This is an optimization exercise on Yosys and OpenROAD, whose aim is small area, a short achievable clock period and few clock cycles per item, not a production implementation.
The RTL was checked by simulation tests, not by an equivalence proof against the original design.
The series may have gaps, and a smaller design here may also do less where the tests do not look.

`design/flow/design.v`:
```
`timescale 1 ns / 1 ps
module gen_dffr # (
	parameter DW = 32,
	parameter rstValue = {DW{1'b0}}
)
(
	input [DW-1:0] dnxt,
	output [DW-1:0] qout,
	input CLK,
	input RSTn
);
reg [DW-1:0] qout_r;
always @(posedge CLK or negedge RSTn) begin
	if ( ~RSTn )
		qout_r <= rstValue;
	else                  
		qout_r <= dnxt;
end
assign qout = qout_r;
endmodule
`timescale 1 ns / 1 ps
module gen_rsffr # (
	parameter DW = 1,
	parameter rstValue = {DW{1'b0}}
)
(
	input [DW-1:0] set_in,
	input [DW-1:0] rst_in,
	output [DW-1:0] qout,
	input CLK,
	input RSTn
);
reg [DW-1:0] qout_r;
generate
	for ( genvar i = 0; i < DW; i = i + 1 ) begin
		always @(posedge CLK or negedge RSTn) begin
			if ( ~RSTn ) begin
				qout_r[i] <= rstValue[i];
			end 
			else begin
				qout_r[i] <= qout_r[i];
				if ( set_in[i] ) begin
					qout_r[i] <= 1'b1;
				end
				if ( rst_in[i] ) begin
					qout_r[i] <= 1'b0;	
				end
			end
		end
	end
endgenerate
assign qout = qout_r;
endmodule
`timescale 1 ns / 1 ps
module mul #(
	parameter DW = 13+(5+$clog2(4))
)
(
	input mul_exeparam_valid,
	output mul_execute_ready,
	input [DW-1:0] mul_exeparam,
	output mul_writeback_valid,
	output [63:0] mul_res_qout,
	output [(5+$clog2(4))-1:0] mul_rd0_qout,
	input [63:0] src1,
	input [63:0] src2,
	input flush,
	input CLK,
	input RSTn		
);
	wire rv64m_mul, rv64m_mulh, rv64m_mullhsu, rv64m_mulhu, rv64m_div, rv64m_divu, rv64m_rem, rv64m_remu, rv64m_mulw, rv64m_divw, rv64m_divuw, rv64_remw, rv64m_remuw;
	wire [(5+$clog2(4))-1:0] mul_rd0_dnxt;
	assign {
			rv64m_mul,
			rv64m_mulh,
			rv64m_mullhsu,
			rv64m_mulhu,
			rv64m_div,
			rv64m_divu,
			rv64m_rem,
			rv64m_remu,
			rv64m_mulw,
			rv64m_divw,
			rv64m_divuw,
			rv64_remw,
			rv64m_remuw,
			mul_rd0_dnxt
			} = mul_exeparam;
	wire valid_dnxt;
	wire mul_fun = rv64m_mul | rv64m_mulh | rv64m_mullhsu | rv64m_mulhu | rv64m_mulw;
	wire mul_op1_sign = (rv64m_mul | rv64m_mulh | rv64m_mullhsu | rv64m_mulw) & ( rv64m_mulw ? src1[31] : src1[63]);
	wire mul_op2_sign = (rv64m_mul | rv64m_mulh | rv64m_mulw) & ( rv64m_mulw ? src2[31] : src2[63]);
	wire [64:0] mul_op1 = rv64m_mulw ? { {33{mul_op1_sign}}, src1[31:0] } : { mul_op1_sign, src1 };
	wire [64:0] mul_op2 = rv64m_mulw ? { {33{mul_op2_sign}}, src2[31:0] } : { mul_op2_sign, src2 };
	wire signed [127:0] muls = $signed(mul_op1) * $signed(mul_op2);
	wire div_fun = 
		rv64m_div
		| rv64m_divu
		| rv64m_rem
		| rv64m_remu
		| rv64m_divw
		| rv64m_divuw
		| rv64_remw
		| rv64m_remuw;
	wire is32w = rv64m_divw | rv64m_divuw | rv64_remw | rv64m_remuw;
	wire isUsi = rv64m_divu | rv64m_remu | rv64m_divuw | rv64m_remuw;
	wire [127:0] dividend_dnxt, dividend_qout;
	wire [63:0] divisor_dnxt, divisor_qout;
	wire [63:0] div_res_dnxt, div_res_qout;
	wire [6:0] div_cnt_dnxt, div_cnt_qout;
	wire [63:0] dividend_load = isUsi ? 
									(is32w ? {32'b0, src1[31:0]} : src1) : 
									( 
										is32w ?  
											{ 32'b0, (src1[31] ? $signed(-src1[31:0]) : src1[31:0])} : 
											(src1[63] ? $signed(-src1) : src1)
									);
	wire [63:0] divisor_load = isUsi ? 
									(is32w ? {32'b0, src2[31:0]} : src2) : 
									( 
										is32w ?  
										{ {32'b0}, (src2[31] ? $signed(-src2[31:0]) : src2[31:0])} : 
											(src2[63] ? $signed(-src2) : src2)
									);
	wire div_cmp;
	wire [127:0] dividend_shift;
	wire [127:0] divided;
	assign dividend_dnxt = 
		(mul_exeparam_valid & div_fun) ? 
			{64'd0, dividend_load} :
			((div_cnt_qout == 7'd64) ? dividend_qout : divided)
			;
	assign divisor_dnxt = (mul_exeparam_valid & div_fun) ? 
						divisor_load :
						divisor_qout;
	assign div_cnt_dnxt = (mul_exeparam_valid & div_fun) ? 
							7'd0 :
							(div_cnt_qout == 7'd65 ? div_cnt_qout : div_cnt_qout + 1);
	assign dividend_shift = dividend_qout << 1;
	assign div_cmp = dividend_shift[127:64] >= divisor_qout;
	assign divided = div_cmp ? 
						{(dividend_shift[127:64] - divisor_qout), dividend_shift[63:1], 1'b1} :
						dividend_shift;
	wire dividend_sign = isUsi ? 1'b0 : (is32w ? src1[31] : src1[63]);
	wire divisor_sign  = isUsi ? 1'b0 : (is32w ? src2[31] : src2[63]);
	wire div_by_zero = is32w ? (src2[31:0] == 32'd0) : (src2 == 64'd0);
	wire div_overflow = ~isUsi & 
							(
								(is32w & (src1[31] & ~(|src1[30:0])) & (&src2[31:0]))
								|
								(~is32w & (src1[63] & ~(|src1[62:0])) & (&src2[63:0]))								
							);
	wire [63:0] quot = 
		({64{div_by_zero}} & {64{1'b1}})
		|
		({64{div_overflow}} & (is32w ? { {33{1'b1}}, 31'b0 } : {1'b1, 63'b0}))
		|
		(
			{64{(~div_by_zero)&(~div_overflow)}} &
				((dividend_sign^divisor_sign) ? $signed(-dividend_qout[63:0]) : dividend_qout[63:0])
		);
	wire [63:0] rema = 
		({64{div_by_zero}} & (is32w ? { {32{src1[31]}}, src1} : src1 ) )
		|
		({64{div_overflow}} & 64'd0 )
		|
		(
			{64{(~div_by_zero)&(~div_overflow)}} &
				((dividend_sign) ? $signed(-dividend_qout[127:64]): dividend_qout[127:64])
		);
	gen_dffr # (.DW(128)) dividend ( .dnxt(dividend_dnxt), .qout(dividend_qout), .CLK(CLK), .RSTn(RSTn));
	gen_dffr # (.DW(64)) divisor ( .dnxt(divisor_dnxt), .qout(divisor_qout), .CLK(CLK), .RSTn(RSTn));
	gen_dffr # (.DW(7)) div_cnt ( .dnxt(div_cnt_dnxt), .qout(div_cnt_qout), .CLK(CLK), .RSTn(RSTn));
	wire [63:0] mul_res_dnxt = {64{valid_dnxt}} & 
		(
			( {64{rv64m_mul}} & muls[63:0] )
			| ({64{rv64m_mulh}} & muls[127:64] )
			| ({64{rv64m_mullhsu}} & muls[127:64] )
			| ({64{rv64m_mulhu}} & muls[127:64] )
			| ({64{rv64m_div}} & quot)
			| ({64{rv64m_divu}} & quot)
			| ({64{rv64m_rem}} & rema)
			| ({64{rv64m_remu}} & rema)
			| ({64{rv64m_mulw}} & {{32{muls[31]}},muls[31:0]} )
			| ({64{rv64m_divw}} & {{32{quot[31]}}, quot[31:0]} )
			| ({64{rv64m_divuw}} & {{32{quot[31]}}, quot[31:0]} )
			| ({64{rv64_remw}} & { {32{rema[31]}}, rema[31:0] } )
			| ({64{rv64m_remuw}} & { {32{rema[31]}}, rema[31:0]})
		);
	wire mul_valid;
	wire div_valid;
	assign mul_valid = mul_exeparam_valid & mul_fun;
	assign div_valid = div_fun & 
						(
							(mul_exeparam_valid & (div_by_zero | div_overflow))
							|
							(div_cnt_qout == 7'd64 & ~mul_execute_ready)
						);
	assign valid_dnxt = (~flush) & (mul_valid | div_valid);
	wire ready_set;
	wire ready_rst;
	assign ready_set = (mul_valid | div_valid) | flush;
	assign ready_rst = ~ready_set & mul_exeparam_valid & ~flush;
	gen_dffr # (.DW((5+$clog2(4)))) mul_rd0 ( .dnxt(mul_rd0_dnxt), .qout(mul_rd0_qout), .CLK(CLK), .RSTn(RSTn));
	gen_dffr # (.DW(64)) mul_res ( .dnxt(mul_res_dnxt), .qout(mul_res_qout), .CLK(CLK), .RSTn(RSTn));
	gen_dffr # (.DW(1)) valid ( .dnxt(valid_dnxt), .qout(mul_writeback_valid), .CLK(CLK), .RSTn(RSTn));
	gen_rsffr # (.DW(1), .rstValue(1'b1)) ready_rsffr ( .set_in(ready_set), .rst_in(ready_rst), .qout(mul_execute_ready), .CLK(CLK), .RSTn(RSTn));
endmodule
```
`design/flow/run.sh`:
```
#!/bin/bash
# synth_recipe.tcl (not shown) runs the flow's synth.tcl, then flattens the netlist and writes it again
# the make line also repeats each setting of config.mk as NAME=value (left out here)
make -C /OpenROAD-flow-scripts/flow DESIGN_CONFIG=/design/flow/config.mk WORK_HOME=/design/flow/orfs CLKGATE_MAP_FILE= SYNTH_SCRIPT=/design/flow/synth_recipe.tcl finish
```
`design/flow/config.mk`:
```
export PLATFORM = sky130hd
export DESIGN_NAME = mul
export DESIGN_NICKNAME = mul
export VERILOG_FILES = /design/flow/design.v
export SDC_FILE = /design/flow/constraint.sdc
export NUM_CORES = 4
export LEC_CHECK = 0
export CAP_MARGIN = 20
export CORE_MARGIN = 2
export CORE_UTILIZATION = 40
export SETUP_SLACK_MARGIN = 0.3
export SLEW_MARGIN = 20
```
`design/flow/constraint.sdc`:
```
create_clock -name core_clock -period 14.0 [get_ports {CLK}]
set_input_delay 2.8000 -clock core_clock [delete_from_list [all_inputs] [get_ports {CLK}]]
set_output_delay 2.8000 -clock core_clock [all_outputs]
set_load 0.01 [all_outputs]
```
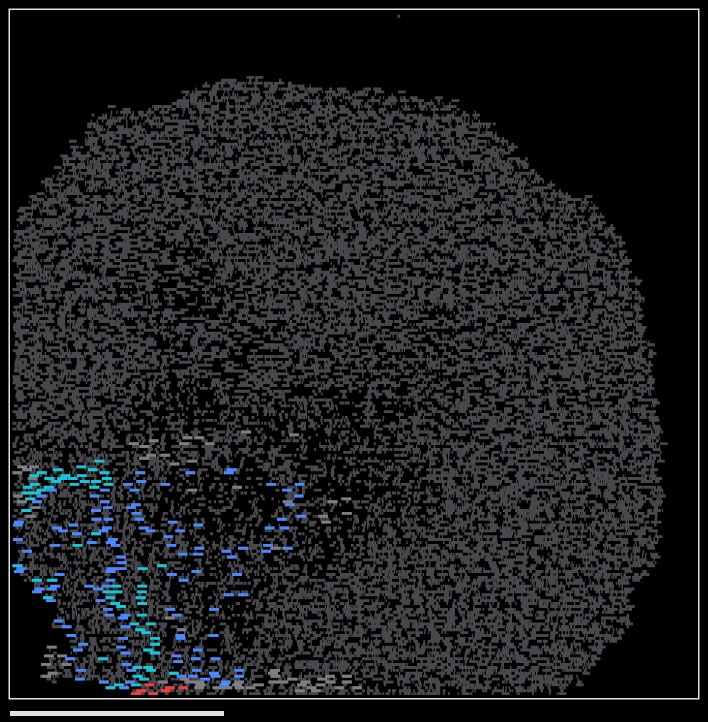
**Above:** run 1 (flops by top-level scope).
The bar under the picture is 200 um long. Other sequential cells in the stronger grey, the rest of the logic in the fainter grey.
- blue: dividend (flops 128; where lower left)
- red: mul_rd0 (flops 7; where lower left)
- cyan: divisor (flops 64; where lower left)
- not coloured: 73

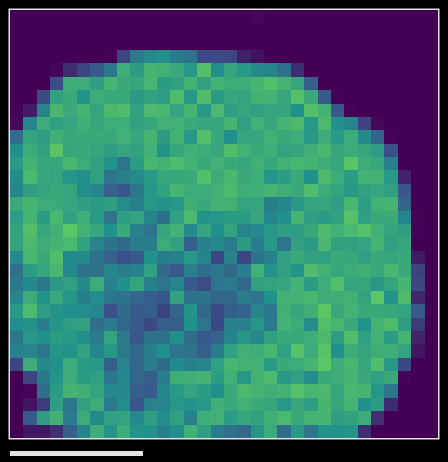
**Above:** run 1 (local utilization).
The bar under the picture is 200 um long. 32 x 32 tiles, from dark purple (low) to yellow (high), 0 to 100% covered.
- mean over tiles: 41%
- emptiest ninth of the die: upper right
- fullest tile: 74%
- nearly empty tiles: 22%

==> run summary, run 1 <==
----------------------------------------------------
[Placement]
  DP Area ... 0.175 sq mm
  Port Buf Inserts ... 224
  Weighted congestion at the end of routability-driven global placement ... 1.04

[CTS]
  Number of buffers inserted for hold repair after clock tree synthesis ... 0
  Maximum number of buffers from clock root to sink ... 3
  TritonCTS clock tree ... done
  Post-cts resize count ... 0
  Postcts setup bufs ... 0
  Clock slew at the register clock pins of the worst setup and hold paths ... 0.06 ns

[Cells and area]
  Net count reported at finish ... 23.4k
  Most common cell after layout, fill and taps aside ... fa_1
  Non-filler cells in the finished layout ... 23.7k
  Fraction of final layout cells with drive strength greater than 1 ... 5.66%
  Final Instance Area ... 0.177 sq mm
  Top library cells by usage in the layout, fill and taps aside ... 4467 x fa_1, 4210 x inv_1, 2492 x nand2_1

[Logic synthesis]
  Number of unique standard cell types used by synthesis ... 95
  Most used flip-flop cell after synthesis ... dfrtp_1
  Proportion of synthesized chip area in sequential cells ... 4.16%
  Simple-gate portion of the synthesized area ... 16.2%
  Compound-Gate Fraction of Synth Area ... 6.14%
  Cells after Synth ... 18.4k
  Total number of yosys warnings ... 5
  Average cell area after synthesis ... 8.88 sq um

[Run]
  Max capacitance violation total ... 0

[Worst setup path]
  Buffers & Inverters on Critical Path ... 8
  Crit end category ... flop
  Critical Path Start Type ... input pin
  Required @ worst endpoint ... 14.42 ns
  Setup crit end ... mul_res.qout_r[46]
  Reg2Reg Depth ... 13
  Cell occurring most often along the worst timing path ... fa_1
  Crit path largest cell delay ... 0.68 ns
  Largest fanout of any net on the critical path ... 47
  Max stage delay cell, worst path ... or4_1

[Floorplanning]
  Die X ... 644 um
  IO Pins ... 225
  Overall die height ... 644 um
  Row cnt ... 234

[STA]
  Final setup violating endpoints ... 0
  Post-Route Hold Slack ... 0.481 ns
  Slew headroom ... 19.6%
  Clock period minus final worst setup slack ... 13.47 ns
  Peak clock frequency supported by timing ... 74.2 MHz
  Setup repair after global routing missed its margin ... no
  Share of the clock period used by the worst path after layout ... 96.2%
  Number of hold violations in the final report ... 0
  Sum of negative setup slack ... 0 ns

[Outcome]
  Status ... no timing/DRC/antenna violations

[Global route]
  Number of antenna violations at the first check in global routing ... 61
  Number of global-route vias before repair ... 137k
  Global-route usage over all layers ... 31.0%
  First-pass GRT wire length ... 942 mm
  Largest net degree at the start of global routing ... 116

[Routing]
  Vias ... 130k
  Vias per cell ... 5.49
  Routed wire length ... 634 mm
  Routed len/inst ... 26.7 um
  Number of detailed-routing iterations run before antenna repair ... 6

[Min path]
  Hold Path Depth ... 2
  Source of the worst hold timing path ... divisor.qout_r[25]

----------------------------------------------------
Testbench counts for the RTL of run 1, summed over its fixed seeds: cycles 85,175, items 2,560.
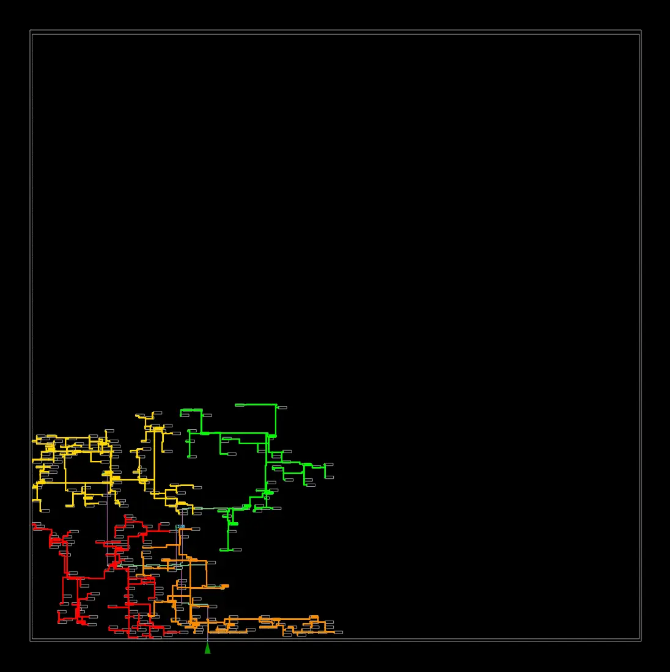
**Above:** run 1 (clock tree branches).
number of H-tree branching levels: 2
clock tree root buffer cell: clkbuf_16
TritonCTS buffer count: 34
clock sink count: 272

run 1: state kept, by name, summed over array words and instances, names as in the netlist:
signal,count
dividend.qout_r,128
ready_rsffr.qout_r,1
div_cnt.qout_r,7
mul_rd0.qout_r,7
mul_res.qout_r,64
divisor.qout_r,64
valid.qout_r,1
run 1: worst reg2reg max path: stages (launching register included):
cell	delay, ns
dfrtp_1	0.52
or4_1	0.61
or4_1	0.67
nor4_1	0.70
and2_1	0.35
a21oi_1	0.12
xnor2_1	0.26
nor2_1	0.07
a211o_1	0.42
o31ai_1	0.36
buf_4	0.20
o41ai_1	0.07
a41o_1	0.25
buf_12	0.15
run 1: Yosys cell counts (10+ instances only):
cell,instances,area (sq um)
a2111oi_0,13,114
a211o_1,10,87.6
a211oi_1,38,285
a21boi_0,14,105
a21o_1,103,773
a21oi_1,526,2630
a221oi_1,16,140
a22oi_1,35,263
a311oi_1,26,228
a31oi_1,105,657
a41oi_1,10,87.6
and2_1,1454,9100
and3_1,36,225
buf_1,49,184
buf_2,12,60.1
clkbuf_1,1103,4140
dfrtp_1,271,6780
fa_1,4469,89500
ha_1,519,6490
inv_1,4210,15800
mux2i_1,34,340
nand2_1,2497,9370
nand2b_1,35,219
nand3_1,99,495
nand4_1,111,694
nor2_1,1116,4190
nor2b_1,61,382
nor3_1,110,551
nor4_1,63,394
o211ai_1,33,248
o21a_1,33,248
o21ai_0,323,1620
o21ai_1,28,140
o21bai_1,39,293
o22ai_1,115,719
o31ai_1,44,330
o41ai_1,23,201
or2_2,12,75.1
or3_1,36,225
or4_1,23,173
xnor2_1,271,2370
xor2_1,153,1340
run 1: final cells by class:
type	count	area, sq um
timing repair buffer	937	8550
antenna	27	67.6
sequential	272	6810
fill	40300	230000
clock buffer	45	993
tap	5428	6790
clock inverter	16	166
inverter	4217	15800
multi-input combinational	12800	138000
run 1: per-layer routing:
layer	GRT usage (%)	vias to the layer above	part of all wire [%]
li1	-	53500	-
met1	41.2	69200	39
met2	48.1	6168	45
met3	6.74	1282	9.8
met4	15.5	30	6.2
met5	0	-	0.036
**Run 1: sequential cells coloured by netlist name**

Other sequential cells in the stronger grey, the rest of the logic in the fainter grey.
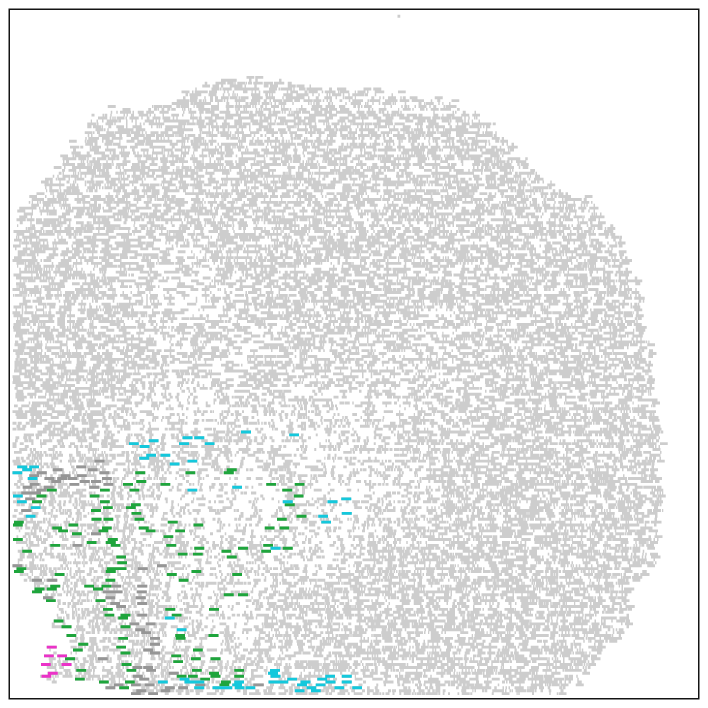

--- run 2 (changed files replaced; the others as in run 1) ---
==> design/flow/design.v <==
`timescale 1 ns / 1 ps
module gen_dffr # (
	parameter DW = 32,
	parameter rstValue = {DW{1'b0}}
)
(
	input [DW-1:0] dnxt,
	output [DW-1:0] qout,
	input CLK,
	input RSTn
);
reg [DW-1:0] qout_r;
always @(posedge CLK or negedge RSTn) begin
	if ( ~RSTn )
		qout_r <= rstValue;
	else                  
		qout_r <= dnxt;
end
assign qout = qout_r;
endmodule
`timescale 1 ns / 1 ps
module gen_rsffr # (
	parameter DW = 1,
	parameter rstValue = {DW{1'b0}}
)
(
	input [DW-1:0] set_in,
	input [DW-1:0] rst_in,
	output [DW-1:0] qout,
	input CLK,
	input RSTn
);
reg [DW-1:0] qout_r;
generate
	for ( genvar i = 0; i < DW; i = i + 1 ) begin
		always @(posedge CLK or negedge RSTn) begin
			if ( ~RSTn ) begin
				qout_r[i] <= rstValue[i];
			end 
			else begin
				qout_r[i] <= qout_r[i];
				if ( set_in[i] ) begin
					qout_r[i] <= 1'b1;
				end
				if ( rst_in[i] ) begin
					qout_r[i] <= 1'b0;	
				end
			end
		end
	end
endgenerate
assign qout = qout_r;
endmodule
`timescale 1 ns / 1 ps
module mul #(
	parameter DW = 13+(5+$clog2(4))
)
(
	input mul_exeparam_valid,
	output mul_execute_ready,
	input [DW-1:0] mul_exeparam,
	output mul_writeback_valid,
	output [63:0] mul_res_qout,
	output [(5+$clog2(4))-1:0] mul_rd0_qout,
	input [63:0] src1,
	input [63:0] src2,
	input flush,
	input CLK,
	input RSTn
);
	function [6:0] bitlen64;
		input [63:0] v;
		integer j;
		begin
			bitlen64 = 7'd0;
			for (j = 0; j < 64; j = j + 1)
				if (v[j]) bitlen64 = j + 1;
		end
	endfunction
	function lowmask64;
		input [63:0] v;
		begin
			lowmask64 = ((v >> 1) & ~v) == 64'd0;
		end
	endfunction
	function [2:0] chunks;
		input [63:0] v;
		input s;
		begin
			if (s ? (&v[63:15] | ~|v[63:15]) : ~|v[63:16]) chunks = 3'd1;
			else if (s ? (&v[63:31] | ~|v[63:31]) : ~|v[63:32]) chunks = 3'd2;
			else if (s ? (&v[63:47] | ~|v[63:47]) : ~|v[63:48]) chunks = 3'd3;
			else chunks = 3'd4;
		end
	endfunction
	reg ready_q;
	reg c_valid;
	reg [63:0] c_a, c_b;
	reg [12:0] c_op;
	reg [6:0] c_tag;
	always @(posedge CLK) begin
		if (ready_q) begin
			c_a <= src1;
			c_b <= src2;
			c_op <= mul_exeparam[19:7];
			c_tag <= mul_exeparam[6:0];
		end
	end
	wire op_mul    = c_op[12];
	wire op_mulh   = c_op[11];
	wire op_mulhsu = c_op[10];
	wire op_mulhu  = c_op[9];
	wire op_div    = c_op[8];
	wire op_divu   = c_op[7];
	wire op_rem    = c_op[6];
	wire op_remu   = c_op[5];
	wire op_mulw   = c_op[4];
	wire op_divw   = c_op[3];
	wire op_divuw  = c_op[2];
	wire op_remw   = c_op[1];
	wire op_remuw  = c_op[0];
	wire c_is_mul = op_mul | op_mulh | op_mulhsu | op_mulhu | op_mulw;
	wire ms_a = op_mul | op_mulh | op_mulhsu | op_mulw;
	wire ms_b = op_mul | op_mulh | op_mulw;
	wire [63:0] ma = op_mulw ? {{32{c_a[31]}}, c_a[31:0]} : c_a;
	wire [63:0] mb = op_mulw ? {{32{c_b[31]}}, c_b[31:0]} : c_b;
	wire [2:0] na = chunks(ma, ms_a);
	wire [2:0] nb = chunks(mb, ms_b);
	wire mswap = na < nb;
	wire [64:0] m_x = mswap ? {ms_b & mb[63], mb} : {ms_a & ma[63], ma};
	wire [63:0] m_y = mswap ? ma : mb;
	wire m_ys = mswap ? ms_a : ms_b;
	wire [2:0] m_n = mswap ? na : nb;
	wire d_word = op_divw | op_divuw | op_remw | op_remuw;
	wire d_sgn = op_div | op_rem | op_divw | op_remw;
	wire d_isrem = op_rem | op_remu | op_remw | op_remuw;
	wire [63:0] da = d_word ? {{32{d_sgn & c_a[31]}}, c_a[31:0]} : c_a;
	wire [63:0] db = d_word ? {{32{d_sgn & c_b[31]}}, c_b[31:0]} : c_b;
	wire d_nega = d_sgn & da[63];
	wire d_negb = d_sgn & db[63];
	wire [63:0] d_absa = d_nega ? -da : da;
	wire [63:0] d_absb = d_negb ? -db : db;
	wire d_zero = d_word ? (c_b[31:0] == 32'd0) : (c_b == 64'd0);
	wire [63:0] d_ca = da ^ {64{d_nega}};
	wire [63:0] d_cb = db ^ {64{d_negb}};
	wire [6:0] la = bitlen64(d_ca) + {6'd0, d_nega & lowmask64(d_ca)};
	wire [6:0] lb = bitlen64(d_cb) + {6'd0, d_negb & lowmask64(d_cb)};
	wire [7:0] nq = {1'b0, la} - {1'b0, lb} + 8'd1;    
	wire [5:0] d_c = (d_zero | nq[7] | (nq == 8'd0)) ? 6'd0 : nq[6:1] + {5'd0, nq[0]};
	wire [63:0] r0 = d_absa;
	wire [5:0] d_n = (d_c == 6'd0) ? 6'd1 : d_c;
	wire [63:0] r1 = d_n[0] ? {r0[1:0], r0[63:2]} : r0;
	wire [63:0] r2 = d_n[1] ? {r1[3:0], r1[63:4]} : r1;
	wire [63:0] r3 = d_n[2] ? {r2[7:0], r2[63:8]} : r2;
	wire [63:0] r4 = d_n[3] ? {r3[15:0], r3[63:16]} : r3;
	wire [63:0] r5 = d_n[4] ? {r4[31:0], r4[63:32]} : r4;
	wire [63:0] d_mask = {64{1'b1}} >> {d_n, 1'b0};
	wire [63:0] d_r = r5 & d_mask;
	wire [63:0] d_q = r5 & ~d_mask;
	reg i_valid;
	reg [5:0] i_cnt;
	reg i_last;            
	reg [2:0] i_n;
	reg [81:0] i_acc;      
	reg [63:0] i_q;        
	reg [64:0] i_x;        
	reg i_yb;              
	reg i_ys;              
	reg [6:0] i_tag;
	reg i_mul, i_mulw, i_mulhi, i_word, i_rem, i_neg, i_zero;
	wire i_end = i_valid & i_last;
	wire i_free = ~i_valid | i_last;
	wire p_move = c_valid & i_free;
	wire [16:0] yb = {i_q[15:0], i_yb};
	wire [66:0] xs = {{2{i_x[64]}}, i_x};
	reg [66:0] pp [0:8];
	reg [16:0] negrow;
	integer j;
	always @(*) begin
		negrow = 17'd0;
		for (j = 0; j < 8; j = j + 1) begin : booth
			reg b0, b1, b2, one, two, neg;
			reg [66:0] sel;
			b0 = yb[2*j]; b1 = yb[2*j+1]; b2 = yb[2*j+2];
			one = b1 ^ b0;
			two = (b2 & ~b1 & ~b0) | (~b2 & b1 & b0);
			neg = b2;
			sel = ({67{one}} & xs) | ({67{two}} & {xs[65:0], 1'b0});
			sel = sel ^ {67{neg}};
			pp[j] = {~sel[66], sel[65:0]};
			negrow[2*j] = neg;
		end
		pp[8] = (i_last & ~i_ys & i_q[15]) ? {~xs[66], xs[65:0]} : {1'b1, 66'd0};
	end
	localparam [81:0] MCONST = - ((82'd1 << 66) + (82'd1 << 68) + (82'd1 << 70) + (82'd1 << 72)
	                            + (82'd1 << 74) + (82'd1 << 76) + (82'd1 << 78) + (82'd1 << 80)
	                            + (82'd1 << 82) + (82'd1 << 65));
	wire [81:0] m_next = {16'd0, ~i_acc[81], i_acc[80:16]}
	                   + {15'd0, pp[0]}
	                   + {13'd0, pp[1], 2'd0}
	                   + {11'd0, pp[2], 4'd0}
	                   + {9'd0, pp[3], 6'd0}
	                   + {7'd0, pp[4], 8'd0}
	                   + {5'd0, pp[5], 10'd0}
	                   + {3'd0, pp[6], 12'd0}
	                   + {1'd0, pp[7], 14'd0}
	                   + {pp[8][65:0], 16'd0}
	                   + {65'd0, negrow}
	                   + MCONST;
	wire [63:0] m_qnext = {m_next[15:0], i_q[63:16]};
	wire [64:0] t1 = {i_acc[63:0], i_q[63]};
	wire [65:0] s1 = {1'b0, t1} - {2'b0, i_x[63:0]};
	wire g1 = ~s1[65];
	wire [63:0] r1n = g1 ? s1[63:0] : t1[63:0];
	wire [63:0] q1n = {i_q[62:0], g1};
	wire [64:0] t2 = {r1n, q1n[63]};
	wire [65:0] s2 = {1'b0, t2} - {2'b0, i_x[63:0]};
	wire g2 = ~s2[65];
	wire [63:0] r2n = g2 ? s2[63:0] : t2[63:0];
	wire [63:0] q2n = {q1n[62:0], g2};
	wire [5:0] new_n = c_is_mul ? {3'd0, m_n} : d_n;
	wire [5:0] cnt_next = p_move ? new_n : i_cnt - 6'd1;
	wire i_valid_next = ~flush & (p_move | (i_valid & ~i_last));
	wire c_valid_next = ~flush & ((mul_exeparam_valid & ready_q) | (c_valid & ~p_move));
	wire last_next = (cnt_next == 6'd1);
	wire ready_next = ~c_valid_next | ~i_valid_next | last_next;
	always @(posedge CLK) begin
		if (p_move) begin
			i_n <= m_n;
			i_acc <= c_is_mul ? 82'd0 : {18'd0, d_r};
			i_q <= c_is_mul ? m_y : d_q;
			i_x <= c_is_mul ? m_x : {1'b0, d_absb};
			i_yb <= 1'b0;
			i_ys <= m_ys;
			i_tag <= c_tag;
			i_mul <= c_is_mul;
			i_mulw <= op_mulw;
			i_mulhi <= op_mulh | op_mulhsu | op_mulhu;
			i_word <= d_word;
			i_rem <= d_isrem;
			i_neg <= d_isrem ? d_nega : (d_nega ^ d_negb);
			i_zero <= d_zero;
		end else begin
			i_acc <= i_mul ? m_next : {18'd0, r2n};
			i_q <= i_mul ? m_qnext : q2n;
			i_yb <= i_q[15];
		end
	end
	reg g_valid;
	reg [81:0] g_hi;
	reg [47:0] g_lo;
	reg [2:0] g_n;
	reg [6:0] g_tag;
	reg g_mul, g_mulw, g_mulhi, g_word, g_rem, g_neg, g_zero;
	always @(posedge CLK) begin
		g_hi <= i_mul ? m_next : {18'd0, i_rem ? r2n : q2n};
		g_lo <= i_q[63:16];
		g_n <= i_n;
		g_tag <= i_tag;
		g_mul <= i_mul;
		g_mulw <= i_mulw;
		g_mulhi <= i_mulhi;
		g_word <= i_word;
		g_rem <= i_rem;
		g_neg <= i_neg;
		g_zero <= i_zero;
	end
	always @(posedge CLK or negedge RSTn) begin
		if (~RSTn) begin
			ready_q <= 1'b1;
			c_valid <= 1'b0;
			i_valid <= 1'b0;
			i_cnt <= 6'd0;
			i_last <= 1'b0;
			g_valid <= 1'b0;
		end else begin
			ready_q <= ready_next;
			c_valid <= c_valid_next;
			i_valid <= i_valid_next;
			i_cnt <= cnt_next;
			i_last <= last_next;
			g_valid <= i_end & ~flush;
		end
	end
	reg [63:0] lo64;
	always @(*) begin
		case (g_n)
			3'd1: lo64 = g_hi[63:0];
			3'd2: lo64 = {g_hi[47:0], g_lo[47:32]};
			3'd3: lo64 = {g_hi[31:0], g_lo[47:16]};
			default: lo64 = {g_hi[15:0], g_lo[47:0]};
		endcase
	end
	reg [63:0] hi64;
	always @(*) begin
		case (g_n)
			3'd1: hi64 = {{46{g_hi[81]}}, g_hi[81:64]};
			3'd2: hi64 = {{30{g_hi[81]}}, g_hi[81:48]};
			3'd3: hi64 = {{14{g_hi[81]}}, g_hi[81:32]};
			default: hi64 = g_hi[79:16];
		endcase
	end
	wire [63:0] m_res = g_mulhi ? hi64 : g_mulw ? {{32{lo64[31]}}, lo64[31:0]} : lo64;
	wire [63:0] d_raw = g_hi[63:0];
	wire [63:0] d_sres = g_neg ? -d_raw : d_raw;
	wire [63:0] d_res1 = (g_zero & ~g_rem) ? {64{1'b1}} : d_sres;
	wire [63:0] d_res = g_word ? {{32{d_res1[31]}}, d_res1[31:0]} : d_res1;
	reg [63:0] out_res;
	reg [6:0] out_tag;
	reg out_valid;
	always @(posedge CLK) begin
		out_res <= g_mul ? m_res : d_res;
		out_tag <= g_tag;
	end
	always @(posedge CLK or negedge RSTn) begin
		if (~RSTn) out_valid <= 1'b0;
		else out_valid <= g_valid & ~flush;
	end
	assign mul_execute_ready = ready_q;
	assign mul_writeback_valid = out_valid;
	assign mul_res_qout = out_res;
	assign mul_rd0_qout = out_tag;
endmodule
==> design/flow/config.mk <==
export PLATFORM = sky130hd
export DESIGN_NAME = mul
export DESIGN_NICKNAME = mul
export VERILOG_FILES = /design/flow/design.v
export SDC_FILE = /design/flow/constraint.sdc
export NUM_CORES = 4
export LEC_CHECK = 0
export CAP_MARGIN = 20
export CORE_MARGIN = 2
export CORE_UTILIZATION = 40
export SETUP_SLACK_MARGIN = 5
export SLEW_MARGIN = 20
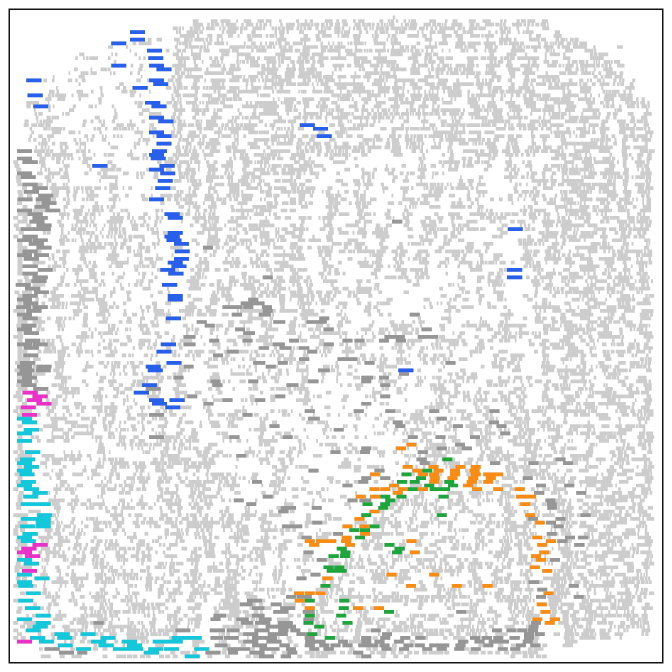
**Above:** run 2 (sequential cells coloured by netlist name).
Other sequential cells in the stronger grey, the rest of the logic in the fainter grey.
- blue: i_x (flops 65)
- green: g_lo (flops 48; where bottom centre)
- magenta: c_op (flops 12)
- orange: g_hi (flops 82)
- cyan: c_a (flops 64; where lower left)
- not coloured: 336

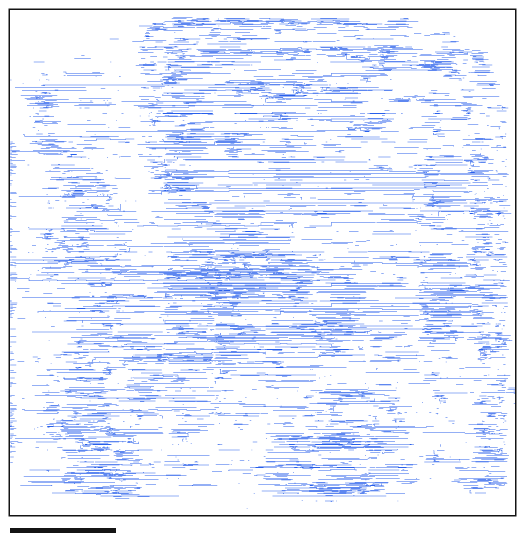
**Above:** run 2 (M3 wires).
The bar under the picture is 100 um long.
- wire length on this layer: 54.8 mm
- main direction: horizontal
- longest straight run: 244 um
- nets with wire on the layer: 1830

==> run summary, run 2 <==
----------------------------------------------------
[Outcome]
  Status ... no timing/DRC/antenna violations (unchanged)

[Logic synthesis]
  Library cell occupying the most area in the post-synthesis netlist ... fa_1 (unchanged)
  Simple-gate portion of the synthesized area ... 16.1% (was 16.2%)
  Proportion of synthesized chip area in sequential cells ... 16.2% (was 4.16%)
  Cells after Synth ... 12.5k (was 18.4k)
  Average cell area after synthesis ... 7.18 sq um (was 8.88 sq um)
  Total number of yosys warnings ... 2 (was 5)
  Most numerous cell types in the synthesized netlist ... 1743 x a21oi_1, 1208 x nor2_1, 1176 x clkbuf_1 (was 4469 x fa_1, 4210 x inv_1, 2497 x nand2_1)
  Top post-synthesis cells by area ... fa_1 12%, a21oi_1 9.7%, dfxtp_1 8.2% (was fa_1 55%, inv_1 9.7%, nand2_1 5.7%)
  Compound-Gate Fraction of Synth Area ... 34.1% (was 6.14%)
  Most frequent cell after synthesis ... a21oi_1 (was fa_1)
  Most used flip-flop cell after synthesis ... dfxtp_1 (was dfrtp_1)

[STA]
  Peak clock frequency supported by timing ... 112 MHz (was 74.2 MHz)
  Final setup violating endpoints ... 0 (unchanged)
  Slew headroom ... 11.1% (was 19.6%)
  Clock period minus final worst setup slack ... 8.97 ns (was 13.47 ns)
  Post-Route Hold Slack ... 0.322 ns (was 0.481 ns)
  Setup repair after global routing missed its margin ... no (unchanged)
  Sum of negative setup slack ... 0 ns (unchanged)

[Worst setup path]
  Required @ worst endpoint ... 14.58 ns (was 14.42 ns)
  Buffers & Inverters on Critical Path ... 7 (was 8)
  Max stage delay cell, worst path ... or4_1 (unchanged)
  Critical Path Start Type ... flop (was input pin)

[Cells and area]
  Top flop regs ... g_hi (82), i_acc (82), i_x (65) (was dividend.qout_r (128), divisor.qout_r (64), mul_res.qout_r (64))
  Total area of sequential cells ... 0.0146 sq mm (was 0.00681 sq mm)
  Top library cells by usage in the layout, fill and taps aside ... 1725 x a21oi_1, 1183 x nor2_1, 1048 x nand2_1 (was 4467 x fa_1, 4210 x inv_1, 2492 x nand2_1)
  Most common cell after layout, fill and taps aside ... a21oi_1 (was fa_1)
  Area of the multi-input gates ... 0.0684 sq mm (was 0.138 sq mm)

[Routing]
  Met2 wire length ... 214 mm (was 283 mm)
  Routed wire length ... 502 mm (was 634 mm)
  Vias ... 103k (was 130k)
  Met3 WL post-DR ... 54.8 mm (was 62.0 mm)
  Routed length on met1 ... 187 mm (was 250 mm)
  Highest routed metal layer ... met5 (unchanged)

[Placement]
  Weighted congestion at the end of routability-driven global placement ... 1.12 (was 1.04)
  Port Buf Inserts ... 223 (was 224)
  DP Area ... 0.0935 sq mm (was 0.175 sq mm)

[Global route]
  Global-route usage over all layers ... 42.1% (was 31.0%)
  Number of antenna violations at the first check in global routing ... 39 (was 61)
  First-pass GRT wire length ... 705 mm (was 942 mm)
  Largest net degree at the start of global routing ... 158 (was 116)

[CTS]
  Number of H-tree branching levels ... 3 (was 2)
  Maximum number of buffers from clock root to sink ... 3 (unchanged)
  Clock tree root buffer cell ... clkbuf_16 (unchanged)

[Floorplanning]
  Row cnt ... 173 (was 234)
  Die X ... 477 um (was 644 um)

[Run]
  Max capacitance violation total ... 0 (unchanged)

[Min path]
  Hold Path Depth ... 0 (was 2)

----------------------------------------------------
Testbench counts for the RTL of run 2, summed over its fixed seeds: cycles 8,120, items 2,560.
## run 2: cell types whose count changed in the layout (fill, tap and decap cells not counted), sizes merged, moves of 230 or more
cell,previous run,this run
and2,1456,50
a21oi,526,1743
nand2,2498,1067
dfrtp,271,11
inv,4217,754
mux2i,34,299
dfxtp,0,365
edfxtp,0,230
o22ai,115,573
o21ai,352,753
buf,778,406
fa,4469,516
## run 2: final cells by class
cell class	instances	area share, %
inverters	775	3.01
flip-flops and latches	607	14.8
repair buffers	637	6.04
diodes	37	0.0942
clock buffers	97	2.14
multi-input cells	9749	69.6
well taps	2975	3.79
clock inverters	36	0.452
## run 2: what timing repair did
item / in CTS / in global routing
resized for setup: 183 / 145
pin swaps: 16 / 16
setup buffers: 44 / 24
endpoints found under the setup margin: 232 / 208
cloned: 7 / 2
## run 2: cells by family after synthesis
kind of cell | count (synthesis)
xor gates and xnor gates | 341
buffers and inverters | 2118
DFF | 607
muxes | 414
AOI/OAI and AO/OA | 4857
adders and majority gates | 875
and+or+nand+nor | 3257
## run 2: metrics by stage
step	utilization [%]	cells
floorplan	-	12500
global placement	42.0	14700
detailed placement	42.0	14700
CTS	43.7	14800
global route	44.1	14900
finish	44.2	14900
## run 2: worst register-to-register path: cells and delay by family, from the launching register on
kind,cells,cell delay (ns)
mux,2,0.92
simple gates,3,0.85
flops,1,0.34
buf+inv,7,1.42
compound gates,16,4.84
fa+ha+maj,2,0.50
## run 2: worst max path at each step
stage,startpoint,end,cells past startpoint
after global placement,c_op[6],i_q[28],31
after CTS,i_q[2],g_hi[49],25
after detailed placement,c_op[6],i_q[28],31
after global routing,c_op[1],i_q[41],35
final,i_x[21],i_acc[15],30
after floorplan,c_op[3],i_acc[21],37
## run 2: routing by layer
layer	GRT usage [%]	vias to the layer above
met5	0	-
met4	32.0	12
met3	9.75	1534
met2	62.8	7438
met1	52.6	49500
li1	-	44100
**Run 2: local utilization**

The bar under the picture is 100 um long. 24 x 24 tiles, from dark purple (low) to yellow (high), 0 to 100% covered.
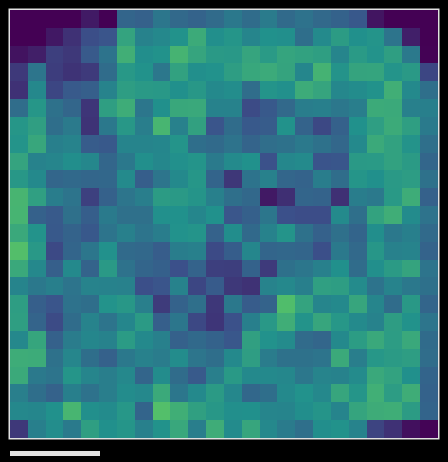

## Run 3: files that changed since run 2, shown whole
==> design/flow/design.v <==
`timescale 1 ns / 1 ps
module gen_dffr # (
	parameter DW = 32,
	parameter rstValue = {DW{1'b0}}
)
(
	input [DW-1:0] dnxt,
	output [DW-1:0] qout,
	input CLK,
	input RSTn
);
reg [DW-1:0] qout_r;
always @(posedge CLK or negedge RSTn) begin
	if ( ~RSTn )
		qout_r <= rstValue;
	else                  
		qout_r <= dnxt;
end
assign qout = qout_r;
endmodule
`timescale 1 ns / 1 ps
module gen_rsffr # (
	parameter DW = 1,
	parameter rstValue = {DW{1'b0}}
)
(
	input [DW-1:0] set_in,
	input [DW-1:0] rst_in,
	output [DW-1:0] qout,
	input CLK,
	input RSTn
);
reg [DW-1:0] qout_r;
generate
	for ( genvar i = 0; i < DW; i = i + 1 ) begin
		always @(posedge CLK or negedge RSTn) begin
			if ( ~RSTn ) begin
				qout_r[i] <= rstValue[i];
			end 
			else begin
				qout_r[i] <= qout_r[i];
				if ( set_in[i] ) begin
					qout_r[i] <= 1'b1;
				end
				if ( rst_in[i] ) begin
					qout_r[i] <= 1'b0;	
				end
			end
		end
	end
endgenerate
assign qout = qout_r;
endmodule
`timescale 1 ns / 1 ps
module mul #(
	parameter DW = 13+(5+$clog2(4))
)
(
	input mul_exeparam_valid,
	output mul_execute_ready,
	input [DW-1:0] mul_exeparam,
	output mul_writeback_valid,
	output [63:0] mul_res_qout,
	output [(5+$clog2(4))-1:0] mul_rd0_qout,
	input [63:0] src1,
	input [63:0] src2,
	input flush,
	input CLK,
	input RSTn
);
	function [6:0] bitlen64;
		input [63:0] v;
		integer j;
		begin
			bitlen64 = 7'd0;
			for (j = 0; j < 64; j = j + 1)
				if (v[j]) bitlen64 = j + 1;
		end
	endfunction
	function lowmask64;
		input [63:0] v;
		begin
			lowmask64 = ((v >> 1) & ~v) == 64'd0;
		end
	endfunction
	function [2:0] chunks;
		input [63:0] v;
		input s;
		begin
			if (s ? (&v[63:15] | ~|v[63:15]) : ~|v[63:16]) chunks = 3'd1;
			else if (s ? (&v[63:31] | ~|v[63:31]) : ~|v[63:32]) chunks = 3'd2;
			else if (s ? (&v[63:47] | ~|v[63:47]) : ~|v[63:48]) chunks = 3'd3;
			else chunks = 3'd4;
		end
	endfunction
	wire [12:0] in_op = mul_exeparam[19:7];
	wire in_mulw = in_op[4];
	wire in_ms_a = in_op[12] | in_op[11] | in_op[10] | in_op[4];
	wire in_ms_b = in_op[12] | in_op[11] | in_op[4];
	wire [63:0] in_ma = in_mulw ? {{32{src1[31]}}, src1[31:0]} : src1;
	wire [63:0] in_mb = in_mulw ? {{32{src2[31]}}, src2[31:0]} : src2;
	wire in_dword = in_op[3] | in_op[2] | in_op[1] | in_op[0];
	wire in_dsgn = in_op[8] | in_op[6] | in_op[3] | in_op[1];
	reg ready_q;
	reg c_valid;
	reg [63:0] c_a, c_b;
	reg [12:0] c_op;
	reg [6:0] c_tag;
	reg [2:0] na, nb;
	reg [6:0] la, lb;
	reg d_zero;
	always @(posedge CLK) begin
		if (ready_q) begin
			c_a <= src1;
			c_b <= src2;
			c_op <= in_op;
			c_tag <= mul_exeparam[6:0];
			na <= chunks(in_ma, in_ms_a);
			nb <= chunks(in_mb, in_ms_b);
			la <= abslen(src1, in_dword, in_dsgn);
			lb <= abslen(src2, in_dword, in_dsgn);
			d_zero <= in_dword ? (src2[31:0] == 32'd0) : (src2 == 64'd0);
		end
	end
	wire op_mul    = c_op[12];
	wire op_mulh   = c_op[11];
	wire op_mulhsu = c_op[10];
	wire op_mulhu  = c_op[9];
	wire op_div    = c_op[8];
	wire op_divu   = c_op[7];
	wire op_rem    = c_op[6];
	wire op_remu   = c_op[5];
	wire op_mulw   = c_op[4];
	wire op_divw   = c_op[3];
	wire op_divuw  = c_op[2];
	wire op_remw   = c_op[1];
	wire op_remuw  = c_op[0];
	wire c_is_mul = op_mul | op_mulh | op_mulhsu | op_mulhu | op_mulw;
	wire ms_a = op_mul | op_mulh | op_mulhsu | op_mulw;
	wire ms_b = op_mul | op_mulh | op_mulw;
	wire [63:0] ma = op_mulw ? {{32{c_a[31]}}, c_a[31:0]} : c_a;
	wire [63:0] mb = op_mulw ? {{32{c_b[31]}}, c_b[31:0]} : c_b;
	wire mswap = na < nb;
	wire [64:0] m_x = mswap ? {ms_b & mb[63], mb} : {ms_a & ma[63], ma};
	wire [63:0] m_y = mswap ? ma : mb;
	wire m_ys = mswap ? ms_a : ms_b;
	wire [2:0] m_n = mswap ? na : nb;
	wire d_word = op_divw | op_divuw | op_remw | op_remuw;
	wire d_sgn = op_div | op_rem | op_divw | op_remw;
	wire d_isrem = op_rem | op_remu | op_remw | op_remuw;
	wire [63:0] da = d_word ? {{32{d_sgn & c_a[31]}}, c_a[31:0]} : c_a;
	wire [63:0] db = d_word ? {{32{d_sgn & c_b[31]}}, c_b[31:0]} : c_b;
	wire d_nega = d_sgn & da[63];
	wire d_negb = d_sgn & db[63];
	wire [63:0] d_absa = d_nega ? -da : da;
	wire [63:0] d_absb = d_negb ? -db : db;
	function [6:0] abslen;
		input [63:0] v;
		input word, sgn;
		reg [6:0] l64p, l64n, l32p, l32n;
		begin
			l64p = bitlen64(v);
			l64n = bitlen64(~v) + {6'd0, lowmask64(~v)};
			l32p = bitlen64({32'd0, v[31:0]});
			l32n = bitlen64({32'd0, ~v[31:0]}) + {6'd0, lowmask64({32'd0, ~v[31:0]})};
			if (word) abslen = (sgn & v[31]) ? l32n : l32p;
			else abslen = (sgn & v[63]) ? l64n : l64p;
		end
	endfunction
	wire [7:0] d_t = {1'b0, la} - {1'b0, lb};
	wire [7:0] d_t2 = d_t + 8'd2;
	wire [5:0] d_n = (d_zero | d_t[7] | (d_t == 8'd0)) ? 6'd1 : d_t2[6:1];
	wire [63:0] r0 = d_absa;
	wire [63:0] r1 = d_n[0] ? {r0[1:0], r0[63:2]} : r0;
	wire [63:0] r2 = d_n[1] ? {r1[3:0], r1[63:4]} : r1;
	wire [63:0] r3 = d_n[2] ? {r2[7:0], r2[63:8]} : r2;
	wire [63:0] r4 = d_n[3] ? {r3[15:0], r3[63:16]} : r3;
	wire [63:0] r5 = d_n[4] ? {r4[31:0], r4[63:32]} : r4;
	wire [63:0] d_mask = {64{1'b1}} >> {d_n, 1'b0};
	wire [63:0] d_r = r5 & d_mask;
	wire [63:0] d_q = r5 & ~d_mask;
	reg i_valid;
	reg [5:0] i_cnt;
	reg i_last;            
	reg [2:0] i_n;
	reg [81:0] i_acc;      
	reg [63:0] i_q;        
	reg [64:0] i_x;        
	reg i_yb;              
	reg i_ys;              
	reg [6:0] i_tag;
	reg i_mul, i_mulw, i_mulhi, i_word, i_rem, i_neg, i_zero;
	wire i_end = i_valid & i_last;
	wire i_free = ~i_valid | i_last;
	wire p_move = c_valid & i_free;
	wire c_valid_next = ~flush & ((mul_exeparam_valid & ready_q) | (c_valid & ~p_move));
	wire [16:0] m_d = {i_last & i_ys & i_q[15], i_q[15:0]};
	wire signed [81:0] m_prod = $signed(i_x) * $signed(m_d);
	wire signed [81:0] m_acc = $signed(i_acc) >>> 16;
	wire [81:0] m_next = m_prod + m_acc;
	wire [63:0] m_qnext = {m_next[15:0], i_q[63:16]};
	wire [64:0] t1 = {i_acc[63:0], i_q[63]};
	wire [65:0] s1 = {1'b0, t1} - {2'b0, i_x[63:0]};
	wire g1 = ~s1[65];
	wire [63:0] r1n = g1 ? s1[63:0] : t1[63:0];
	wire [63:0] q1n = {i_q[62:0], g1};
	wire [64:0] t2 = {r1n, q1n[63]};
	wire [65:0] s2 = {1'b0, t2} - {2'b0, i_x[63:0]};
	wire g2 = ~s2[65];
	wire [63:0] r2n = g2 ? s2[63:0] : t2[63:0];
	wire [63:0] q2n = {q1n[62:0], g2};
	wire [5:0] new_n = c_is_mul ? {3'd0, m_n} : d_n;
	wire [5:0] cnt_next = p_move ? new_n : i_cnt - 6'd1;
	wire i_valid_next = ~flush & (p_move | (i_valid & ~i_last));
	wire last_next = (cnt_next == 6'd1);
	wire ready_next = ~c_valid_next | ~i_valid_next | last_next;
	always @(posedge CLK) begin
		if (p_move) begin
			i_n <= m_n;
			i_acc <= c_is_mul ? 82'd0 : {18'd0, d_r};
			i_q <= c_is_mul ? m_y : d_q;
			i_x <= c_is_mul ? m_x : {1'b0, d_absb};
			i_yb <= 1'b0;
			i_ys <= m_ys;
			i_tag <= c_tag;
			i_mul <= c_is_mul;
			i_mulw <= op_mulw;
			i_mulhi <= op_mulh | op_mulhsu | op_mulhu;
			i_word <= d_word;
			i_rem <= d_isrem;
			i_neg <= d_isrem ? d_nega : (d_nega ^ d_negb);
			i_zero <= d_zero;
		end else begin
			i_acc <= i_mul ? m_next : {18'd0, r2n};
			i_q <= i_mul ? m_qnext : q2n;
			i_yb <= i_q[15];
		end
	end
	reg [63:0] lo64;
	always @(*) begin
		case (i_n)
			3'd1: lo64 = m_next[63:0];
			3'd2: lo64 = {m_next[47:0], i_q[63:48]};
			3'd3: lo64 = {m_next[31:0], i_q[63:32]};
			default: lo64 = {m_next[15:0], i_q[63:16]};
		endcase
	end
	reg [63:0] hi64;
	always @(*) begin
		case (i_n)
			3'd1: hi64 = {{46{m_next[81]}}, m_next[81:64]};
			3'd2: hi64 = {{30{m_next[81]}}, m_next[81:48]};
			3'd3: hi64 = {{14{m_next[81]}}, m_next[81:32]};
			default: hi64 = m_next[79:16];
		endcase
	end
	reg g_valid;
	reg [63:0] g_res;
	reg [6:0] g_tag;
	reg g_mul, g_mulw, g_word, g_rem, g_neg, g_zero;
	always @(posedge CLK) begin
		g_res <= i_mul ? (i_mulhi ? hi64 : lo64) : (i_rem ? r2n : q2n);
		g_tag <= i_tag;
		g_mul <= i_mul;
		g_mulw <= i_mulw;
		g_word <= i_word;
		g_rem <= i_rem;
		g_neg <= i_neg;
		g_zero <= i_zero;
	end
	always @(posedge CLK or negedge RSTn) begin
		if (~RSTn) begin
			ready_q <= 1'b1;
			c_valid <= 1'b0;
			i_valid <= 1'b0;
			i_cnt <= 6'd0;
			i_last <= 1'b0;
			g_valid <= 1'b0;
		end else begin
			ready_q <= ready_next;
			c_valid <= c_valid_next;
			i_valid <= i_valid_next;
			i_cnt <= cnt_next;
			i_last <= last_next;
			g_valid <= i_end & ~flush;
		end
	end
	wire [63:0] m_res = g_mulw ? {{32{g_res[31]}}, g_res[31:0]} : g_res;
	wire [63:0] d_sres = g_neg ? -g_res : g_res;
	wire [63:0] d_res1 = (g_zero & ~g_rem) ? {64{1'b1}} : d_sres;
	wire [63:0] d_res = g_word ? {{32{d_res1[31]}}, d_res1[31:0]} : d_res1;
	reg [63:0] out_res;
	reg [6:0] out_tag;
	reg out_valid;
	always @(posedge CLK) begin
		out_res <= g_mul ? m_res : d_res;
		out_tag <= g_tag;
	end
	always @(posedge CLK or negedge RSTn) begin
		if (~RSTn) out_valid <= 1'b0;
		else out_valid <= g_valid & ~flush;
	end
	assign mul_execute_ready = ready_q;
	assign mul_writeback_valid = out_valid;
	assign mul_res_qout = out_res;
	assign mul_rd0_qout = out_tag;
endmodule
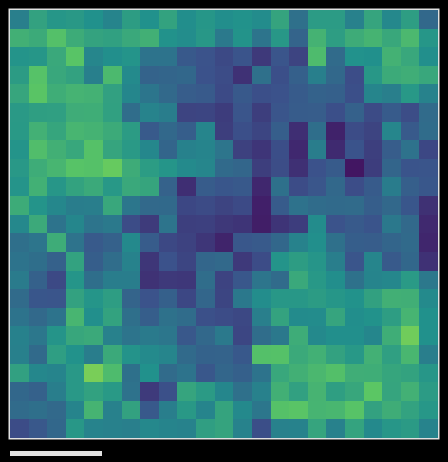
**Above:** run 3 (local utilization).
The bar under the picture is 100 um long. 23 x 23 tiles, from dark purple (low) to yellow (high), 0 to 100% covered.
- tiles over 75% full: 0.60%
- emptiest ninth of the die: centre
- mean over tiles: 42%
- fullest tile: 79%

==> run summary, run 3 <==
----------------------------------------------------
[Outcome]
  Status ... no timing/DRC/antenna violations (unchanged)

[CTS]
  Clock slew at the register clock pins of the worst setup and hold paths ... 0.06 ns (about the same)
  Clock tree root buffer cell ... clkbuf_16 (unchanged)
  Number of buffers inserted for hold repair after clock tree synthesis ... 0 (unchanged)
  Clock network latency to the later pin of the worst-skew pair ... 0.75 ns (was 0.76 ns)
  Maximum number of buffers from clock root to sink ... 3 (unchanged)
  TritonCTS clock tree ... done (unchanged)

[STA]
  Final setup violating endpoints ... 0 (unchanged)
  Final Worst Setup Slack ... 4.81 ns (was 5.03 ns)
  Peak clock frequency supported by timing ... 109 MHz (was 112 MHz)
  Setup repair after global routing missed its margin ... no (unchanged)
  Worst clock skew ... 0.0538 ns (was 0.0506 ns)
  Slew headroom ... 12.4% (was 11.1%)
  Count of final max-slew check failures ... 0 (unchanged)
  Number of hold violations in the final report ... 0 (unchanged)
  Transition time at the pin with the least slew margin ... 1.31 ns (about the same)
  Share of the clock period used by the worst path after layout ... 65.7% (was 64.0%)
  Sum of negative setup slack ... 0 ns (unchanged)
  Clock period minus final worst setup slack ... 9.19 ns (was 8.97 ns)

[Logic synthesis]
  Most numerous cell types in the synthesized netlist ... 1393 x nand2_1, 1309 x inv_1, 1084 x fa_1 (was 1743 x a21oi_1, 1208 x nor2_1, 1176 x clkbuf_1)
  Proportion of synthesized chip area in sequential cells ... 16.3% (was 16.2%)
  Net count after synthesis ... 12.0k (was 13.5k)
  Netlist area before placement ... 0.0844 sq mm (was 0.0896 sq mm)
  Top post-synthesis cells by area ... fa_1 26%, edfxtp_1 8.9%, dfxtp_1 7.0% (was fa_1 12%, a21oi_1 9.7%, dfxtp_1 8.2%)
  Asr flop ratio synth ... 2.15% (was 1.98%)
  Most frequent cell after synthesis ... nand2_1 (was a21oi_1)
  Average cell area after synthesis ... 8.13 sq um (was 7.18 sq um)
  Number of unique standard cell types used by synthesis ... 116 (was 98)
  Total number of yosys warnings ... 1 (was 2)
  Most used flip-flop cell after synthesis ... dfxtp_1 (unchanged)
  Yosys reg bits ... 557 (was 607)
  Proportion of netlist area held by the largest area contributor ... 25.7% (was 11.5%)
  Cells after Synth ... 10.4k (was 12.5k)
  Number of enable flip-flop cells after synthesis ... 251 (was 230)
  Library cell occupying the most area in the post-synthesis netlist ... fa_1 (unchanged)

[Min path]
  Hold Path Depth ... 0 (unchanged)
  Worst hold-check path type ... flop to flop (unchanged)
  Source of the worst hold timing path ... g_tag[3] (was g_tag[5])
  Worst-case hold path end point ... out_tag[3] (was out_tag[5])

[Floorplanning]
  Overall die height ... 463 um (was 477 um)
  IO Pins ... 225 (unchanged)
  Die X ... 463 um (was 477 um)
  Core area ... 0.210 sq mm (was 0.223 sq mm)
  Initial core utilization ... 40.3% (about the same)
  DIE AREA ... 0.215 sq mm (was 0.228 sq mm)
  Row cnt ... 168 (was 173)

[Cells and area]
  Most common cell after layout, fill and taps aside ... nand2_1 (was a21oi_1)
  Top flop regs ... i_acc (82), i_x (65) (was g_hi (82), i_acc (82), i_x (65))
  Non-filler cells in the finished layout ... 13.3k (was 14.9k)
  Fraction of final layout cells with drive strength greater than 1 ... 7.74% (was 8.55%)
  Area Growth Syn to Fin ... 12.1% (was 9.69%)
  Net count reported at finish ... 12.0k (was 12.9k)
  Largest register FFs ... 82
  Final Instance Area ... 0.0946 sq mm (was 0.0983 sq mm)
  Most flops, register ... i_acc
  Top library cells by usage in the layout, fill and taps aside ... 1389 x nand2_1, 1302 x inv_1, 1078 x fa_1 (was 1725 x a21oi_1, 1183 x nor2_1, 1048 x nand2_1)

[Routing]
  Met2 wire length ... 196 mm (was 214 mm)
  Number of design-rule violations left by the first detailed-router iteration ... 9461 (was 14.8k)
  Number of detailed-routing iterations run before antenna repair ... 6 (was 7)
  Routed wire length ... 459 mm (was 502 mm)
  Routed Antenna Nets ... 0 (unchanged)
  Remaining design rule violation count ... 0 (unchanged)
  Routed length on met1 ... 179 mm (was 187 mm)
  Routed len/inst ... 34.5 um (was 33.6 um)
  Vias per cell ... 6.20 (was 6.88)
  Met3 WL post-DR ... 44.2 mm (was 54.8 mm)
  Highest routed metal layer ... met5 (unchanged)
  Vias ... 82.5k (was 103k)

[Worst setup path]
  Startpoint of the worst-slack reg-to-reg timing path ... i_x[37] (was i_x[21])
  Reg2Reg Depth ... 27 (was 30)
  Setup crit end ... g_res[37] (was i_acc[15])
  Critical Path Start Type ... flop (unchanged)
  Required @ worst endpoint ... 14.55 ns (was 14.58 ns)
  WS Path Type ... flop to flop (unchanged)
  Crit end category ... flop (unchanged)
  Worst setup path startpoint ... i_x[37] (was i_x[21])
  Largest fanout of any net on the critical path ... 17 (was 36)
  R2R Path End ... g_res[37] (was i_acc[15])
  Arrival time worst endpoint ... 9.74 ns (was 9.55 ns)
  Worst R2R Setup Slack ... 4.81 ns (was 5.03 ns)

[Global route]
  Grt ovf ... 0 (unchanged)
  Met2 Resource Use GR ... 62.9% (was 62.8%)
  Largest net degree at the start of global routing ... 106 (was 158)
  Busiest metal layer after global routing ... met2 (unchanged)
  Global-route usage over all layers ... 41.7% (was 42.1%)
  Number of antenna violations at the first check in global routing ... 49 (was 39)
  First-pass GRT wire length ... 634 mm (was 705 mm)
  GR Layer Usage met3 ... 9.94% (was 9.75%)
  Routing usage on met1 ... 52.6% (about the same)
  Number of global-route vias before repair ... 81.3k (was 93.7k)

[Placement]
  Number of placed instances, taps included ... 13.1k (was 14.7k)
  DP Area ... 0.0904 sq mm (was 0.0935 sq mm)
  Detailed placement HPWL ... 363 mm (was 375 mm)
  Post-Place Worst Slack ... 3.06 ns (was 2.48 ns)
  Weighted congestion at the end of routability-driven global placement ... 1.10 (was 1.12)
  Port Buf Inserts ... 223 (unchanged)

[Run]
  Max capacitance violation total ... 0 (unchanged)

----------------------------------------------------
Testbench counts for the RTL of run 3, summed over its fixed seeds: cycles 8,120, items 2,560.
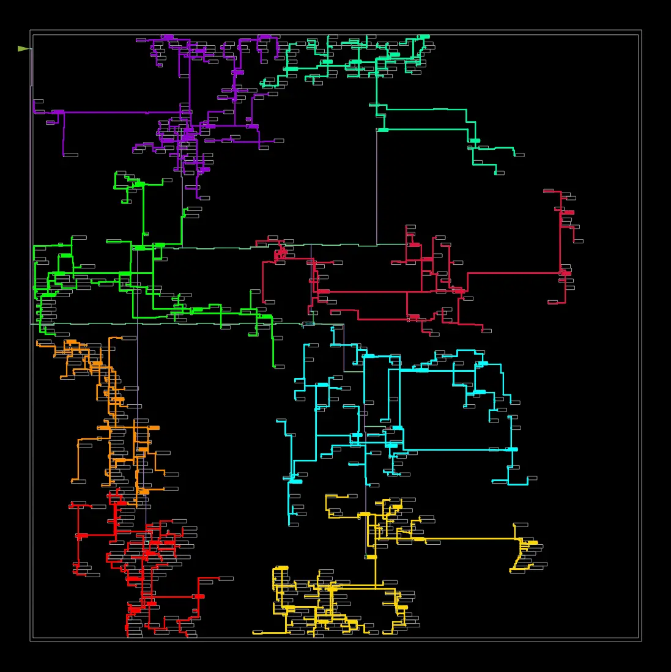
**Above:** run 3 (clock tree branches).
TritonCTS buffer count: 74
number of H-tree branching levels: 3
clock sink count: 557

==> run 3: cell types whose count changed after synthesis, moves of 359 or more <==
cell	delta
a21oi_1	-1036
and2_1	+359
clkbuf_1	-642
fa_1	+568
inv_1	+599
nor2_1	-427
o22ai_1	-499
==> run 3: cells by family (layout without fill, tap and decap cells) <==
kind of cell             Yosys count  count (layout)  share of synthesized area (%)
buffers and inverters           1928            2019                           8.63
XOR/XNOR                         350             350                           3.65
other                              0              17                              0
flip-flops                       557             557                           16.3
AND/OR/NAND/NOR                 3304            3304                           18.0
AO/OA/AOI/OAI                   2537            2541                           19.3
multiplexers                     286             286                           3.48
adder cells (fa/ha/maj)         1422            1422                           30.7
==> run 3: per-stage QoR <==
step	utilization [%]	hold WS (ns)
CTS	44.8	0.323
floorplan	-	0.310
global route	45.1	0.330
global placement	43.1	0.311
detailed placement	43.1	0.314
finish	45.1	0.319
==> run 3: final cells by class <==
class                      instances  area, sq um
multi-input combinational       7903        64400
clock inverter                    40          432
antenna                           17         42.5
inverter                        1314         4960
sequential                       557        13800
tap                             2805         3510
timing repair buffer             570         5490
fill                           20900       115000
clock buffer                      95         2030
==> run 3: worst max-delay path, cell delays in order, from the launching register on <==
cell and delay [ns]:
edfxtp_1 0.33, buf_4 0.46, inv_1 0.36, nand2_1 0.31
fa_1 0.48, fa_1 0.47, fa_1 0.51, fa_1 0.43
fa_1 0.58, inv_1 0.08, fa_1 0.56, ha_2 0.31
a21oi_4 0.24, o21ai_0 0.24, a21oi_1 0.24, o21ai_0 0.13
a31oi_2 0.46, o211ai_1 0.15, buf_4 0.23, a221oi_4 0.37
o21ai_1 0.15, xor2_1 0.18, buf_4 0.24, maj3_1 0.37
nand2_1 0.07, buf_4 0.27, a21oi_1 0.08, o211ai_1 0.71
==> run 3: repair_timing <==
| action | CTS | global route |
|---|---|---|
| endpoints found under the setup margin | 145 | 120 |
| gates resized for setup | 114 | 73 |
| buffers inserted | 45 | 25 |
| gates cloned | 2 | 5 |
| pin swaps | 11 | 13 |
**Run 3: M3 wires**

The bar under the picture is 100 um long.
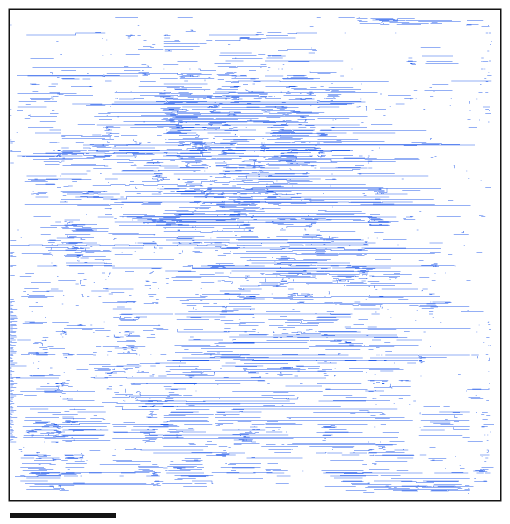

==> run 3 -> run 4 <==
--- a/design/flow/design.v
+++ b/design/flow/design.v
@@ -169,15 +169,15 @@
 	endfunction
 	wire [7:0] d_t = {1'b0, la} - {1'b0, lb};
-	wire [7:0] d_t2 = d_t + 8'd2;
-	wire [5:0] d_n = (d_zero | d_t[7] | (d_t == 8'd0)) ? 6'd1 : d_t2[6:1];
+	wire [7:0] d_t4 = d_t + 8'd4;
+	wire [4:0] d_n = (d_zero | d_t[7] | (d_t == 8'd0)) ? 5'd1 : d_t4[6:2];
 	wire [63:0] r0 = d_absa;
-	wire [63:0] r1 = d_n[0] ? {r0[1:0], r0[63:2]} : r0;
-	wire [63:0] r2 = d_n[1] ? {r1[3:0], r1[63:4]} : r1;
-	wire [63:0] r3 = d_n[2] ? {r2[7:0], r2[63:8]} : r2;
-	wire [63:0] r4 = d_n[3] ? {r3[15:0], r3[63:16]} : r3;
-	wire [63:0] r5 = d_n[4] ? {r4[31:0], r4[63:32]} : r4;
-	wire [63:0] d_mask = {64{1'b1}} >> {d_n, 1'b0};
+	wire [63:0] r2 = d_n[0] ? {r0[3:0], r0[63:4]} : r0;
+	wire [63:0] r3 = d_n[1] ? {r2[7:0], r2[63:8]} : r2;
+	wire [63:0] r4 = d_n[2] ? {r3[15:0], r3[63:16]} : r3;
+	wire [63:0] r5 = d_n[3] ? {r4[31:0], r4[63:32]} : r4;
+	wire [63:0] d_mask = {64{1'b1}} >> {d_n, 2'b0};
 	wire [63:0] d_r = r5 & d_mask;
 	wire [63:0] d_q = r5 & ~d_mask;
+	wire [65:0] d_abs3 = {2'b0, d_absb} + {1'b0, d_absb, 1'b0};
 	reg i_valid;
 	reg [5:0] i_cnt;
@@ -187,4 +187,5 @@
 	reg [63:0] i_q;        
 	reg [64:0] i_x;        
+	reg [65:0] i_x3;       
 	reg i_yb;              
 	reg i_ys;              
@@ -200,15 +201,27 @@
 	wire [81:0] m_next = m_prod + m_acc;
 	wire [63:0] m_qnext = {m_next[15:0], i_q[63:16]};
-	wire [64:0] t1 = {i_acc[63:0], i_q[63]};
-	wire [65:0] s1 = {1'b0, t1} - {2'b0, i_x[63:0]};
-	wire g1 = ~s1[65];
-	wire [63:0] r1n = g1 ? s1[63:0] : t1[63:0];
-	wire [63:0] q1n = {i_q[62:0], g1};
-	wire [64:0] t2 = {r1n, q1n[63]};
-	wire [65:0] s2 = {1'b0, t2} - {2'b0, i_x[63:0]};
-	wire g2 = ~s2[65];
-	wire [63:0] r2n = g2 ? s2[63:0] : t2[63:0];
-	wire [63:0] q2n = {q1n[62:0], g2};
-	wire [5:0] new_n = c_is_mul ? {3'd0, m_n} : d_n;
+	function [65:0] rdx4;      
+		input [63:0] r;
+		input [1:0] nb;
+		input [63:0] d;
+		input [65:0] d3;
+		reg [65:0] t;
+		reg [66:0] e1, e2, e3;
+		reg q1, q2, q3;
+		begin
+			t = {r, nb};
+			e1 = {1'b0, t} - {3'b0, d};
+			e2 = {1'b0, t} - {2'b0, d, 1'b0};
+			e3 = {1'b0, t} - {1'b0, d3};
+			q1 = ~e1[66]; q2 = ~e2[66]; q3 = ~e3[66];
+			rdx4[63:0] = q3 ? e3[63:0] : q2 ? e2[63:0] : q1 ? e1[63:0] : t[63:0];
+			rdx4[65:64] = {q2, q3 | (q1 & ~q2)};
+		end
+	endfunction
+	wire [65:0] dv1 = rdx4(i_acc[63:0], i_q[63:62], i_x[63:0], i_x3);
+	wire [65:0] dv2 = rdx4(dv1[63:0], i_q[61:60], i_x[63:0], i_x3);
+	wire [63:0] r2n = dv2[63:0];
+	wire [63:0] q2n = {i_q[59:0], dv1[65:64], dv2[65:64]};
+	wire [5:0] new_n = c_is_mul ? {3'd0, m_n} : {1'b0, d_n};
 	wire [5:0] cnt_next = p_move ? new_n : i_cnt - 6'd1;
 	wire i_valid_next = ~flush & (p_move | (i_valid & ~i_last));
@@ -221,4 +234,5 @@
 			i_q <= c_is_mul ? m_y : d_q;
 			i_x <= c_is_mul ? m_x : {1'b0, d_absb};
+			i_x3 <= d_abs3;
 			i_yb <= 1'b0;
 			i_ys <= m_ys;
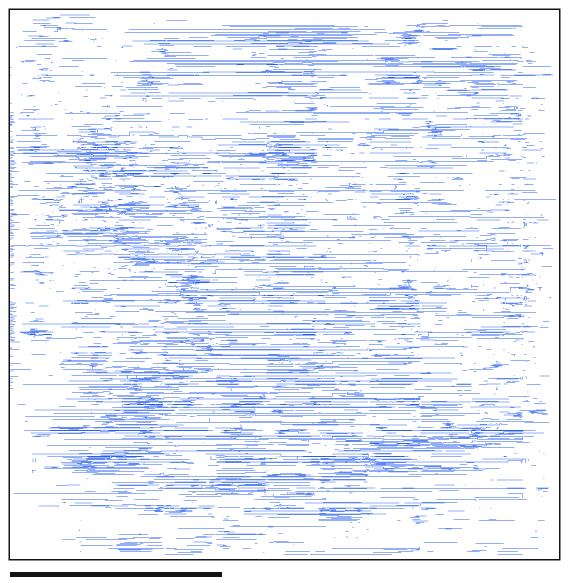
**Above:** run 4 (M3 wires).
The bar under the picture is 200 um long.
- main direction: horizontal
- nets with wire on the layer: 1952
- wire length on this layer: 65.6 mm
- longest straight run: 322 um
- share of all routed wire: 10%

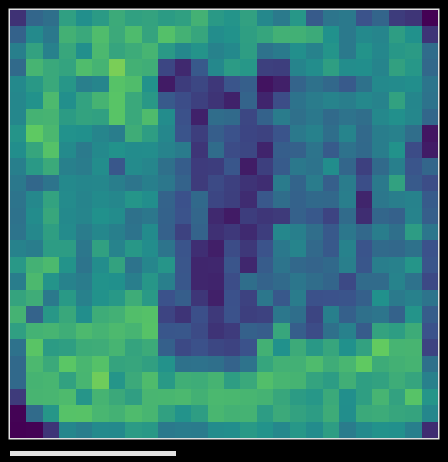
**Above:** run 4 (local utilization).
The bar under the picture is 200 um long. 26 x 26 tiles, from dark purple (low) to yellow (high), 0 to 100% covered.
- tiles over 75% full: 0.70%
- fullest tile: 79%
- emptiest ninth of the die: centre
- nearly empty tiles: 0.60%

==> run summary, run 4 <==
----------------------------------------------------
[Outcome]
  Status ... no timing/DRC/antenna violations (unchanged)

[Logic synthesis]
  Asr flop ratio synth ... 1.93% (was 2.15%)
  Proportion of netlist area held by the largest area contributor ... 20.7% (was 25.7%)
  Total number of yosys warnings ... 1 (unchanged)
  Average cell area after synthesis ... 8.02 sq um (was 8.13 sq um)
  Number of unique standard cell types used by synthesis ... 103 (was 116)
  Number of enable flip-flop cells after synthesis ... 317 (was 251)
  Cells after Synth ... 13.1k (was 10.4k)
  Yosys reg bits ... 623 (was 557)
  Most frequent cell after synthesis ... nand2_1 (unchanged)
  Most numerous cell types in the synthesized netlist ... 1621 x nand2_1, 1434 x inv_1, 1089 x fa_1 (was 1393 x nand2_1, 1309 x inv_1, 1084 x fa_1)
  Most used flip-flop cell after synthesis ... edfxtp_1 (was dfxtp_1)

[Cells and area]
  Dominant kind of cell by area ... multi-input gates (unchanged)
  Clock buffer cells ... 92 (was 95)
  Fraction of final layout cells with drive strength greater than 1 ... 10.2% (was 7.74%)
  Bufs w/o clock ... 880 (was 570)
  Final sequential cell count ... 623 (was 557)
  Top flop regs ... i_acc (82), i_x3 (66), i_x (65) (was i_acc (82), i_x (65))
  Top library cells by usage in the layout, fill and taps aside ... 1613 x nand2_1, 1395 x inv_1, 1083 x fa_1 (was 1389 x nand2_1, 1302 x inv_1, 1078 x fa_1)
  #MultiIn Comb ... 10.4k (was 7903)
  Net count reported at finish ... 15.3k (was 12.0k)
  Area Growth Syn to Fin ... 14.6% (was 12.1%)
  Non-filler cells in the finished layout ... 17.0k (was 13.3k)
  Signal inverters ... 1439 (was 1314)
  Most flops, register ... i_acc (unchanged)
  Final Instance Area ... 0.121 sq mm (was 0.0946 sq mm)
  Clock network area share ... 2.18% (was 2.61%)
  Most common cell after layout, fill and taps aside ... nand2_1 (unchanged)
  Sequential share of cell area ... 13.1% (was 14.6%)
  Data-path buffer share of cell area in the final layout ... 6.89% (was 5.81%)
  Area of the multi-input gates ... 0.0839 sq mm (was 0.0644 sq mm)
  Total area of sequential cells ... 0.0158 sq mm (was 0.0138 sq mm)

[STA]
  Share of the clock period used by the worst path after layout ... 65.2% (was 65.7%)
  Number of hold violations in the final report ... 0 (unchanged)
  Post-Route Hold Slack ... 0.328 ns (was 0.319 ns)
  Peak clock frequency supported by timing ... 110 MHz (was 109 MHz)
  Setup repair after global routing missed its margin ... yes (was no)
  Count of final max-slew check failures ... 0 (unchanged)
  Sum of negative setup slack ... 0 ns (unchanged)
  Final setup violating endpoints ... 0 (unchanged)
  Worst clock skew ... 0.0892 ns (was 0.0538 ns)
  Slew headroom ... 14.0% (was 12.4%)
  Final Worst Setup Slack ... 4.88 ns (was 4.81 ns)
  Transition time at the pin with the least slew margin ... 1.29 ns (was 1.31 ns)

[Worst setup path]
  Arrival time worst endpoint ... 9.85 ns (was 9.74 ns)
  Required @ worst endpoint ... 14.73 ns (was 14.55 ns)
  Crit path largest cell delay ... 0.81 ns (was 0.71 ns)
  Critical Path Start Type ... flop (unchanged)
  WS Path Type ... flop to flop (unchanged)
  Largest fanout of any net on the critical path ... 17 (unchanged)

[Routing]
  Remaining design rule violation count ... 0 (unchanged)
  Routed len/inst ... 37.1 um (was 34.5 um)
  Number of design-rule violations left by the first detailed-router iteration ... 13.2k (was 9461)
  Routed Antenna Nets ... 0 (unchanged)
  Number of detailed-routing iterations run before antenna repair ... 6 (unchanged)
  Vias ... 108k (was 82.5k)
  Routed wire length ... 632 mm (was 459 mm)

[Placement]
  Post-Place Worst Slack ... 2.85 ns (was 3.06 ns)
  DP Area ... 0.114 sq mm (was 0.0904 sq mm)

[Min path]
  Worst hold-check path type ... flop to flop (unchanged)

[Global route]
  Number of global-route vias before repair ... 103k (was 81.3k)
  Global-route usage over all layers ... 46.4% (was 41.7%)
  Grt ovf ... 0 (unchanged)
  Largest net degree at the start of global routing ... 115 (was 106)
  Number of antenna violations at the first check in global routing ... 80 (was 49)

[Floorplanning]
  Die X ... 517 um (was 463 um)
  IO Pins ... 225 (unchanged)
  Number of tapcells ... 3515 (was 2805)
  Overall die height ... 517 um (was 463 um)
  Core area ... 0.262 sq mm (was 0.210 sq mm)
  Row cnt ... 188 (was 168)

[CTS]
  Clock tree root buffer cell ... clkbuf_16 (unchanged)
  Number of H-tree branching levels ... 3 (unchanged)
  Clock sink count ... 623 (was 557)
  Maximum number of buffers from clock root to sink ... 3 (unchanged)
  Clock slew at the register clock pins of the worst setup and hold paths ... 0.06 ns (about the same)

----------------------------------------------------
Testbench counts for the RTL of run 4, summed over its fixed seeds: cycles 6,185, items 2,560.
[run 4: changes by cell type after synthesis, moves of 68 or more]
| cell | before | now |
|---|---|---|
| o21ai_0 | 597 | 789 |
| ha_1 | 337 | 663 |
| nor2b_1 | 28 | 110 |
| a21o_1 | 124 | 299 |
| xnor2_1 | 183 | 347 |
| inv_1 | 1309 | 1434 |
| xor2_1 | 165 | 291 |
| a211oi_1 | 83 | 165 |
| mux2i_1 | 227 | 295 |
| nor3_1 | 128 | 227 |
| a21oi_1 | 707 | 973 |
| nand2_1 | 1393 | 1621 |
[run 4: layer usage]
metal	vias to the layer above	part of all wire, %	global-route usage, %
li1	46000	-	-
met1	53900	37	56.3
met2	6565	42	68.3
met3	1733	10	13.3
met4	28	10	37.6
met5	-	0.027	0
[run 4: cell families (layout without fill, tap and decap cells)]
group | Yosys count | after routing | share of synthesized area [%]
AO/OA/AOI/OAI | 3521 | 3522 | 21.4
XOR/XNOR | 638 | 638 | 5.31
adder cells (fa/ha/maj) | 1753 | 1753 | 28.6
buffers and inverters | 2130 | 2463 | 7.64
flip-flops | 623 | 623 | 14.9
multiplexers | 421 | 421 | 4.15
other | 0 | 57 | 0
AND/OR/NAND/NOR | 4042 | 4043 | 18.0
[run 4: final timing paths]
path / start / slack [ns] / to / cells after the start
min in group asynchronous: RSTn / 2.41 / g_valid / 1
worst max register to register: i_x[26] / 4.88 / i_acc[63] / 31
worst min register to register: g_tag[4] / 0.33 / out_tag[4] / 0
worst max-delay path: i_x[26] / 4.88 / i_acc[63] / 31
worst min-delay path: g_tag[4] / 0.33 / out_tag[4] / 0
max in group asynchronous: RSTn / 11.19 / i_last / 1
[run 4: critical path, delay by kind of cell, from the launching register on]
family	cells	cell delay, ns
xor+xnor	1	0.16
simple gates	9	3.08
buf+inv	6	1.48
compound gates	13	3.09
fa+ha+maj	2	0.87
flops	1	0.33
[run 4: timing repair]
item / CTS / global route
endpoints found under the hold margin: 0 / 0
buffers inserted: 103 / 60
endpoints found under the setup margin: 146 / 134
cloned: 1 / 6
pin swaps: 26 / 45
gates resized for setup: 282 / 176
**Run 4: clock tree branches**

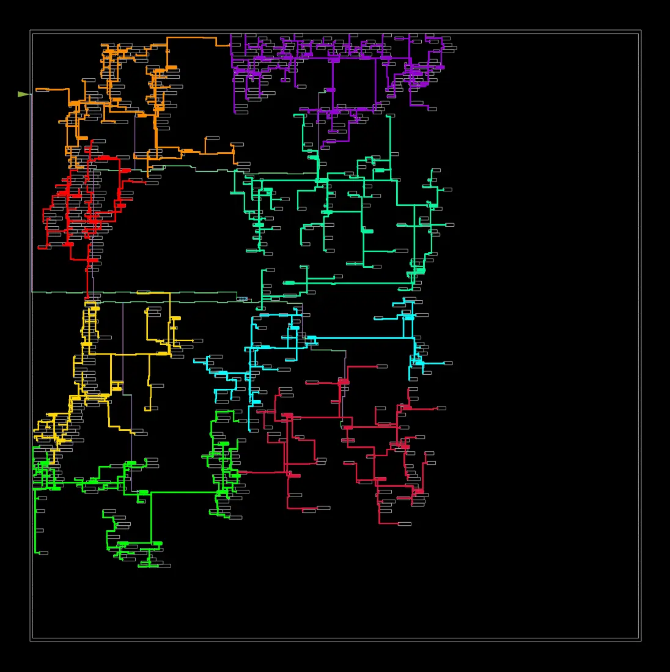

--- run 5 (changed files replaced; the others as in run 4) ---
==> design/flow/design.v <==
`timescale 1 ns / 1 ps
module gen_dffr # (
	parameter DW = 32,
	parameter rstValue = {DW{1'b0}}
)
(
	input [DW-1:0] dnxt,
	output [DW-1:0] qout,
	input CLK,
	input RSTn
);
reg [DW-1:0] qout_r;
always @(posedge CLK or negedge RSTn) begin
	if ( ~RSTn )
		qout_r <= rstValue;
	else                  
		qout_r <= dnxt;
end
assign qout = qout_r;
endmodule
`timescale 1 ns / 1 ps
module gen_rsffr # (
	parameter DW = 1,
	parameter rstValue = {DW{1'b0}}
)
(
	input [DW-1:0] set_in,
	input [DW-1:0] rst_in,
	output [DW-1:0] qout,
	input CLK,
	input RSTn
);
reg [DW-1:0] qout_r;
generate
	for ( genvar i = 0; i < DW; i = i + 1 ) begin
		always @(posedge CLK or negedge RSTn) begin
			if ( ~RSTn ) begin
				qout_r[i] <= rstValue[i];
			end 
			else begin
				qout_r[i] <= qout_r[i];
				if ( set_in[i] ) begin
					qout_r[i] <= 1'b1;
				end
				if ( rst_in[i] ) begin
					qout_r[i] <= 1'b0;	
				end
			end
		end
	end
endgenerate
assign qout = qout_r;
endmodule
`timescale 1 ns / 1 ps
module mul #(
	parameter DW = 13+(5+$clog2(4))
)
(
	input mul_exeparam_valid,
	output mul_execute_ready,
	input [DW-1:0] mul_exeparam,
	output mul_writeback_valid,
	output [63:0] mul_res_qout,
	output [(5+$clog2(4))-1:0] mul_rd0_qout,
	input [63:0] src1,
	input [63:0] src2,
	input flush,
	input CLK,
	input RSTn
);
	function [6:0] bitlen64;
		input [63:0] v;
		integer j;
		begin
			bitlen64 = 7'd0;
			for (j = 0; j < 64; j = j + 1)
				if (v[j]) bitlen64 = j + 1;
		end
	endfunction
	function lowmask64;
		input [63:0] v;
		begin
			lowmask64 = ((v >> 1) & ~v) == 64'd0;
		end
	endfunction
	function [2:0] chunks;
		input [63:0] v;
		input s;
		begin
			if (s ? (&v[63:15] | ~|v[63:15]) : ~|v[63:16]) chunks = 3'd1;
			else if (s ? (&v[63:31] | ~|v[63:31]) : ~|v[63:32]) chunks = 3'd2;
			else if (s ? (&v[63:47] | ~|v[63:47]) : ~|v[63:48]) chunks = 3'd3;
			else chunks = 3'd4;
		end
	endfunction
	wire [12:0] in_op = mul_exeparam[19:7];
	wire in_mulw = in_op[4];
	wire in_ms_a = in_op[12] | in_op[11] | in_op[10] | in_op[4];
	wire in_ms_b = in_op[12] | in_op[11] | in_op[4];
	wire [63:0] in_ma = in_mulw ? {{32{src1[31]}}, src1[31:0]} : src1;
	wire [63:0] in_mb = in_mulw ? {{32{src2[31]}}, src2[31:0]} : src2;
	wire in_dword = in_op[3] | in_op[2] | in_op[1] | in_op[0];
	wire in_dsgn = in_op[8] | in_op[6] | in_op[3] | in_op[1];
	reg ready_q;
	reg c_valid;
	reg [63:0] c_a, c_b;
	reg [12:0] c_op;
	reg [6:0] c_tag;
	reg [2:0] na, nb;
	reg [6:0] la, lb;
	reg d_zero;
	always @(posedge CLK) begin
		if (ready_q) begin
			c_a <= src1;
			c_b <= src2;
			c_op <= in_op;
			c_tag <= mul_exeparam[6:0];
			na <= chunks(in_ma, in_ms_a);
			nb <= chunks(in_mb, in_ms_b);
			la <= abslen(src1, in_dword, in_dsgn);
			lb <= abslen(src2, in_dword, in_dsgn);
			d_zero <= in_dword ? (src2[31:0] == 32'd0) : (src2 == 64'd0);
		end
	end
	wire op_mul    = c_op[12];
	wire op_mulh   = c_op[11];
	wire op_mulhsu = c_op[10];
	wire op_mulhu  = c_op[9];
	wire op_div    = c_op[8];
	wire op_divu   = c_op[7];
	wire op_rem    = c_op[6];
	wire op_remu   = c_op[5];
	wire op_mulw   = c_op[4];
	wire op_divw   = c_op[3];
	wire op_divuw  = c_op[2];
	wire op_remw   = c_op[1];
	wire op_remuw  = c_op[0];
	wire c_is_mul = op_mul | op_mulh | op_mulhsu | op_mulhu | op_mulw;
	wire ms_a = op_mul | op_mulh | op_mulhsu | op_mulw;
	wire ms_b = op_mul | op_mulh | op_mulw;
	wire [63:0] ma = op_mulw ? {{32{c_a[31]}}, c_a[31:0]} : c_a;
	wire [63:0] mb = op_mulw ? {{32{c_b[31]}}, c_b[31:0]} : c_b;
	wire mswap = na < nb;
	wire [64:0] m_x = mswap ? {ms_b & mb[63], mb} : {ms_a & ma[63], ma};
	wire [63:0] m_y = mswap ? ma : mb;
	wire m_ys = mswap ? ms_a : ms_b;
	wire [2:0] m_n = mswap ? na : nb;
	wire d_word = op_divw | op_divuw | op_remw | op_remuw;
	wire d_sgn = op_div | op_rem | op_divw | op_remw;
	wire d_isrem = op_rem | op_remu | op_remw | op_remuw;
	wire [63:0] da = d_word ? {{32{d_sgn & c_a[31]}}, c_a[31:0]} : c_a;
	wire [63:0] db = d_word ? {{32{d_sgn & c_b[31]}}, c_b[31:0]} : c_b;
	wire d_nega = d_sgn & da[63];
	wire d_negb = d_sgn & db[63];
	wire [63:0] d_absa = d_nega ? -da : da;
	wire [63:0] d_absb = d_negb ? -db : db;
	function [6:0] abslen;
		input [63:0] v;
		input word, sgn;
		reg [6:0] l64p, l64n, l32p, l32n;
		begin
			l64p = bitlen64(v);
			l64n = bitlen64(~v) + {6'd0, lowmask64(~v)};
			l32p = bitlen64({32'd0, v[31:0]});
			l32n = bitlen64({32'd0, ~v[31:0]}) + {6'd0, lowmask64({32'd0, ~v[31:0]})};
			if (word) abslen = (sgn & v[31]) ? l32n : l32p;
			else abslen = (sgn & v[63]) ? l64n : l64p;
		end
	endfunction
	wire [7:0] d_t = {1'b0, la} - {1'b0, lb};
	wire [7:0] d_t4 = d_t + 8'd4;
	wire [4:0] d_n = (d_zero | d_t[7] | (d_t == 8'd0)) ? 5'd1 : d_t4[6:2];
	wire [63:0] r0 = d_absa;
	wire [63:0] r2 = d_n[0] ? {r0[3:0], r0[63:4]} : r0;
	wire [63:0] r3 = d_n[1] ? {r2[7:0], r2[63:8]} : r2;
	wire [63:0] r4 = d_n[2] ? {r3[15:0], r3[63:16]} : r3;
	wire [63:0] r5 = d_n[3] ? {r4[31:0], r4[63:32]} : r4;
	wire [63:0] d_mask = {64{1'b1}} >> {d_n, 2'b0};
	wire [63:0] d_r = r5 & d_mask;
	wire [63:0] d_q = r5 & ~d_mask;
	wire [65:0] d_abs3 = {2'b0, d_absb} + {1'b0, d_absb, 1'b0};
	reg mu_valid, mu_last;
	reg du_valid, du_last;
	reg gm_valid, gd_valid;
	reg [3:0] ord;         
	reg [2:0] ord_cnt;
	wire ret_m = (ord_cnt != 3'd0) & ~ord[0] & gm_valid;
	wire ret_d = (ord_cnt != 3'd0) & ord[0] & gd_valid;
	wire retire = ret_m | ret_d;
	wire mu_fin = mu_valid & mu_last;
	wire du_fin = du_valid & du_last;
	wire mu_done = mu_fin & (~gm_valid | ret_m);
	wire du_done = du_fin & (~gd_valid | ret_d);
	wire mu_free = ~mu_valid | mu_done;
	wire du_free = ~du_valid | du_done;
	wire c_disp = c_valid & (c_is_mul ? mu_free : du_free);
	wire mu_load = c_disp & c_is_mul;
	wire du_load = c_disp & ~c_is_mul;
	reg [2:0] mu_cnt;
	reg [2:0] mu_n;
	reg [81:0] mu_acc;     
	reg [63:0] mu_q;       
	reg [64:0] mu_x;       
	reg mu_ys, mu_mulw, mu_mulhi;
	reg [6:0] mu_tag;
	wire [16:0] m_d = {mu_last & mu_ys & mu_q[15], mu_q[15:0]};
	wire signed [81:0] m_prod = $signed(mu_x) * $signed(m_d);
	wire signed [81:0] m_acc = $signed(mu_acc) >>> 16;
	wire [81:0] m_next = m_prod + m_acc;
	wire [63:0] m_qnext = {m_next[15:0], mu_q[63:16]};
	reg [63:0] lo64;
	always @(*) begin
		case (mu_n)
			3'd1: lo64 = m_next[63:0];
			3'd2: lo64 = {m_next[47:0], mu_q[63:48]};
			3'd3: lo64 = {m_next[31:0], mu_q[63:32]};
			default: lo64 = {m_next[15:0], mu_q[63:16]};
		endcase
	end
	reg [63:0] hi64;
	always @(*) begin
		case (mu_n)
			3'd1: hi64 = {{46{m_next[81]}}, m_next[81:64]};
			3'd2: hi64 = {{30{m_next[81]}}, m_next[81:48]};
			3'd3: hi64 = {{14{m_next[81]}}, m_next[81:32]};
			default: hi64 = m_next[79:16];
		endcase
	end
	wire mu_step = mu_load | ~mu_fin;     
	wire [2:0] mu_cnt_next = mu_load ? m_n : (mu_valid & ~mu_last) ? mu_cnt - 3'd1 : mu_cnt;
	wire mu_valid_next = ~flush & (mu_load | (mu_valid & ~mu_done));
	wire mu_last_next = (mu_cnt_next == 3'd1);
	always @(posedge CLK) begin
		if (mu_load) begin
			mu_n <= m_n;
			mu_acc <= 82'd0;
			mu_q <= m_y;
			mu_x <= m_x;
			mu_ys <= m_ys;
			mu_tag <= c_tag;
			mu_mulw <= op_mulw;
			mu_mulhi <= op_mulh | op_mulhsu | op_mulhu;
		end else if (mu_step) begin
			mu_acc <= m_next;
			mu_q <= m_qnext;
		end
	end
	reg [4:0] du_cnt;
	reg [63:0] du_r, du_q, du_x;
	reg [65:0] du_x3;
	reg du_word, du_rem, du_neg, du_zero;
	reg [6:0] du_tag;
	function [65:0] rdx4;      
		input [63:0] r;
		input [1:0] nb;
		input [63:0] d;
		input [65:0] d3;
		reg [65:0] t;
		reg [66:0] e1, e2, e3;
		reg q1, q2, q3;
		begin
			t = {r, nb};
			e1 = {1'b0, t} - {3'b0, d};
			e2 = {1'b0, t} - {2'b0, d, 1'b0};
			e3 = {1'b0, t} - {1'b0, d3};
			q1 = ~e1[66]; q2 = ~e2[66]; q3 = ~e3[66];
			rdx4[63:0] = q3 ? e3[63:0] : q2 ? e2[63:0] : q1 ? e1[63:0] : t[63:0];
			rdx4[65:64] = {q2, q3 | (q1 & ~q2)};
		end
	endfunction
	wire [65:0] dv1 = rdx4(du_r, du_q[63:62], du_x, du_x3);
	wire [65:0] dv2 = rdx4(dv1[63:0], du_q[61:60], du_x, du_x3);
	wire [63:0] r_next = dv2[63:0];
	wire [63:0] q_next = {du_q[59:0], dv1[65:64], dv2[65:64]};
	wire du_step = du_load | ~du_fin;
	wire [4:0] du_cnt_next = du_load ? d_n : (du_valid & ~du_last) ? du_cnt - 5'd1 : du_cnt;
	wire du_valid_next = ~flush & (du_load | (du_valid & ~du_done));
	wire du_last_next = (du_cnt_next == 5'd1);
	always @(posedge CLK) begin
		if (du_load) begin
			du_r <= d_r;
			du_q <= d_q;
			du_x <= d_absb;
			du_x3 <= d_abs3;
			du_tag <= c_tag;
			du_word <= d_word;
			du_rem <= d_isrem;
			du_neg <= d_isrem ? d_nega : (d_nega ^ d_negb);
			du_zero <= d_zero;
		end else if (du_step) begin
			du_r <= r_next;
			du_q <= q_next;
		end
	end
	reg [63:0] gm_res, gd_res;
	reg [6:0] gm_tag, gd_tag;
	reg gm_mulw, gd_word, gd_rem, gd_neg, gd_zero;
	always @(posedge CLK) begin
		if (mu_done) begin
			gm_res <= mu_mulhi ? hi64 : lo64;
			gm_tag <= mu_tag;
			gm_mulw <= mu_mulw;
		end
		if (du_done) begin
			gd_res <= du_rem ? r_next : q_next;
			gd_tag <= du_tag;
			gd_word <= du_word;
			gd_rem <= du_rem;
			gd_neg <= du_neg;
			gd_zero <= du_zero;
		end
	end
	wire gm_valid_next = ~flush & (mu_done | (gm_valid & ~ret_m));
	wire gd_valid_next = ~flush & (du_done | (gd_valid & ~ret_d));
	wire [2:0] ord_keep = ord_cnt - {2'd0, retire};
	wire [3:0] ord_shift = retire ? {1'b0, ord[3:1]} : ord;
	reg [3:0] ord_next;
	always @(*) begin
		ord_next = ord_shift;
		if (c_disp) ord_next[ord_keep[1:0]] = ~c_is_mul;
	end
	wire [2:0] ord_cnt_next = flush ? 3'd0 : ord_keep + {2'd0, c_disp};
	wire issue = mul_exeparam_valid & ready_q;
	wire in_is_mul = in_op[12] | in_op[11] | in_op[10] | in_op[9] | in_op[4];
	wire c_valid_next = ~flush & (issue | (c_valid & ~c_disp));
	wire nxt_is_mul = issue ? in_is_mul : c_is_mul;
	wire ret_m_next = (ord_cnt_next != 3'd0) & ~ord_next[0] & gm_valid_next;
	wire ret_d_next = (ord_cnt_next != 3'd0) & ord_next[0] & gd_valid_next;
	wire mu_free_next = ~mu_valid_next | (mu_last_next & (~gm_valid_next | ret_m_next));
	wire du_free_next = ~du_valid_next | (du_last_next & (~gd_valid_next | ret_d_next));
	wire ready_next = ~c_valid_next | (nxt_is_mul ? mu_free_next : du_free_next);
	always @(posedge CLK or negedge RSTn) begin
		if (~RSTn) begin
			ready_q <= 1'b1;
			c_valid <= 1'b0;
			mu_valid <= 1'b0;
			mu_cnt <= 3'd0;
			mu_last <= 1'b0;
			du_valid <= 1'b0;
			du_cnt <= 5'd0;
			du_last <= 1'b0;
			gm_valid <= 1'b0;
			gd_valid <= 1'b0;
			ord <= 4'd0;
			ord_cnt <= 3'd0;
		end else begin
			ready_q <= ready_next;
			c_valid <= c_valid_next;
			mu_valid <= mu_valid_next;
			mu_cnt <= mu_cnt_next;
			mu_last <= mu_last_next;
			du_valid <= du_valid_next;
			du_cnt <= du_cnt_next;
			du_last <= du_last_next;
			gm_valid <= gm_valid_next;
			gd_valid <= gd_valid_next;
			ord <= ord_next;
			ord_cnt <= ord_cnt_next;
		end
	end
	wire [63:0] m_res = gm_mulw ? {{32{gm_res[31]}}, gm_res[31:0]} : gm_res;
	wire [63:0] d_sres = gd_neg ? -gd_res : gd_res;
	wire [63:0] d_res1 = (gd_zero & ~gd_rem) ? {64{1'b1}} : d_sres;
	wire [63:0] d_res = gd_word ? {{32{d_res1[31]}}, d_res1[31:0]} : d_res1;
	reg [63:0] out_res;
	reg [6:0] out_tag;
	reg out_valid;
	always @(posedge CLK) begin
		out_res <= ord[0] ? d_res : m_res;
		out_tag <= ord[0] ? gd_tag : gm_tag;
	end
	always @(posedge CLK or negedge RSTn) begin
		if (~RSTn) out_valid <= 1'b0;
		else out_valid <= retire & ~flush;
	end
	assign mul_execute_ready = ready_q;
	assign mul_writeback_valid = out_valid;
	assign mul_res_qout = out_res;
	assign mul_rd0_qout = out_tag;
endmodule
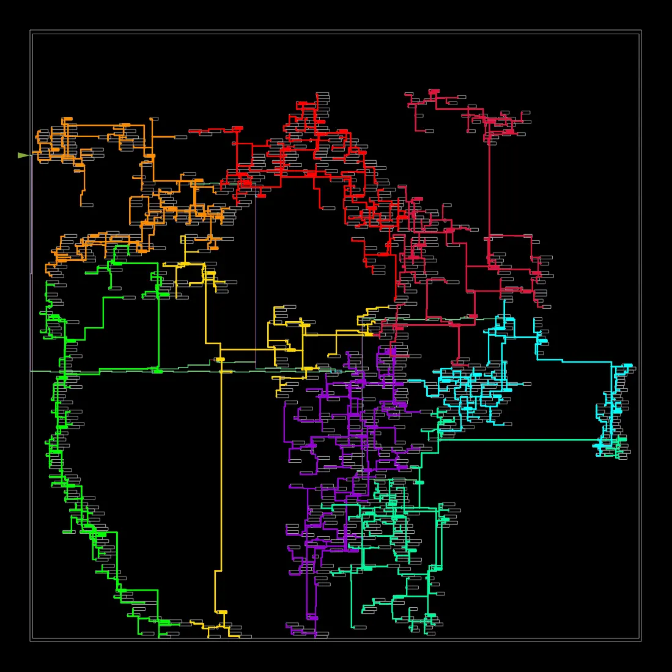
**Above:** run 5 (clock tree branches).
clock sink count: 886
final sequential cell count: 886
TritonCTS buffer count: 103

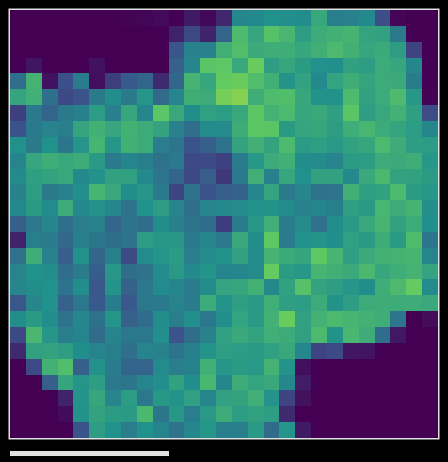
**Above:** run 5 (local utilization).
The bar under the picture is 200 um long. 27 x 27 tiles, from dark purple (low) to yellow (high), 0 to 100% covered.
- emptiest ninth of the die: lower right
- fullest tile: 81%
- tiles over 75% full: 1.1%
- densest ninth of the die: middle right
- mean over tiles: 42%
- nearly empty tiles: 15%

==> run summary, run 5 <==
----------------------------------------------------
[Outcome]
  Status ... no timing/DRC/antenna violations (unchanged)

[Logic synthesis]
  Top post-synthesis cells by area ... fa_1 19%, edfxtp_1 19%, ha_1 7.3% (was fa_1 21%, edfxtp_1 9.0%, ha_1 7.9%)
  Most frequent cell after synthesis ... nand2_1 (unchanged)
  Cells after Synth ... 13.6k (was 13.1k)
  Average cell area after synthesis ... 8.41 sq um (was 8.02 sq um)
  Proportion of netlist area held by the largest area contributor ... 19.0% (was 20.7%)
  Compound-Gate Fraction of Synth Area ... 19.6% (was 21.4%)
  Adder-Cell Fraction of Synth Area ... 26.3% (was 28.6%)
  Asr flop ratio synth ... 2.71% (was 1.93%)
  Combinational family with the most area after synthesis ... adder cells (unchanged)
  Multiplexer share of the synthesized area ... 2.31% (was 4.15%)
  Net count after synthesis ... 15.5k (was 15.0k)
  Total number of yosys warnings ... 1 (unchanged)
  Netlist area before placement ... 0.115 sq mm (was 0.105 sq mm)
  Yosys reg bits ... 886 (was 623)
  Post-Synth XOR/XNOR Area ... 4.90% (was 5.31%)
  Number of unique standard cell types used by synthesis ... 110 (was 103)
  Most used flip-flop cell after synthesis ... edfxtp_1 (unchanged)

[Worst setup path]
  Max stage delay cell, worst path ... edfxtp_1 (was nor3_1)
  Crit path largest cell delay ... 0.64 ns (was 0.81 ns)
  R2R Path End ... du_r[56] (was i_acc[63])
  Largest fanout of any net on the critical path ... 31 (was 17)
  Crit end category ... flop (unchanged)
  WS Path Type ... flop to flop (unchanged)
  Cell occurring most often along the worst timing path ... and3_1
  Startpoint of the worst-slack reg-to-reg timing path ... du_r[32] (was i_x[26])
  Required @ worst endpoint ... 14.49 ns (was 14.73 ns)
  Critical Path Start Type ... flop (unchanged)

[Routing]
  Routed Antenna Nets ... 0 (unchanged)
  Vias ... 105k (was 108k)
  Routed wire length ... 481 mm (was 632 mm)
  Number of detailed-routing iterations run before antenna repair ... 7 (was 6)
  Number of design-rule violations left by the first detailed-router iteration ... 14.0k (was 13.2k)

[STA]
  Count of final max-slew check failures ... 0 (unchanged)
  Sum of negative setup slack ... 0 ns (unchanged)
  Share of the clock period used by the worst path after layout ... 63.8% (was 65.2%)
  Transition time at the pin with the least slew margin ... 1.30 ns (was 1.29 ns)
  Peak clock frequency supported by timing ... 112 MHz (was 110 MHz)
  Final Worst Setup Slack ... 5.06 ns (was 4.88 ns)
  Clock period minus final worst setup slack ... 8.94 ns (was 9.12 ns)
  Worst clock skew ... 0.0511 ns (was 0.0892 ns)
  Number of hold violations in the final report ... 0 (unchanged)
  Post-Route Hold Slack ... 0.400 ns (was 0.328 ns)
  Slew headroom ... 12.6% (was 14.0%)
  Setup repair after global routing missed its margin ... no (was yes)

[Global route]
  Global-route usage over all layers ... 32.1% (was 46.4%)
  Number of global-route vias before repair ... 98.1k (was 103k)
  Grt ovf ... 0 (unchanged)
  Number of antenna violations at the first check in global routing ... 54 (was 80)
  First-pass GRT wire length ... 692 mm (was 853 mm)
  Largest net degree at the start of global routing ... 91 (was 115)

[Cells and area]
  Top library cells by usage in the layout, fill and taps aside ... 1958 x nand2_1, 1456 x inv_1, 1089 x fa_1 (was 1613 x nand2_1, 1395 x inv_1, 1083 x fa_1)
  Most common cell after layout, fill and taps aside ... nand2_1 (unchanged)
  Area Growth Syn to Fin ... 10.0% (was 14.6%)
  Top flop regs ... mu_acc (66), du_x3 (65), mu_x (65) (was i_acc (82), i_x3 (66), i_x (65))
  Post-Route Utilization ... 44.2% (was 46.1%)
  Total area of sequential cells ... 0.0251 sq mm (was 0.0158 sq mm)
  Net count reported at finish ... 15.5k (was 15.3k)
  Area of the multi-input gates ... 0.0823 sq mm (was 0.0839 sq mm)
  Largest register FFs ... 66 (was 82)
  Final-layout fill cell count ... 28.3k (was 26.8k)
  Fraction of final layout cells with drive strength greater than 1 ... 5.76% (was 10.2%)

[Placement]
  Weighted congestion at the end of routability-driven global placement ... 1.03 (was 1.11)
  Post-Place Worst Slack ... 3.33 ns (was 2.85 ns)
  Number of placed instances, taps included ... 17.1k (was 16.7k)
  Detailed placement HPWL ... 382 mm (was 508 mm)
  Port Buf Inserts ... 223 (unchanged)

[Floorplanning]
  Die X ... 539 um (was 517 um)
  Core area ... 0.285 sq mm (was 0.262 sq mm)
  Overall die height ... 539 um (was 517 um)
  Row cnt ... 196 (was 188)
  IO Pins ... 225 (unchanged)
  Initial core utilization ... 40.2% (about the same)

[Min path]
  Worst-case hold path end point ... gm_mulw (was out_tag[4])
  Hold Path Depth ... 0 (unchanged)
  Source of the worst hold timing path ... mu_mulw (was g_tag[4])
  Worst hold-check path type ... flop to flop (unchanged)

[CTS]
  Clock network latency to the later pin of the worst-skew pair ... 0.79 ns (was 0.82 ns)
  Number of H-tree branching levels ... 3 (unchanged)
  Maximum number of buffers from clock root to sink ... 3 (unchanged)
  Clock tree root buffer cell ... clkbuf_16 (unchanged)
  TritonCTS clock tree ... done (unchanged)

[Run]
  Max capacitance violation total ... 0 (unchanged)

----------------------------------------------------
Testbench counts for the RTL of run 5, summed over its fixed seeds: cycles 5,288, items 2,560.
run 5: repair_timing:
item / 4_1_cts / 5_1_grt
pin swaps: 6 / 10
buffers inserted: 81 / 18
setup endpoints to repair: 212 / 173
gates resized for setup: 107 / 97
hold buffers: 0 / 0
endpoints found under the hold margin: 0 / 0
gates cloned: 2 / 5
run 5: layer usage:
layer	vias up	wire, um	GRT usage [%]
li1	46900	-	-
met1	51600	205000	45.8
met2	5654	196000	45.8
met3	878	52800	7.31
met4	34	26700	15.0
met5	-	230	0
run 5: metrics by stage:
step / cell area [sq um]
after floorplan: 115000
after global placement: 121000
after detailed placement: 121000
after CTS: 125000
after global routing: 126000
final: 126000
run 5: logic make-up after synthesis:
logic type | count (synthesis)
xor gates and xnor gates | 642
adders and majority gates | 1761
buffers and inverters | 2165
AOI/OAI and AO/OA | 3482
and+or+nand+nor | 4439
DFF | 886
muxes | 257
run 5: critical path, delay by kind of cell, from the launching register on:
kind / cells / cell delay [ns]
AOI/OAI and AO/OA: 15 / 4.45
xor gates and xnor gates: 1 / 0.48
adders and majority gates: 2 / 0.87
buffers and inverters: 1 / 0.22
DFF: 1 / 0.64
and+or+nand+nor: 8 / 1.95
run 5: worst max path at each step:
stage          startpoint          to  cells after the start
3_5_place_dp     mu_q[15]  gm_res[40]                     24
2_1_floorplan  ord_cnt[2]     du_q[0]                      9
4_1_cts           du_x[0]  gd_res[11]                     30
6_report         du_r[32]    du_r[56]                     27
3_3_place_gp      mu_q[9]  gm_res[40]                     24
5_1_grt           mu_q[4]   gm_res[7]                     28
run 5: area by class of cell:
type | count | share of cell area (%)
sequential | 886 | 19.9
clock buffer | 125 | 2.26
clock inverter | 68 | 0.515
inverter | 1463 | 4.37
tap | 3762 | 3.73
timing repair buffer | 512 | 3.94
antenna | 33 | 0.0655
multi-input combinational | 10600 | 65.2
**Run 5: M3 wires**

The bar under the picture is 200 um long.
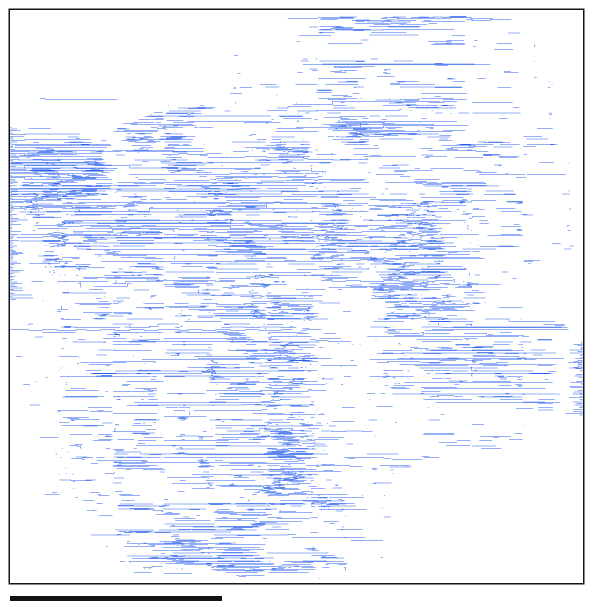

==> run 5 -> run 6 <==
--- a/design/flow/design.v
+++ b/design/flow/design.v
@@ -199,5 +199,5 @@
 	reg [2:0] mu_cnt;
 	reg [2:0] mu_n;
-	reg [81:0] mu_acc;     
+	reg [65:0] mu_acc;     
 	reg [63:0] mu_q;       
 	reg [64:0] mu_x;       
@@ -206,5 +206,5 @@
 	wire [16:0] m_d = {mu_last & mu_ys & mu_q[15], mu_q[15:0]};
 	wire signed [81:0] m_prod = $signed(mu_x) * $signed(m_d);
-	wire signed [81:0] m_acc = $signed(mu_acc) >>> 16;
+	wire signed [81:0] m_acc = $signed(mu_acc);
 	wire [81:0] m_next = m_prod + m_acc;
 	wire [63:0] m_qnext = {m_next[15:0], mu_q[63:16]};
@@ -234,5 +234,5 @@
 		if (mu_load) begin
 			mu_n <= m_n;
-			mu_acc <= 82'd0;
+			mu_acc <= 66'd0;
 			mu_q <= m_y;
 			mu_x <= m_x;
@@ -242,5 +242,5 @@
 			mu_mulhi <= op_mulh | op_mulhsu | op_mulhu;
 		end else if (mu_step) begin
-			mu_acc <= m_next;
+			mu_acc <= m_next[81:16];
 			mu_q <= m_qnext;
 		end
--- a/design/flow/config.mk
+++ b/design/flow/config.mk
@@ -9,4 +9,6 @@
 export CORE_MARGIN = 2
 export CORE_UTILIZATION = 40
+export CTS_BUF_LIST = sky130_fd_sc_hd__clkbuf_8
+export CTS_CLUSTER_SIZE = 20
 export SETUP_SLACK_MARGIN = 5
 export SLEW_MARGIN = 20
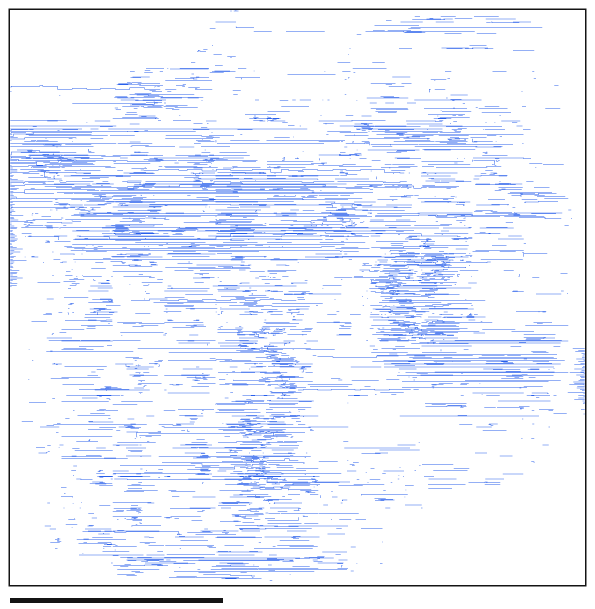
**Above:** run 6 (M3 wires).
The bar under the picture is 200 um long.
- nets with wire on the layer: 1745
- wire length on this layer: 50.1 mm
- longest straight run: 297 um
- share of all routed wire: 10%
- main direction: horizontal

==> run summary, run 6 <==
----------------------------------------------------
[Outcome]
  Status ... no timing/DRC/antenna violations (unchanged)

[Routing]
  Routed Antenna Nets ... 0 (unchanged)
  Vias ... 106k (was 105k)
  Remaining design rule violation count ... 0 (unchanged)
  Number of detailed-routing iterations run before antenna repair ... 8 (was 7)
  Routed wire length ... 498 mm (was 481 mm)
  Routed len/inst ... 28.4 um (was 27.6 um)
  Number of design-rule violations left by the first detailed-router iteration ... 13.0k (was 14.0k)
  Vias per cell ... 6.05 (was 6.03)

[STA]
  Final setup violating endpoints ... 0 (unchanged)
  Setup repair after global routing missed its margin ... no (unchanged)
  Slew headroom ... 9.46% (was 12.6%)
  Count of final max-slew check failures ... 0 (unchanged)
  Post-Route Hold Slack ... 0.417 ns (was 0.400 ns)
  Sum of negative setup slack ... 0 ns (unchanged)
  Clock period minus final worst setup slack ... 8.98 ns (was 8.94 ns)
  Number of hold violations in the final report ... 0 (unchanged)
  Worst clock skew ... 0.103 ns (was 0.0511 ns)
  Share of the clock period used by the worst path after layout ... 64.2% (was 63.8%)
  Peak clock frequency supported by timing ... 111 MHz (was 112 MHz)
  Transition time at the pin with the least slew margin ... 1.35 ns (was 1.30 ns)

[Worst setup path]
  Crit path largest cell delay ... 0.56 ns (was 0.64 ns)
  Largest fanout of any net on the critical path ... 37 (was 31)
  Cell class contributing the biggest share of worst-path delay ... compound AO/OA/AOI/OAI gates (unchanged)
  WS Path Type ... flop to flop (unchanged)
  Arrival time worst endpoint ... 9.67 ns (was 9.43 ns)
  Buffers & Inverters on Critical Path ... 6 (was 1)
  Max stage delay cell, worst path ... o41a_1 (was edfxtp_1)
  Crit end category ... flop (unchanged)
  Required @ worst endpoint ... 14.68 ns (was 14.49 ns)
  Critical Path Start Type ... flop (unchanged)

[Run]
  Max capacitance violation total ... 0 (unchanged)

[Logic synthesis]
  Average cell area after synthesis ... 8.47 sq um (was 8.41 sq um)
  Proportion of synthesized chip area in sequential cells ... 21.8% (was 21.9%)
  Library cell occupying the most area in the post-synthesis netlist ... fa_1 (unchanged)
  Most frequent cell after synthesis ... nand2_1 (unchanged)
  Most used flip-flop cell after synthesis ... edfxtp_1 (unchanged)
  Asr flop ratio synth ... 2.71% (unchanged)
  Netlist area before placement ... 0.115 sq mm (about the same)
  Number of enable flip-flop cells after synthesis ... 725 (unchanged)
  Number of unique standard cell types used by synthesis ... 114 (was 110)
  Yosys reg bits ... 886 (unchanged)
  Proportion of netlist area held by the largest area contributor ... 18.9% (was 19.0%)
  Cells after Synth ... 13.6k (about the same)
  Total number of yosys warnings ... 1 (unchanged)
  Top post-synthesis cells by area ... fa_1 19%, edfxtp_1 19%, ha_1 7.3% (unchanged)
  Most numerous cell types in the synthesized netlist ... 1879 x nand2_1, 1464 x inv_1, 1089 x fa_1 (was 1970 x nand2_1, 1458 x inv_1, 1089 x fa_1)
  Net count after synthesis ... 15.5k (about the same)

[CTS]
  Clock network latency to the later pin of the worst-skew pair ... 1.05 ns (was 0.79 ns)
  TritonCTS buffer count ... 172 (was 103)
  Maximum number of buffers from clock root to sink ... 4 (was 3)
  Number of H-tree branching levels ... 4 (was 3)
  Clock sink count ... 886 (unchanged)
  TritonCTS clock tree ... done (unchanged)
  Clock tree root buffer cell ... clkbuf_8 (was clkbuf_16)
  Number of buffers inserted for hold repair after clock tree synthesis ... 0 (unchanged)
  Clock slew at the register clock pins of the worst setup and hold paths ... 0.06 ns (was 0.07 ns)

[Cells and area]
  Final Instance Area ... 0.127 sq mm (was 0.126 sq mm)
  Most common cell after layout, fill and taps aside ... nand2_1 (unchanged)
  Post-Route Utilization ... 44.2% (about the same)
  Fraction of final layout cells with drive strength greater than 1 ... 6.35% (was 5.76%)
  Top library cells by usage in the layout, fill and taps aside ... 1871 x nand2_1, 1508 x inv_1, 1089 x fa_1 (was 1958 x nand2_1, 1456 x inv_1, 1089 x fa_1)
  Final-layout fill cell count ... 28.5k (was 28.3k)
  Net count reported at finish ... 15.5k (about the same)
  Non-filler cells in the finished layout ... 17.5k (was 17.4k)
  Top flop regs ... du_x3 (66), mu_acc (66), mu_x (65) (was mu_acc (66), du_x3 (65), mu_x (65))
  Area Growth Syn to Fin ... 10.1% (was 10.0%)

[Placement]
  Number of placed instances, taps included ... 17.1k (about the same)
  Port Buf Inserts ... 223 (unchanged)
  Detailed placement HPWL ... 398 mm (was 382 mm)
  DP Area ... 0.121 sq mm (about the same)
  Weighted congestion at the end of routability-driven global placement ... 1.07 (was 1.03)

[Floorplanning]
  IO Pins ... 225 (unchanged)
  Overall die height ... 541 um (was 539 um)
  Core area ... 0.287 sq mm (was 0.285 sq mm)
  Row cnt ... 197 (was 196)
  Die X ... 541 um (was 539 um)
  Initial core utilization ... 40.1% (was 40.2%)
  DIE AREA ... 0.292 sq mm (was 0.291 sq mm)

[Global route]
  Global-route usage over all layers ... 33.3% (was 32.1%)
  Number of global-route vias before repair ... 100k (was 98.1k)
  First-pass GRT wire length ... 715 mm (was 692 mm)
  Largest net degree at the start of global routing ... 105 (was 91)
  Number of antenna violations at the first check in global routing ... 54 (unchanged)
  Grt ovf ... 0 (unchanged)

[Min path]
  Worst hold-check path type ... flop to flop (unchanged)

----------------------------------------------------
Testbench counts for the RTL of run 6, summed over its fixed seeds: cycles 5,288, items 2,560.
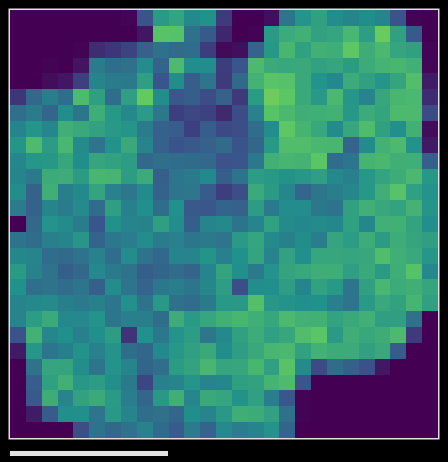
**Above:** run 6 (local utilization).
The bar under the picture is 200 um long. 27 x 27 tiles, from dark purple (low) to yellow (high), 0 to 100% covered.
- emptiest ninth of the die: lower right
- mean over tiles: 42%
- nearly empty tiles: 12%
- fullest tile: 78%
- tiles over 75% full: 0.40%

-- run 6: path summary, 6_finish.rpt --
kind | slack [ns] | end | depth (start not counted) | start
min reg2reg | 0.42 | gd_tag[5] | 0 | du_tag[5]
max in group asynchronous | 11.48 | ord[3] | 2 | RSTn
min | 0.42 | gd_tag[5] | 0 | du_tag[5]
max | 5.02 | du_r[18] | 31 | du_r[6]
min in group asynchronous | 2.17 | out_valid | 2 | RSTn
max reg2reg | 5.02 | du_r[18] | 31 | du_r[6]
-- run 6: routing by layer --
metal	routed length (um)	global-route usage, %	vias to the layer above
met4	32400	17.8	32
met5	221	0	-
met2	207000	48.6	5518
li1	-	-	47200
met3	50100	7.29	1002
met1	208000	45.9	52400
-- run 6: repair_timing --
action / 4_1_cts / 5_1_grt
endpoints found under the setup margin: 213 / 189
pin swaps: 17 / 16
hold endpoints to repair: 0 / 0
buffers inserted: 47 / 44
gates cloned: 2 / 1
gates resized for setup: 145 / 98
-- run 6: cells by family (layout without fill, tap and decap cells) --
group	Yosys count	after routing	synth area share, %
AND/OR/NAND/NOR	4333	4335	17.4
AO/OA/AOI/OAI	3506	3506	19.9
buffers and inverters	2179	2299	7.20
adder cells (fa/ha/maj)	1761	1761	26.2
flip-flops	886	886	21.8
XOR/XNOR	644	644	4.90
multiplexers	288	288	2.57
other	0	27	0
-- run 6: area by class of cell --
| type | instances | area, sq um | area share, % |
|---|---|---|---|
| inverter | 1472 | 5540 | 4.37 |
| tap | 3781 | 4730 | 3.73 |
| clock buffer | 187 | 2570 | 2.03 |
| sequential | 886 | 25100 | 19.8 |
| multi-input combinational | 10500 | 82900 | 65.4 |
| clock inverter | 120 | 895 | 0.706 |
| antenna | 27 | 67.6 | 0.0533 |
| timing repair buffer | 520 | 4970 | 3.92 |
-- run 6: metrics by stage --
stage               setup WS [ns]
global placement             2.41
detailed placement           2.64
CTS                          5.02
finish                       5.02
floorplan                    5.21
global route                 4.92
**Run 6: clock tree branches**

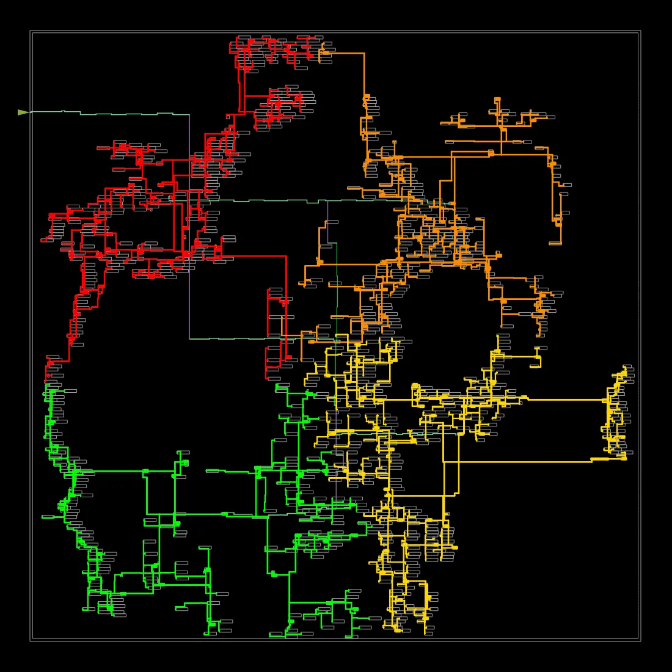

==> run 6 -> run 7 <==
==> design/flow/flow/run.sh (new file) <==
#!/bin/bash
set -euo pipefail
bash standard.sh SETUP_SLACK_MARGIN=6 finish > standard.log 2>&1
==> design/flow/standard.sh (new file) <==
#!/bin/bash
# synth_recipe.tcl (not shown) runs the flow's synth.tcl, then flattens the netlist and writes it again
# the make line also repeats each setting of config.mk as NAME=value (left out here)
make -C /OpenROAD-flow-scripts/flow DESIGN_CONFIG=/design/flow/config.mk WORK_HOME=/design/flow/orfs CLKGATE_MAP_FILE= SYNTH_SCRIPT=/design/flow/synth_recipe.tcl "${@:-finish}"
--- a/design/flow/config.mk
+++ b/design/flow/config.mk
@@ -9,6 +9,4 @@
 export CORE_MARGIN = 2
 export CORE_UTILIZATION = 40
-export CTS_BUF_LIST = sky130_fd_sc_hd__clkbuf_8
-export CTS_CLUSTER_SIZE = 20
 export SETUP_SLACK_MARGIN = 5
 export SLEW_MARGIN = 20
removed: design/flow/run.sh
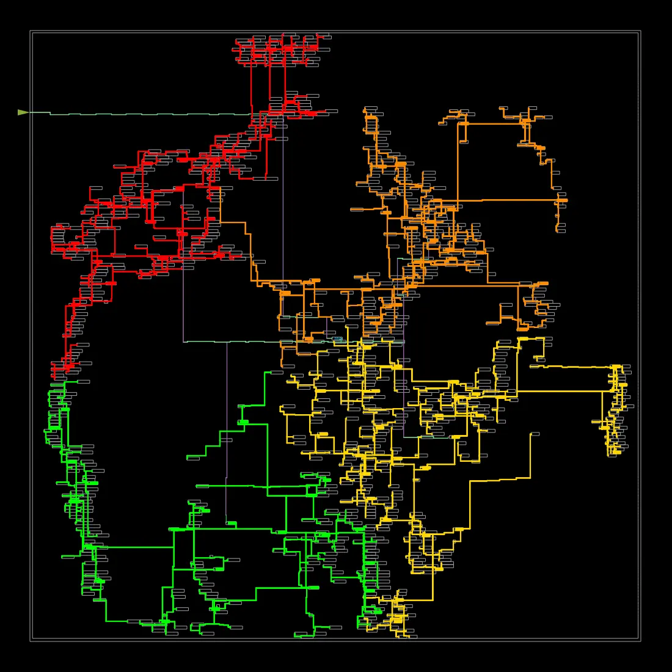
**Above:** run 7 (clock tree branches).
TritonCTS buffer count: 108

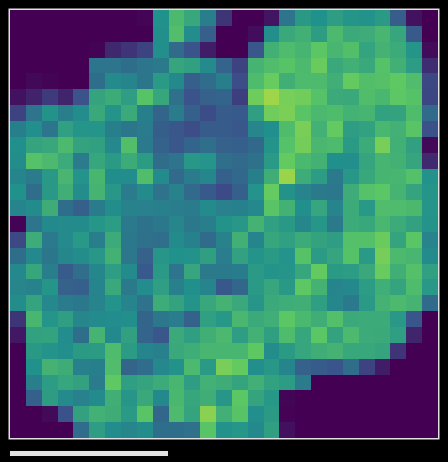
**Above:** run 7 (local utilization).
The bar under the picture is 200 um long. 27 x 27 tiles, from dark purple (low) to yellow (high), 0 to 100% covered.
- tiles over 75% full: 3.2%
- fullest tile: 85%
- nearly empty tiles: 13%
- mean over tiles: 44%

==> run summary, run 7 <==
----------------------------------------------------
[Outcome]
  Status ... no timing/DRC/antenna violations (unchanged)

[Cells and area]
  Top library cells by usage in the layout, fill and taps aside ... 1859 x nand2_1, 1438 x inv_1, 1080 x fa_1 (was 1871 x nand2_1, 1508 x inv_1, 1089 x fa_1)
  Fraction of final layout cells with drive strength greater than 1 ... 11.1% (was 6.35%)
  Most common cell after layout, fill and taps aside ... nand2_1 (unchanged)
  Top flop regs ... du_x3 (66), mu_acc (66), mu_x (65) (unchanged)
  Total area of sequential cells ... 0.0251 sq mm (about the same)

[Min path]
  Source of the worst hold timing path ... du_tag[3] (was du_tag[5])
  Worst-case hold path end point ... gd_tag[3] (was gd_tag[5])

[Routing]
  Routed len/inst ... 29.1 um (was 28.4 um)
  Number of detailed-routing iterations run before antenna repair ... 9 (was 8)
  Remaining design rule violation count ... 0 (unchanged)
  Routed Antenna Nets ... 0 (unchanged)
  Routed wire length ... 519 mm (was 498 mm)

[Logic synthesis]
  Proportion of synthesized chip area in sequential cells ... 21.8% (unchanged)
  Number of enable flip-flop cells after synthesis ... 725 (unchanged)
  Net count after synthesis ... 15.5k (unchanged)
  Netlist area before placement ... 0.115 sq mm (unchanged)
  Number of unique standard cell types used by synthesis ... 114 (unchanged)
  Most numerous cell types in the synthesized netlist ... 1879 x nand2_1, 1464 x inv_1, 1089 x fa_1 (unchanged)
  Proportion of netlist area held by the largest area contributor ... 18.9% (unchanged)
  Asr flop ratio synth ... 2.71% (unchanged)
  Most frequent cell after synthesis ... nand2_1 (unchanged)

[Floorplanning]
  Row cnt ... 197 (unchanged)
  Die X ... 541 um (unchanged)
  IO Pins ... 225 (unchanged)
  DIE AREA ... 0.292 sq mm (unchanged)

[Worst setup path]
  Worst R2R Setup Slack ... 5.68 ns (was 5.02 ns)
  Startpoint of the worst-slack reg-to-reg timing path ... mu_q[3] (was du_r[6])
  Max stage delay cell, worst path ... o211ai_1 (was o41a_1)
  Arrival time worst endpoint ... 8.84 ns (was 9.67 ns)
  Cell occurring most often along the worst timing path ... fa_1
  Largest fanout of any net on the critical path ... 16 (was 37)
  Required @ worst endpoint ... 14.52 ns (was 14.68 ns)

[STA]
  Setup repair after global routing missed its margin ... yes (was no)
  Post-Route Hold Slack ... 0.418 ns (was 0.417 ns)
  Sum of negative setup slack ... 0 ns (unchanged)
  Peak clock frequency supported by timing ... 120 MHz (was 111 MHz)
  Share of the clock period used by the worst path after layout ... 59.5% (was 64.2%)
  Slew headroom ... 6.90% (was 9.46%)
  Number of hold violations in the final report ... 0 (unchanged)
  Clock period minus final worst setup slack ... 8.32 ns (was 8.98 ns)

[Global route]
  Number of global-route vias before repair ... 101k (was 100k)
  Largest net degree at the start of global routing ... 169 (was 105)
  Number of antenna violations at the first check in global routing ... 62 (was 54)

[Placement]
  Weighted congestion at the end of routability-driven global placement ... 1.07 (about the same)
  Detailed placement HPWL ... 393 mm (was 398 mm)

[CTS]
  Clock slew at the register clock pins of the worst setup and hold paths ... 0.06 ns (about the same)
  TritonCTS clock tree ... done (unchanged)
  Number of buffers inserted for hold repair after clock tree synthesis ... 0 (unchanged)
  Maximum number of buffers from clock root to sink ... 4 (unchanged)

----------------------------------------------------
## run 7: worst max path at each step
stage                     slack [ns]  cells after the start  startpoint         end
after floorplan                 6.61                     27     mu_q[2]  gm_res[42]
after global placement          2.76                     26    du_q[63]    du_r[21]
after detailed placement        2.67                     27    du_q[63]    du_r[20]
after CTS                       6.00                     30    du_r[15]    du_r[21]
after global routing            5.63                     28     mu_q[4]  gm_res[23]
final                           5.68                     27     mu_q[3]  gm_res[23]
## run 7: final cells by class
| cell class | instances | share of cell area, % |
|---|---|---|
| multi-input combinational | 10500 | 63.8 |
| sequential | 886 | 18.7 |
| timing repair buffer | 915 | 7.20 |
| inverter | 1472 | 4.14 |
| tap | 3781 | 3.51 |
| clock buffer | 126 | 2.14 |
| clock inverter | 69 | 0.467 |
| antenna | 26 | 0.0483 |
## run 7: what timing repair did
action	CTS	global route
setup buffers	245	182
cloned	25	24
pin swaps	73	163
endpoints found under the setup margin	241	206
resized for setup	474	430
## run 7: logic make-up after synthesis
logic type	synth area share (%)
AND/OR/NAND/NOR	17.4
AO/OA/AOI/OAI	19.9
buffers and inverters	7.20
adder cells (fa/ha/maj)	26.2
flip-flops	21.8
XOR/XNOR	4.90
multiplexers	2.57
## run 7: metrics by stage
stage | instances | instance area, sq um | worst slack, ns | util (%)
6_report | 17800 | 135000 | 5.68 | 46.9
4_1_cts | 17600 | 130000 | 6.00 | 45.4
3_5_place_dp | 17100 | 121000 | 2.67 | 42.3
3_3_place_gp | 17100 | 121000 | 2.76 | 42.3
5_1_grt | 17800 | 135000 | 5.63 | 46.9
2_1_floorplan | 13600 | 115000 | 6.61 | -
## run 7: metal layers
| metal | vias up | GRT usage [%] | wire (um) |
|---|---|---|---|
| met5 | - | 0 | 290 |
| met4 | 38 | 18.7 | 38100 |
| met3 | 1227 | 6.66 | 55700 |
| met2 | 6176 | 49.4 | 215000 |
| met1 | 53700 | 46.5 | 210000 |
| li1 | 47800 | - | - |
## run 7: critical path, delay by kind of cell, from the launching register on
kind / cells / cell delay [ns]
AO/OA/AOI/OAI: 11 / 3.09
adder cells (fa/ha/maj): 7 / 3.09
buffers and inverters: 6 / 0.87
flip-flops: 1 / 0.40
AND/OR/NAND/NOR: 2 / 0.28
XOR/XNOR: 1 / 0.23

## static timing again, ports no longer ideal
Ports are ideal in the flow. The routed layouts listed here were re-timed in OpenROAD. Step 1 sets driving cells, clkbuf_16 on the clock port and buf_2 on the other inputs (assumed; they add their load-dependent delay and slew). Step 2 moves the port delays by t, midway between the first and last clock arrival at a register: inputs arrive t later, outputs are due t later. That takes back most of the time a late clock gives input paths. Three values: ideal ports, drivers, drivers and shift; two values: the first two.
run	t, ns	setup WS [ns]	latest minus earliest clock arrival (ns)	slew at the worst register clock pin (ns)	pins driven straight from the clock port
run 1	0.635	0.526 / 0.525 / -0.110	0.027 / 0.027	0.08 / 0.08	1
run 2	0.824	5.035 / 5.035 / 5.035	0.050 / 0.051	0.08 / 0.08	1
run 3	0.815	4.808 / 4.808 / 4.808	0.054 / 0.053	0.08 / 0.08	1
run 4	0.861	4.876 / 4.876 / 4.876	0.089 / 0.089	0.08 / 0.08	1
run 5	0.867	5.065 / 5.065 / 5.065	0.053 / 0.053	0.07 / 0.07	1
run 6	1.108	5.019 / 5.019 / 5.019	0.110 / 0.110	0.08 / 0.08	1
run 7	0.960	5.676 / 5.676 / 5.676	0.078 / 0.079	0.08 / 0.08	1
Met with ideal ports but missed after step 2: setup timing in run 1. For run 1, which loses most, drivers alone change the setup slack by -0.001 ns; drivers and shift together by -0.636 ns.
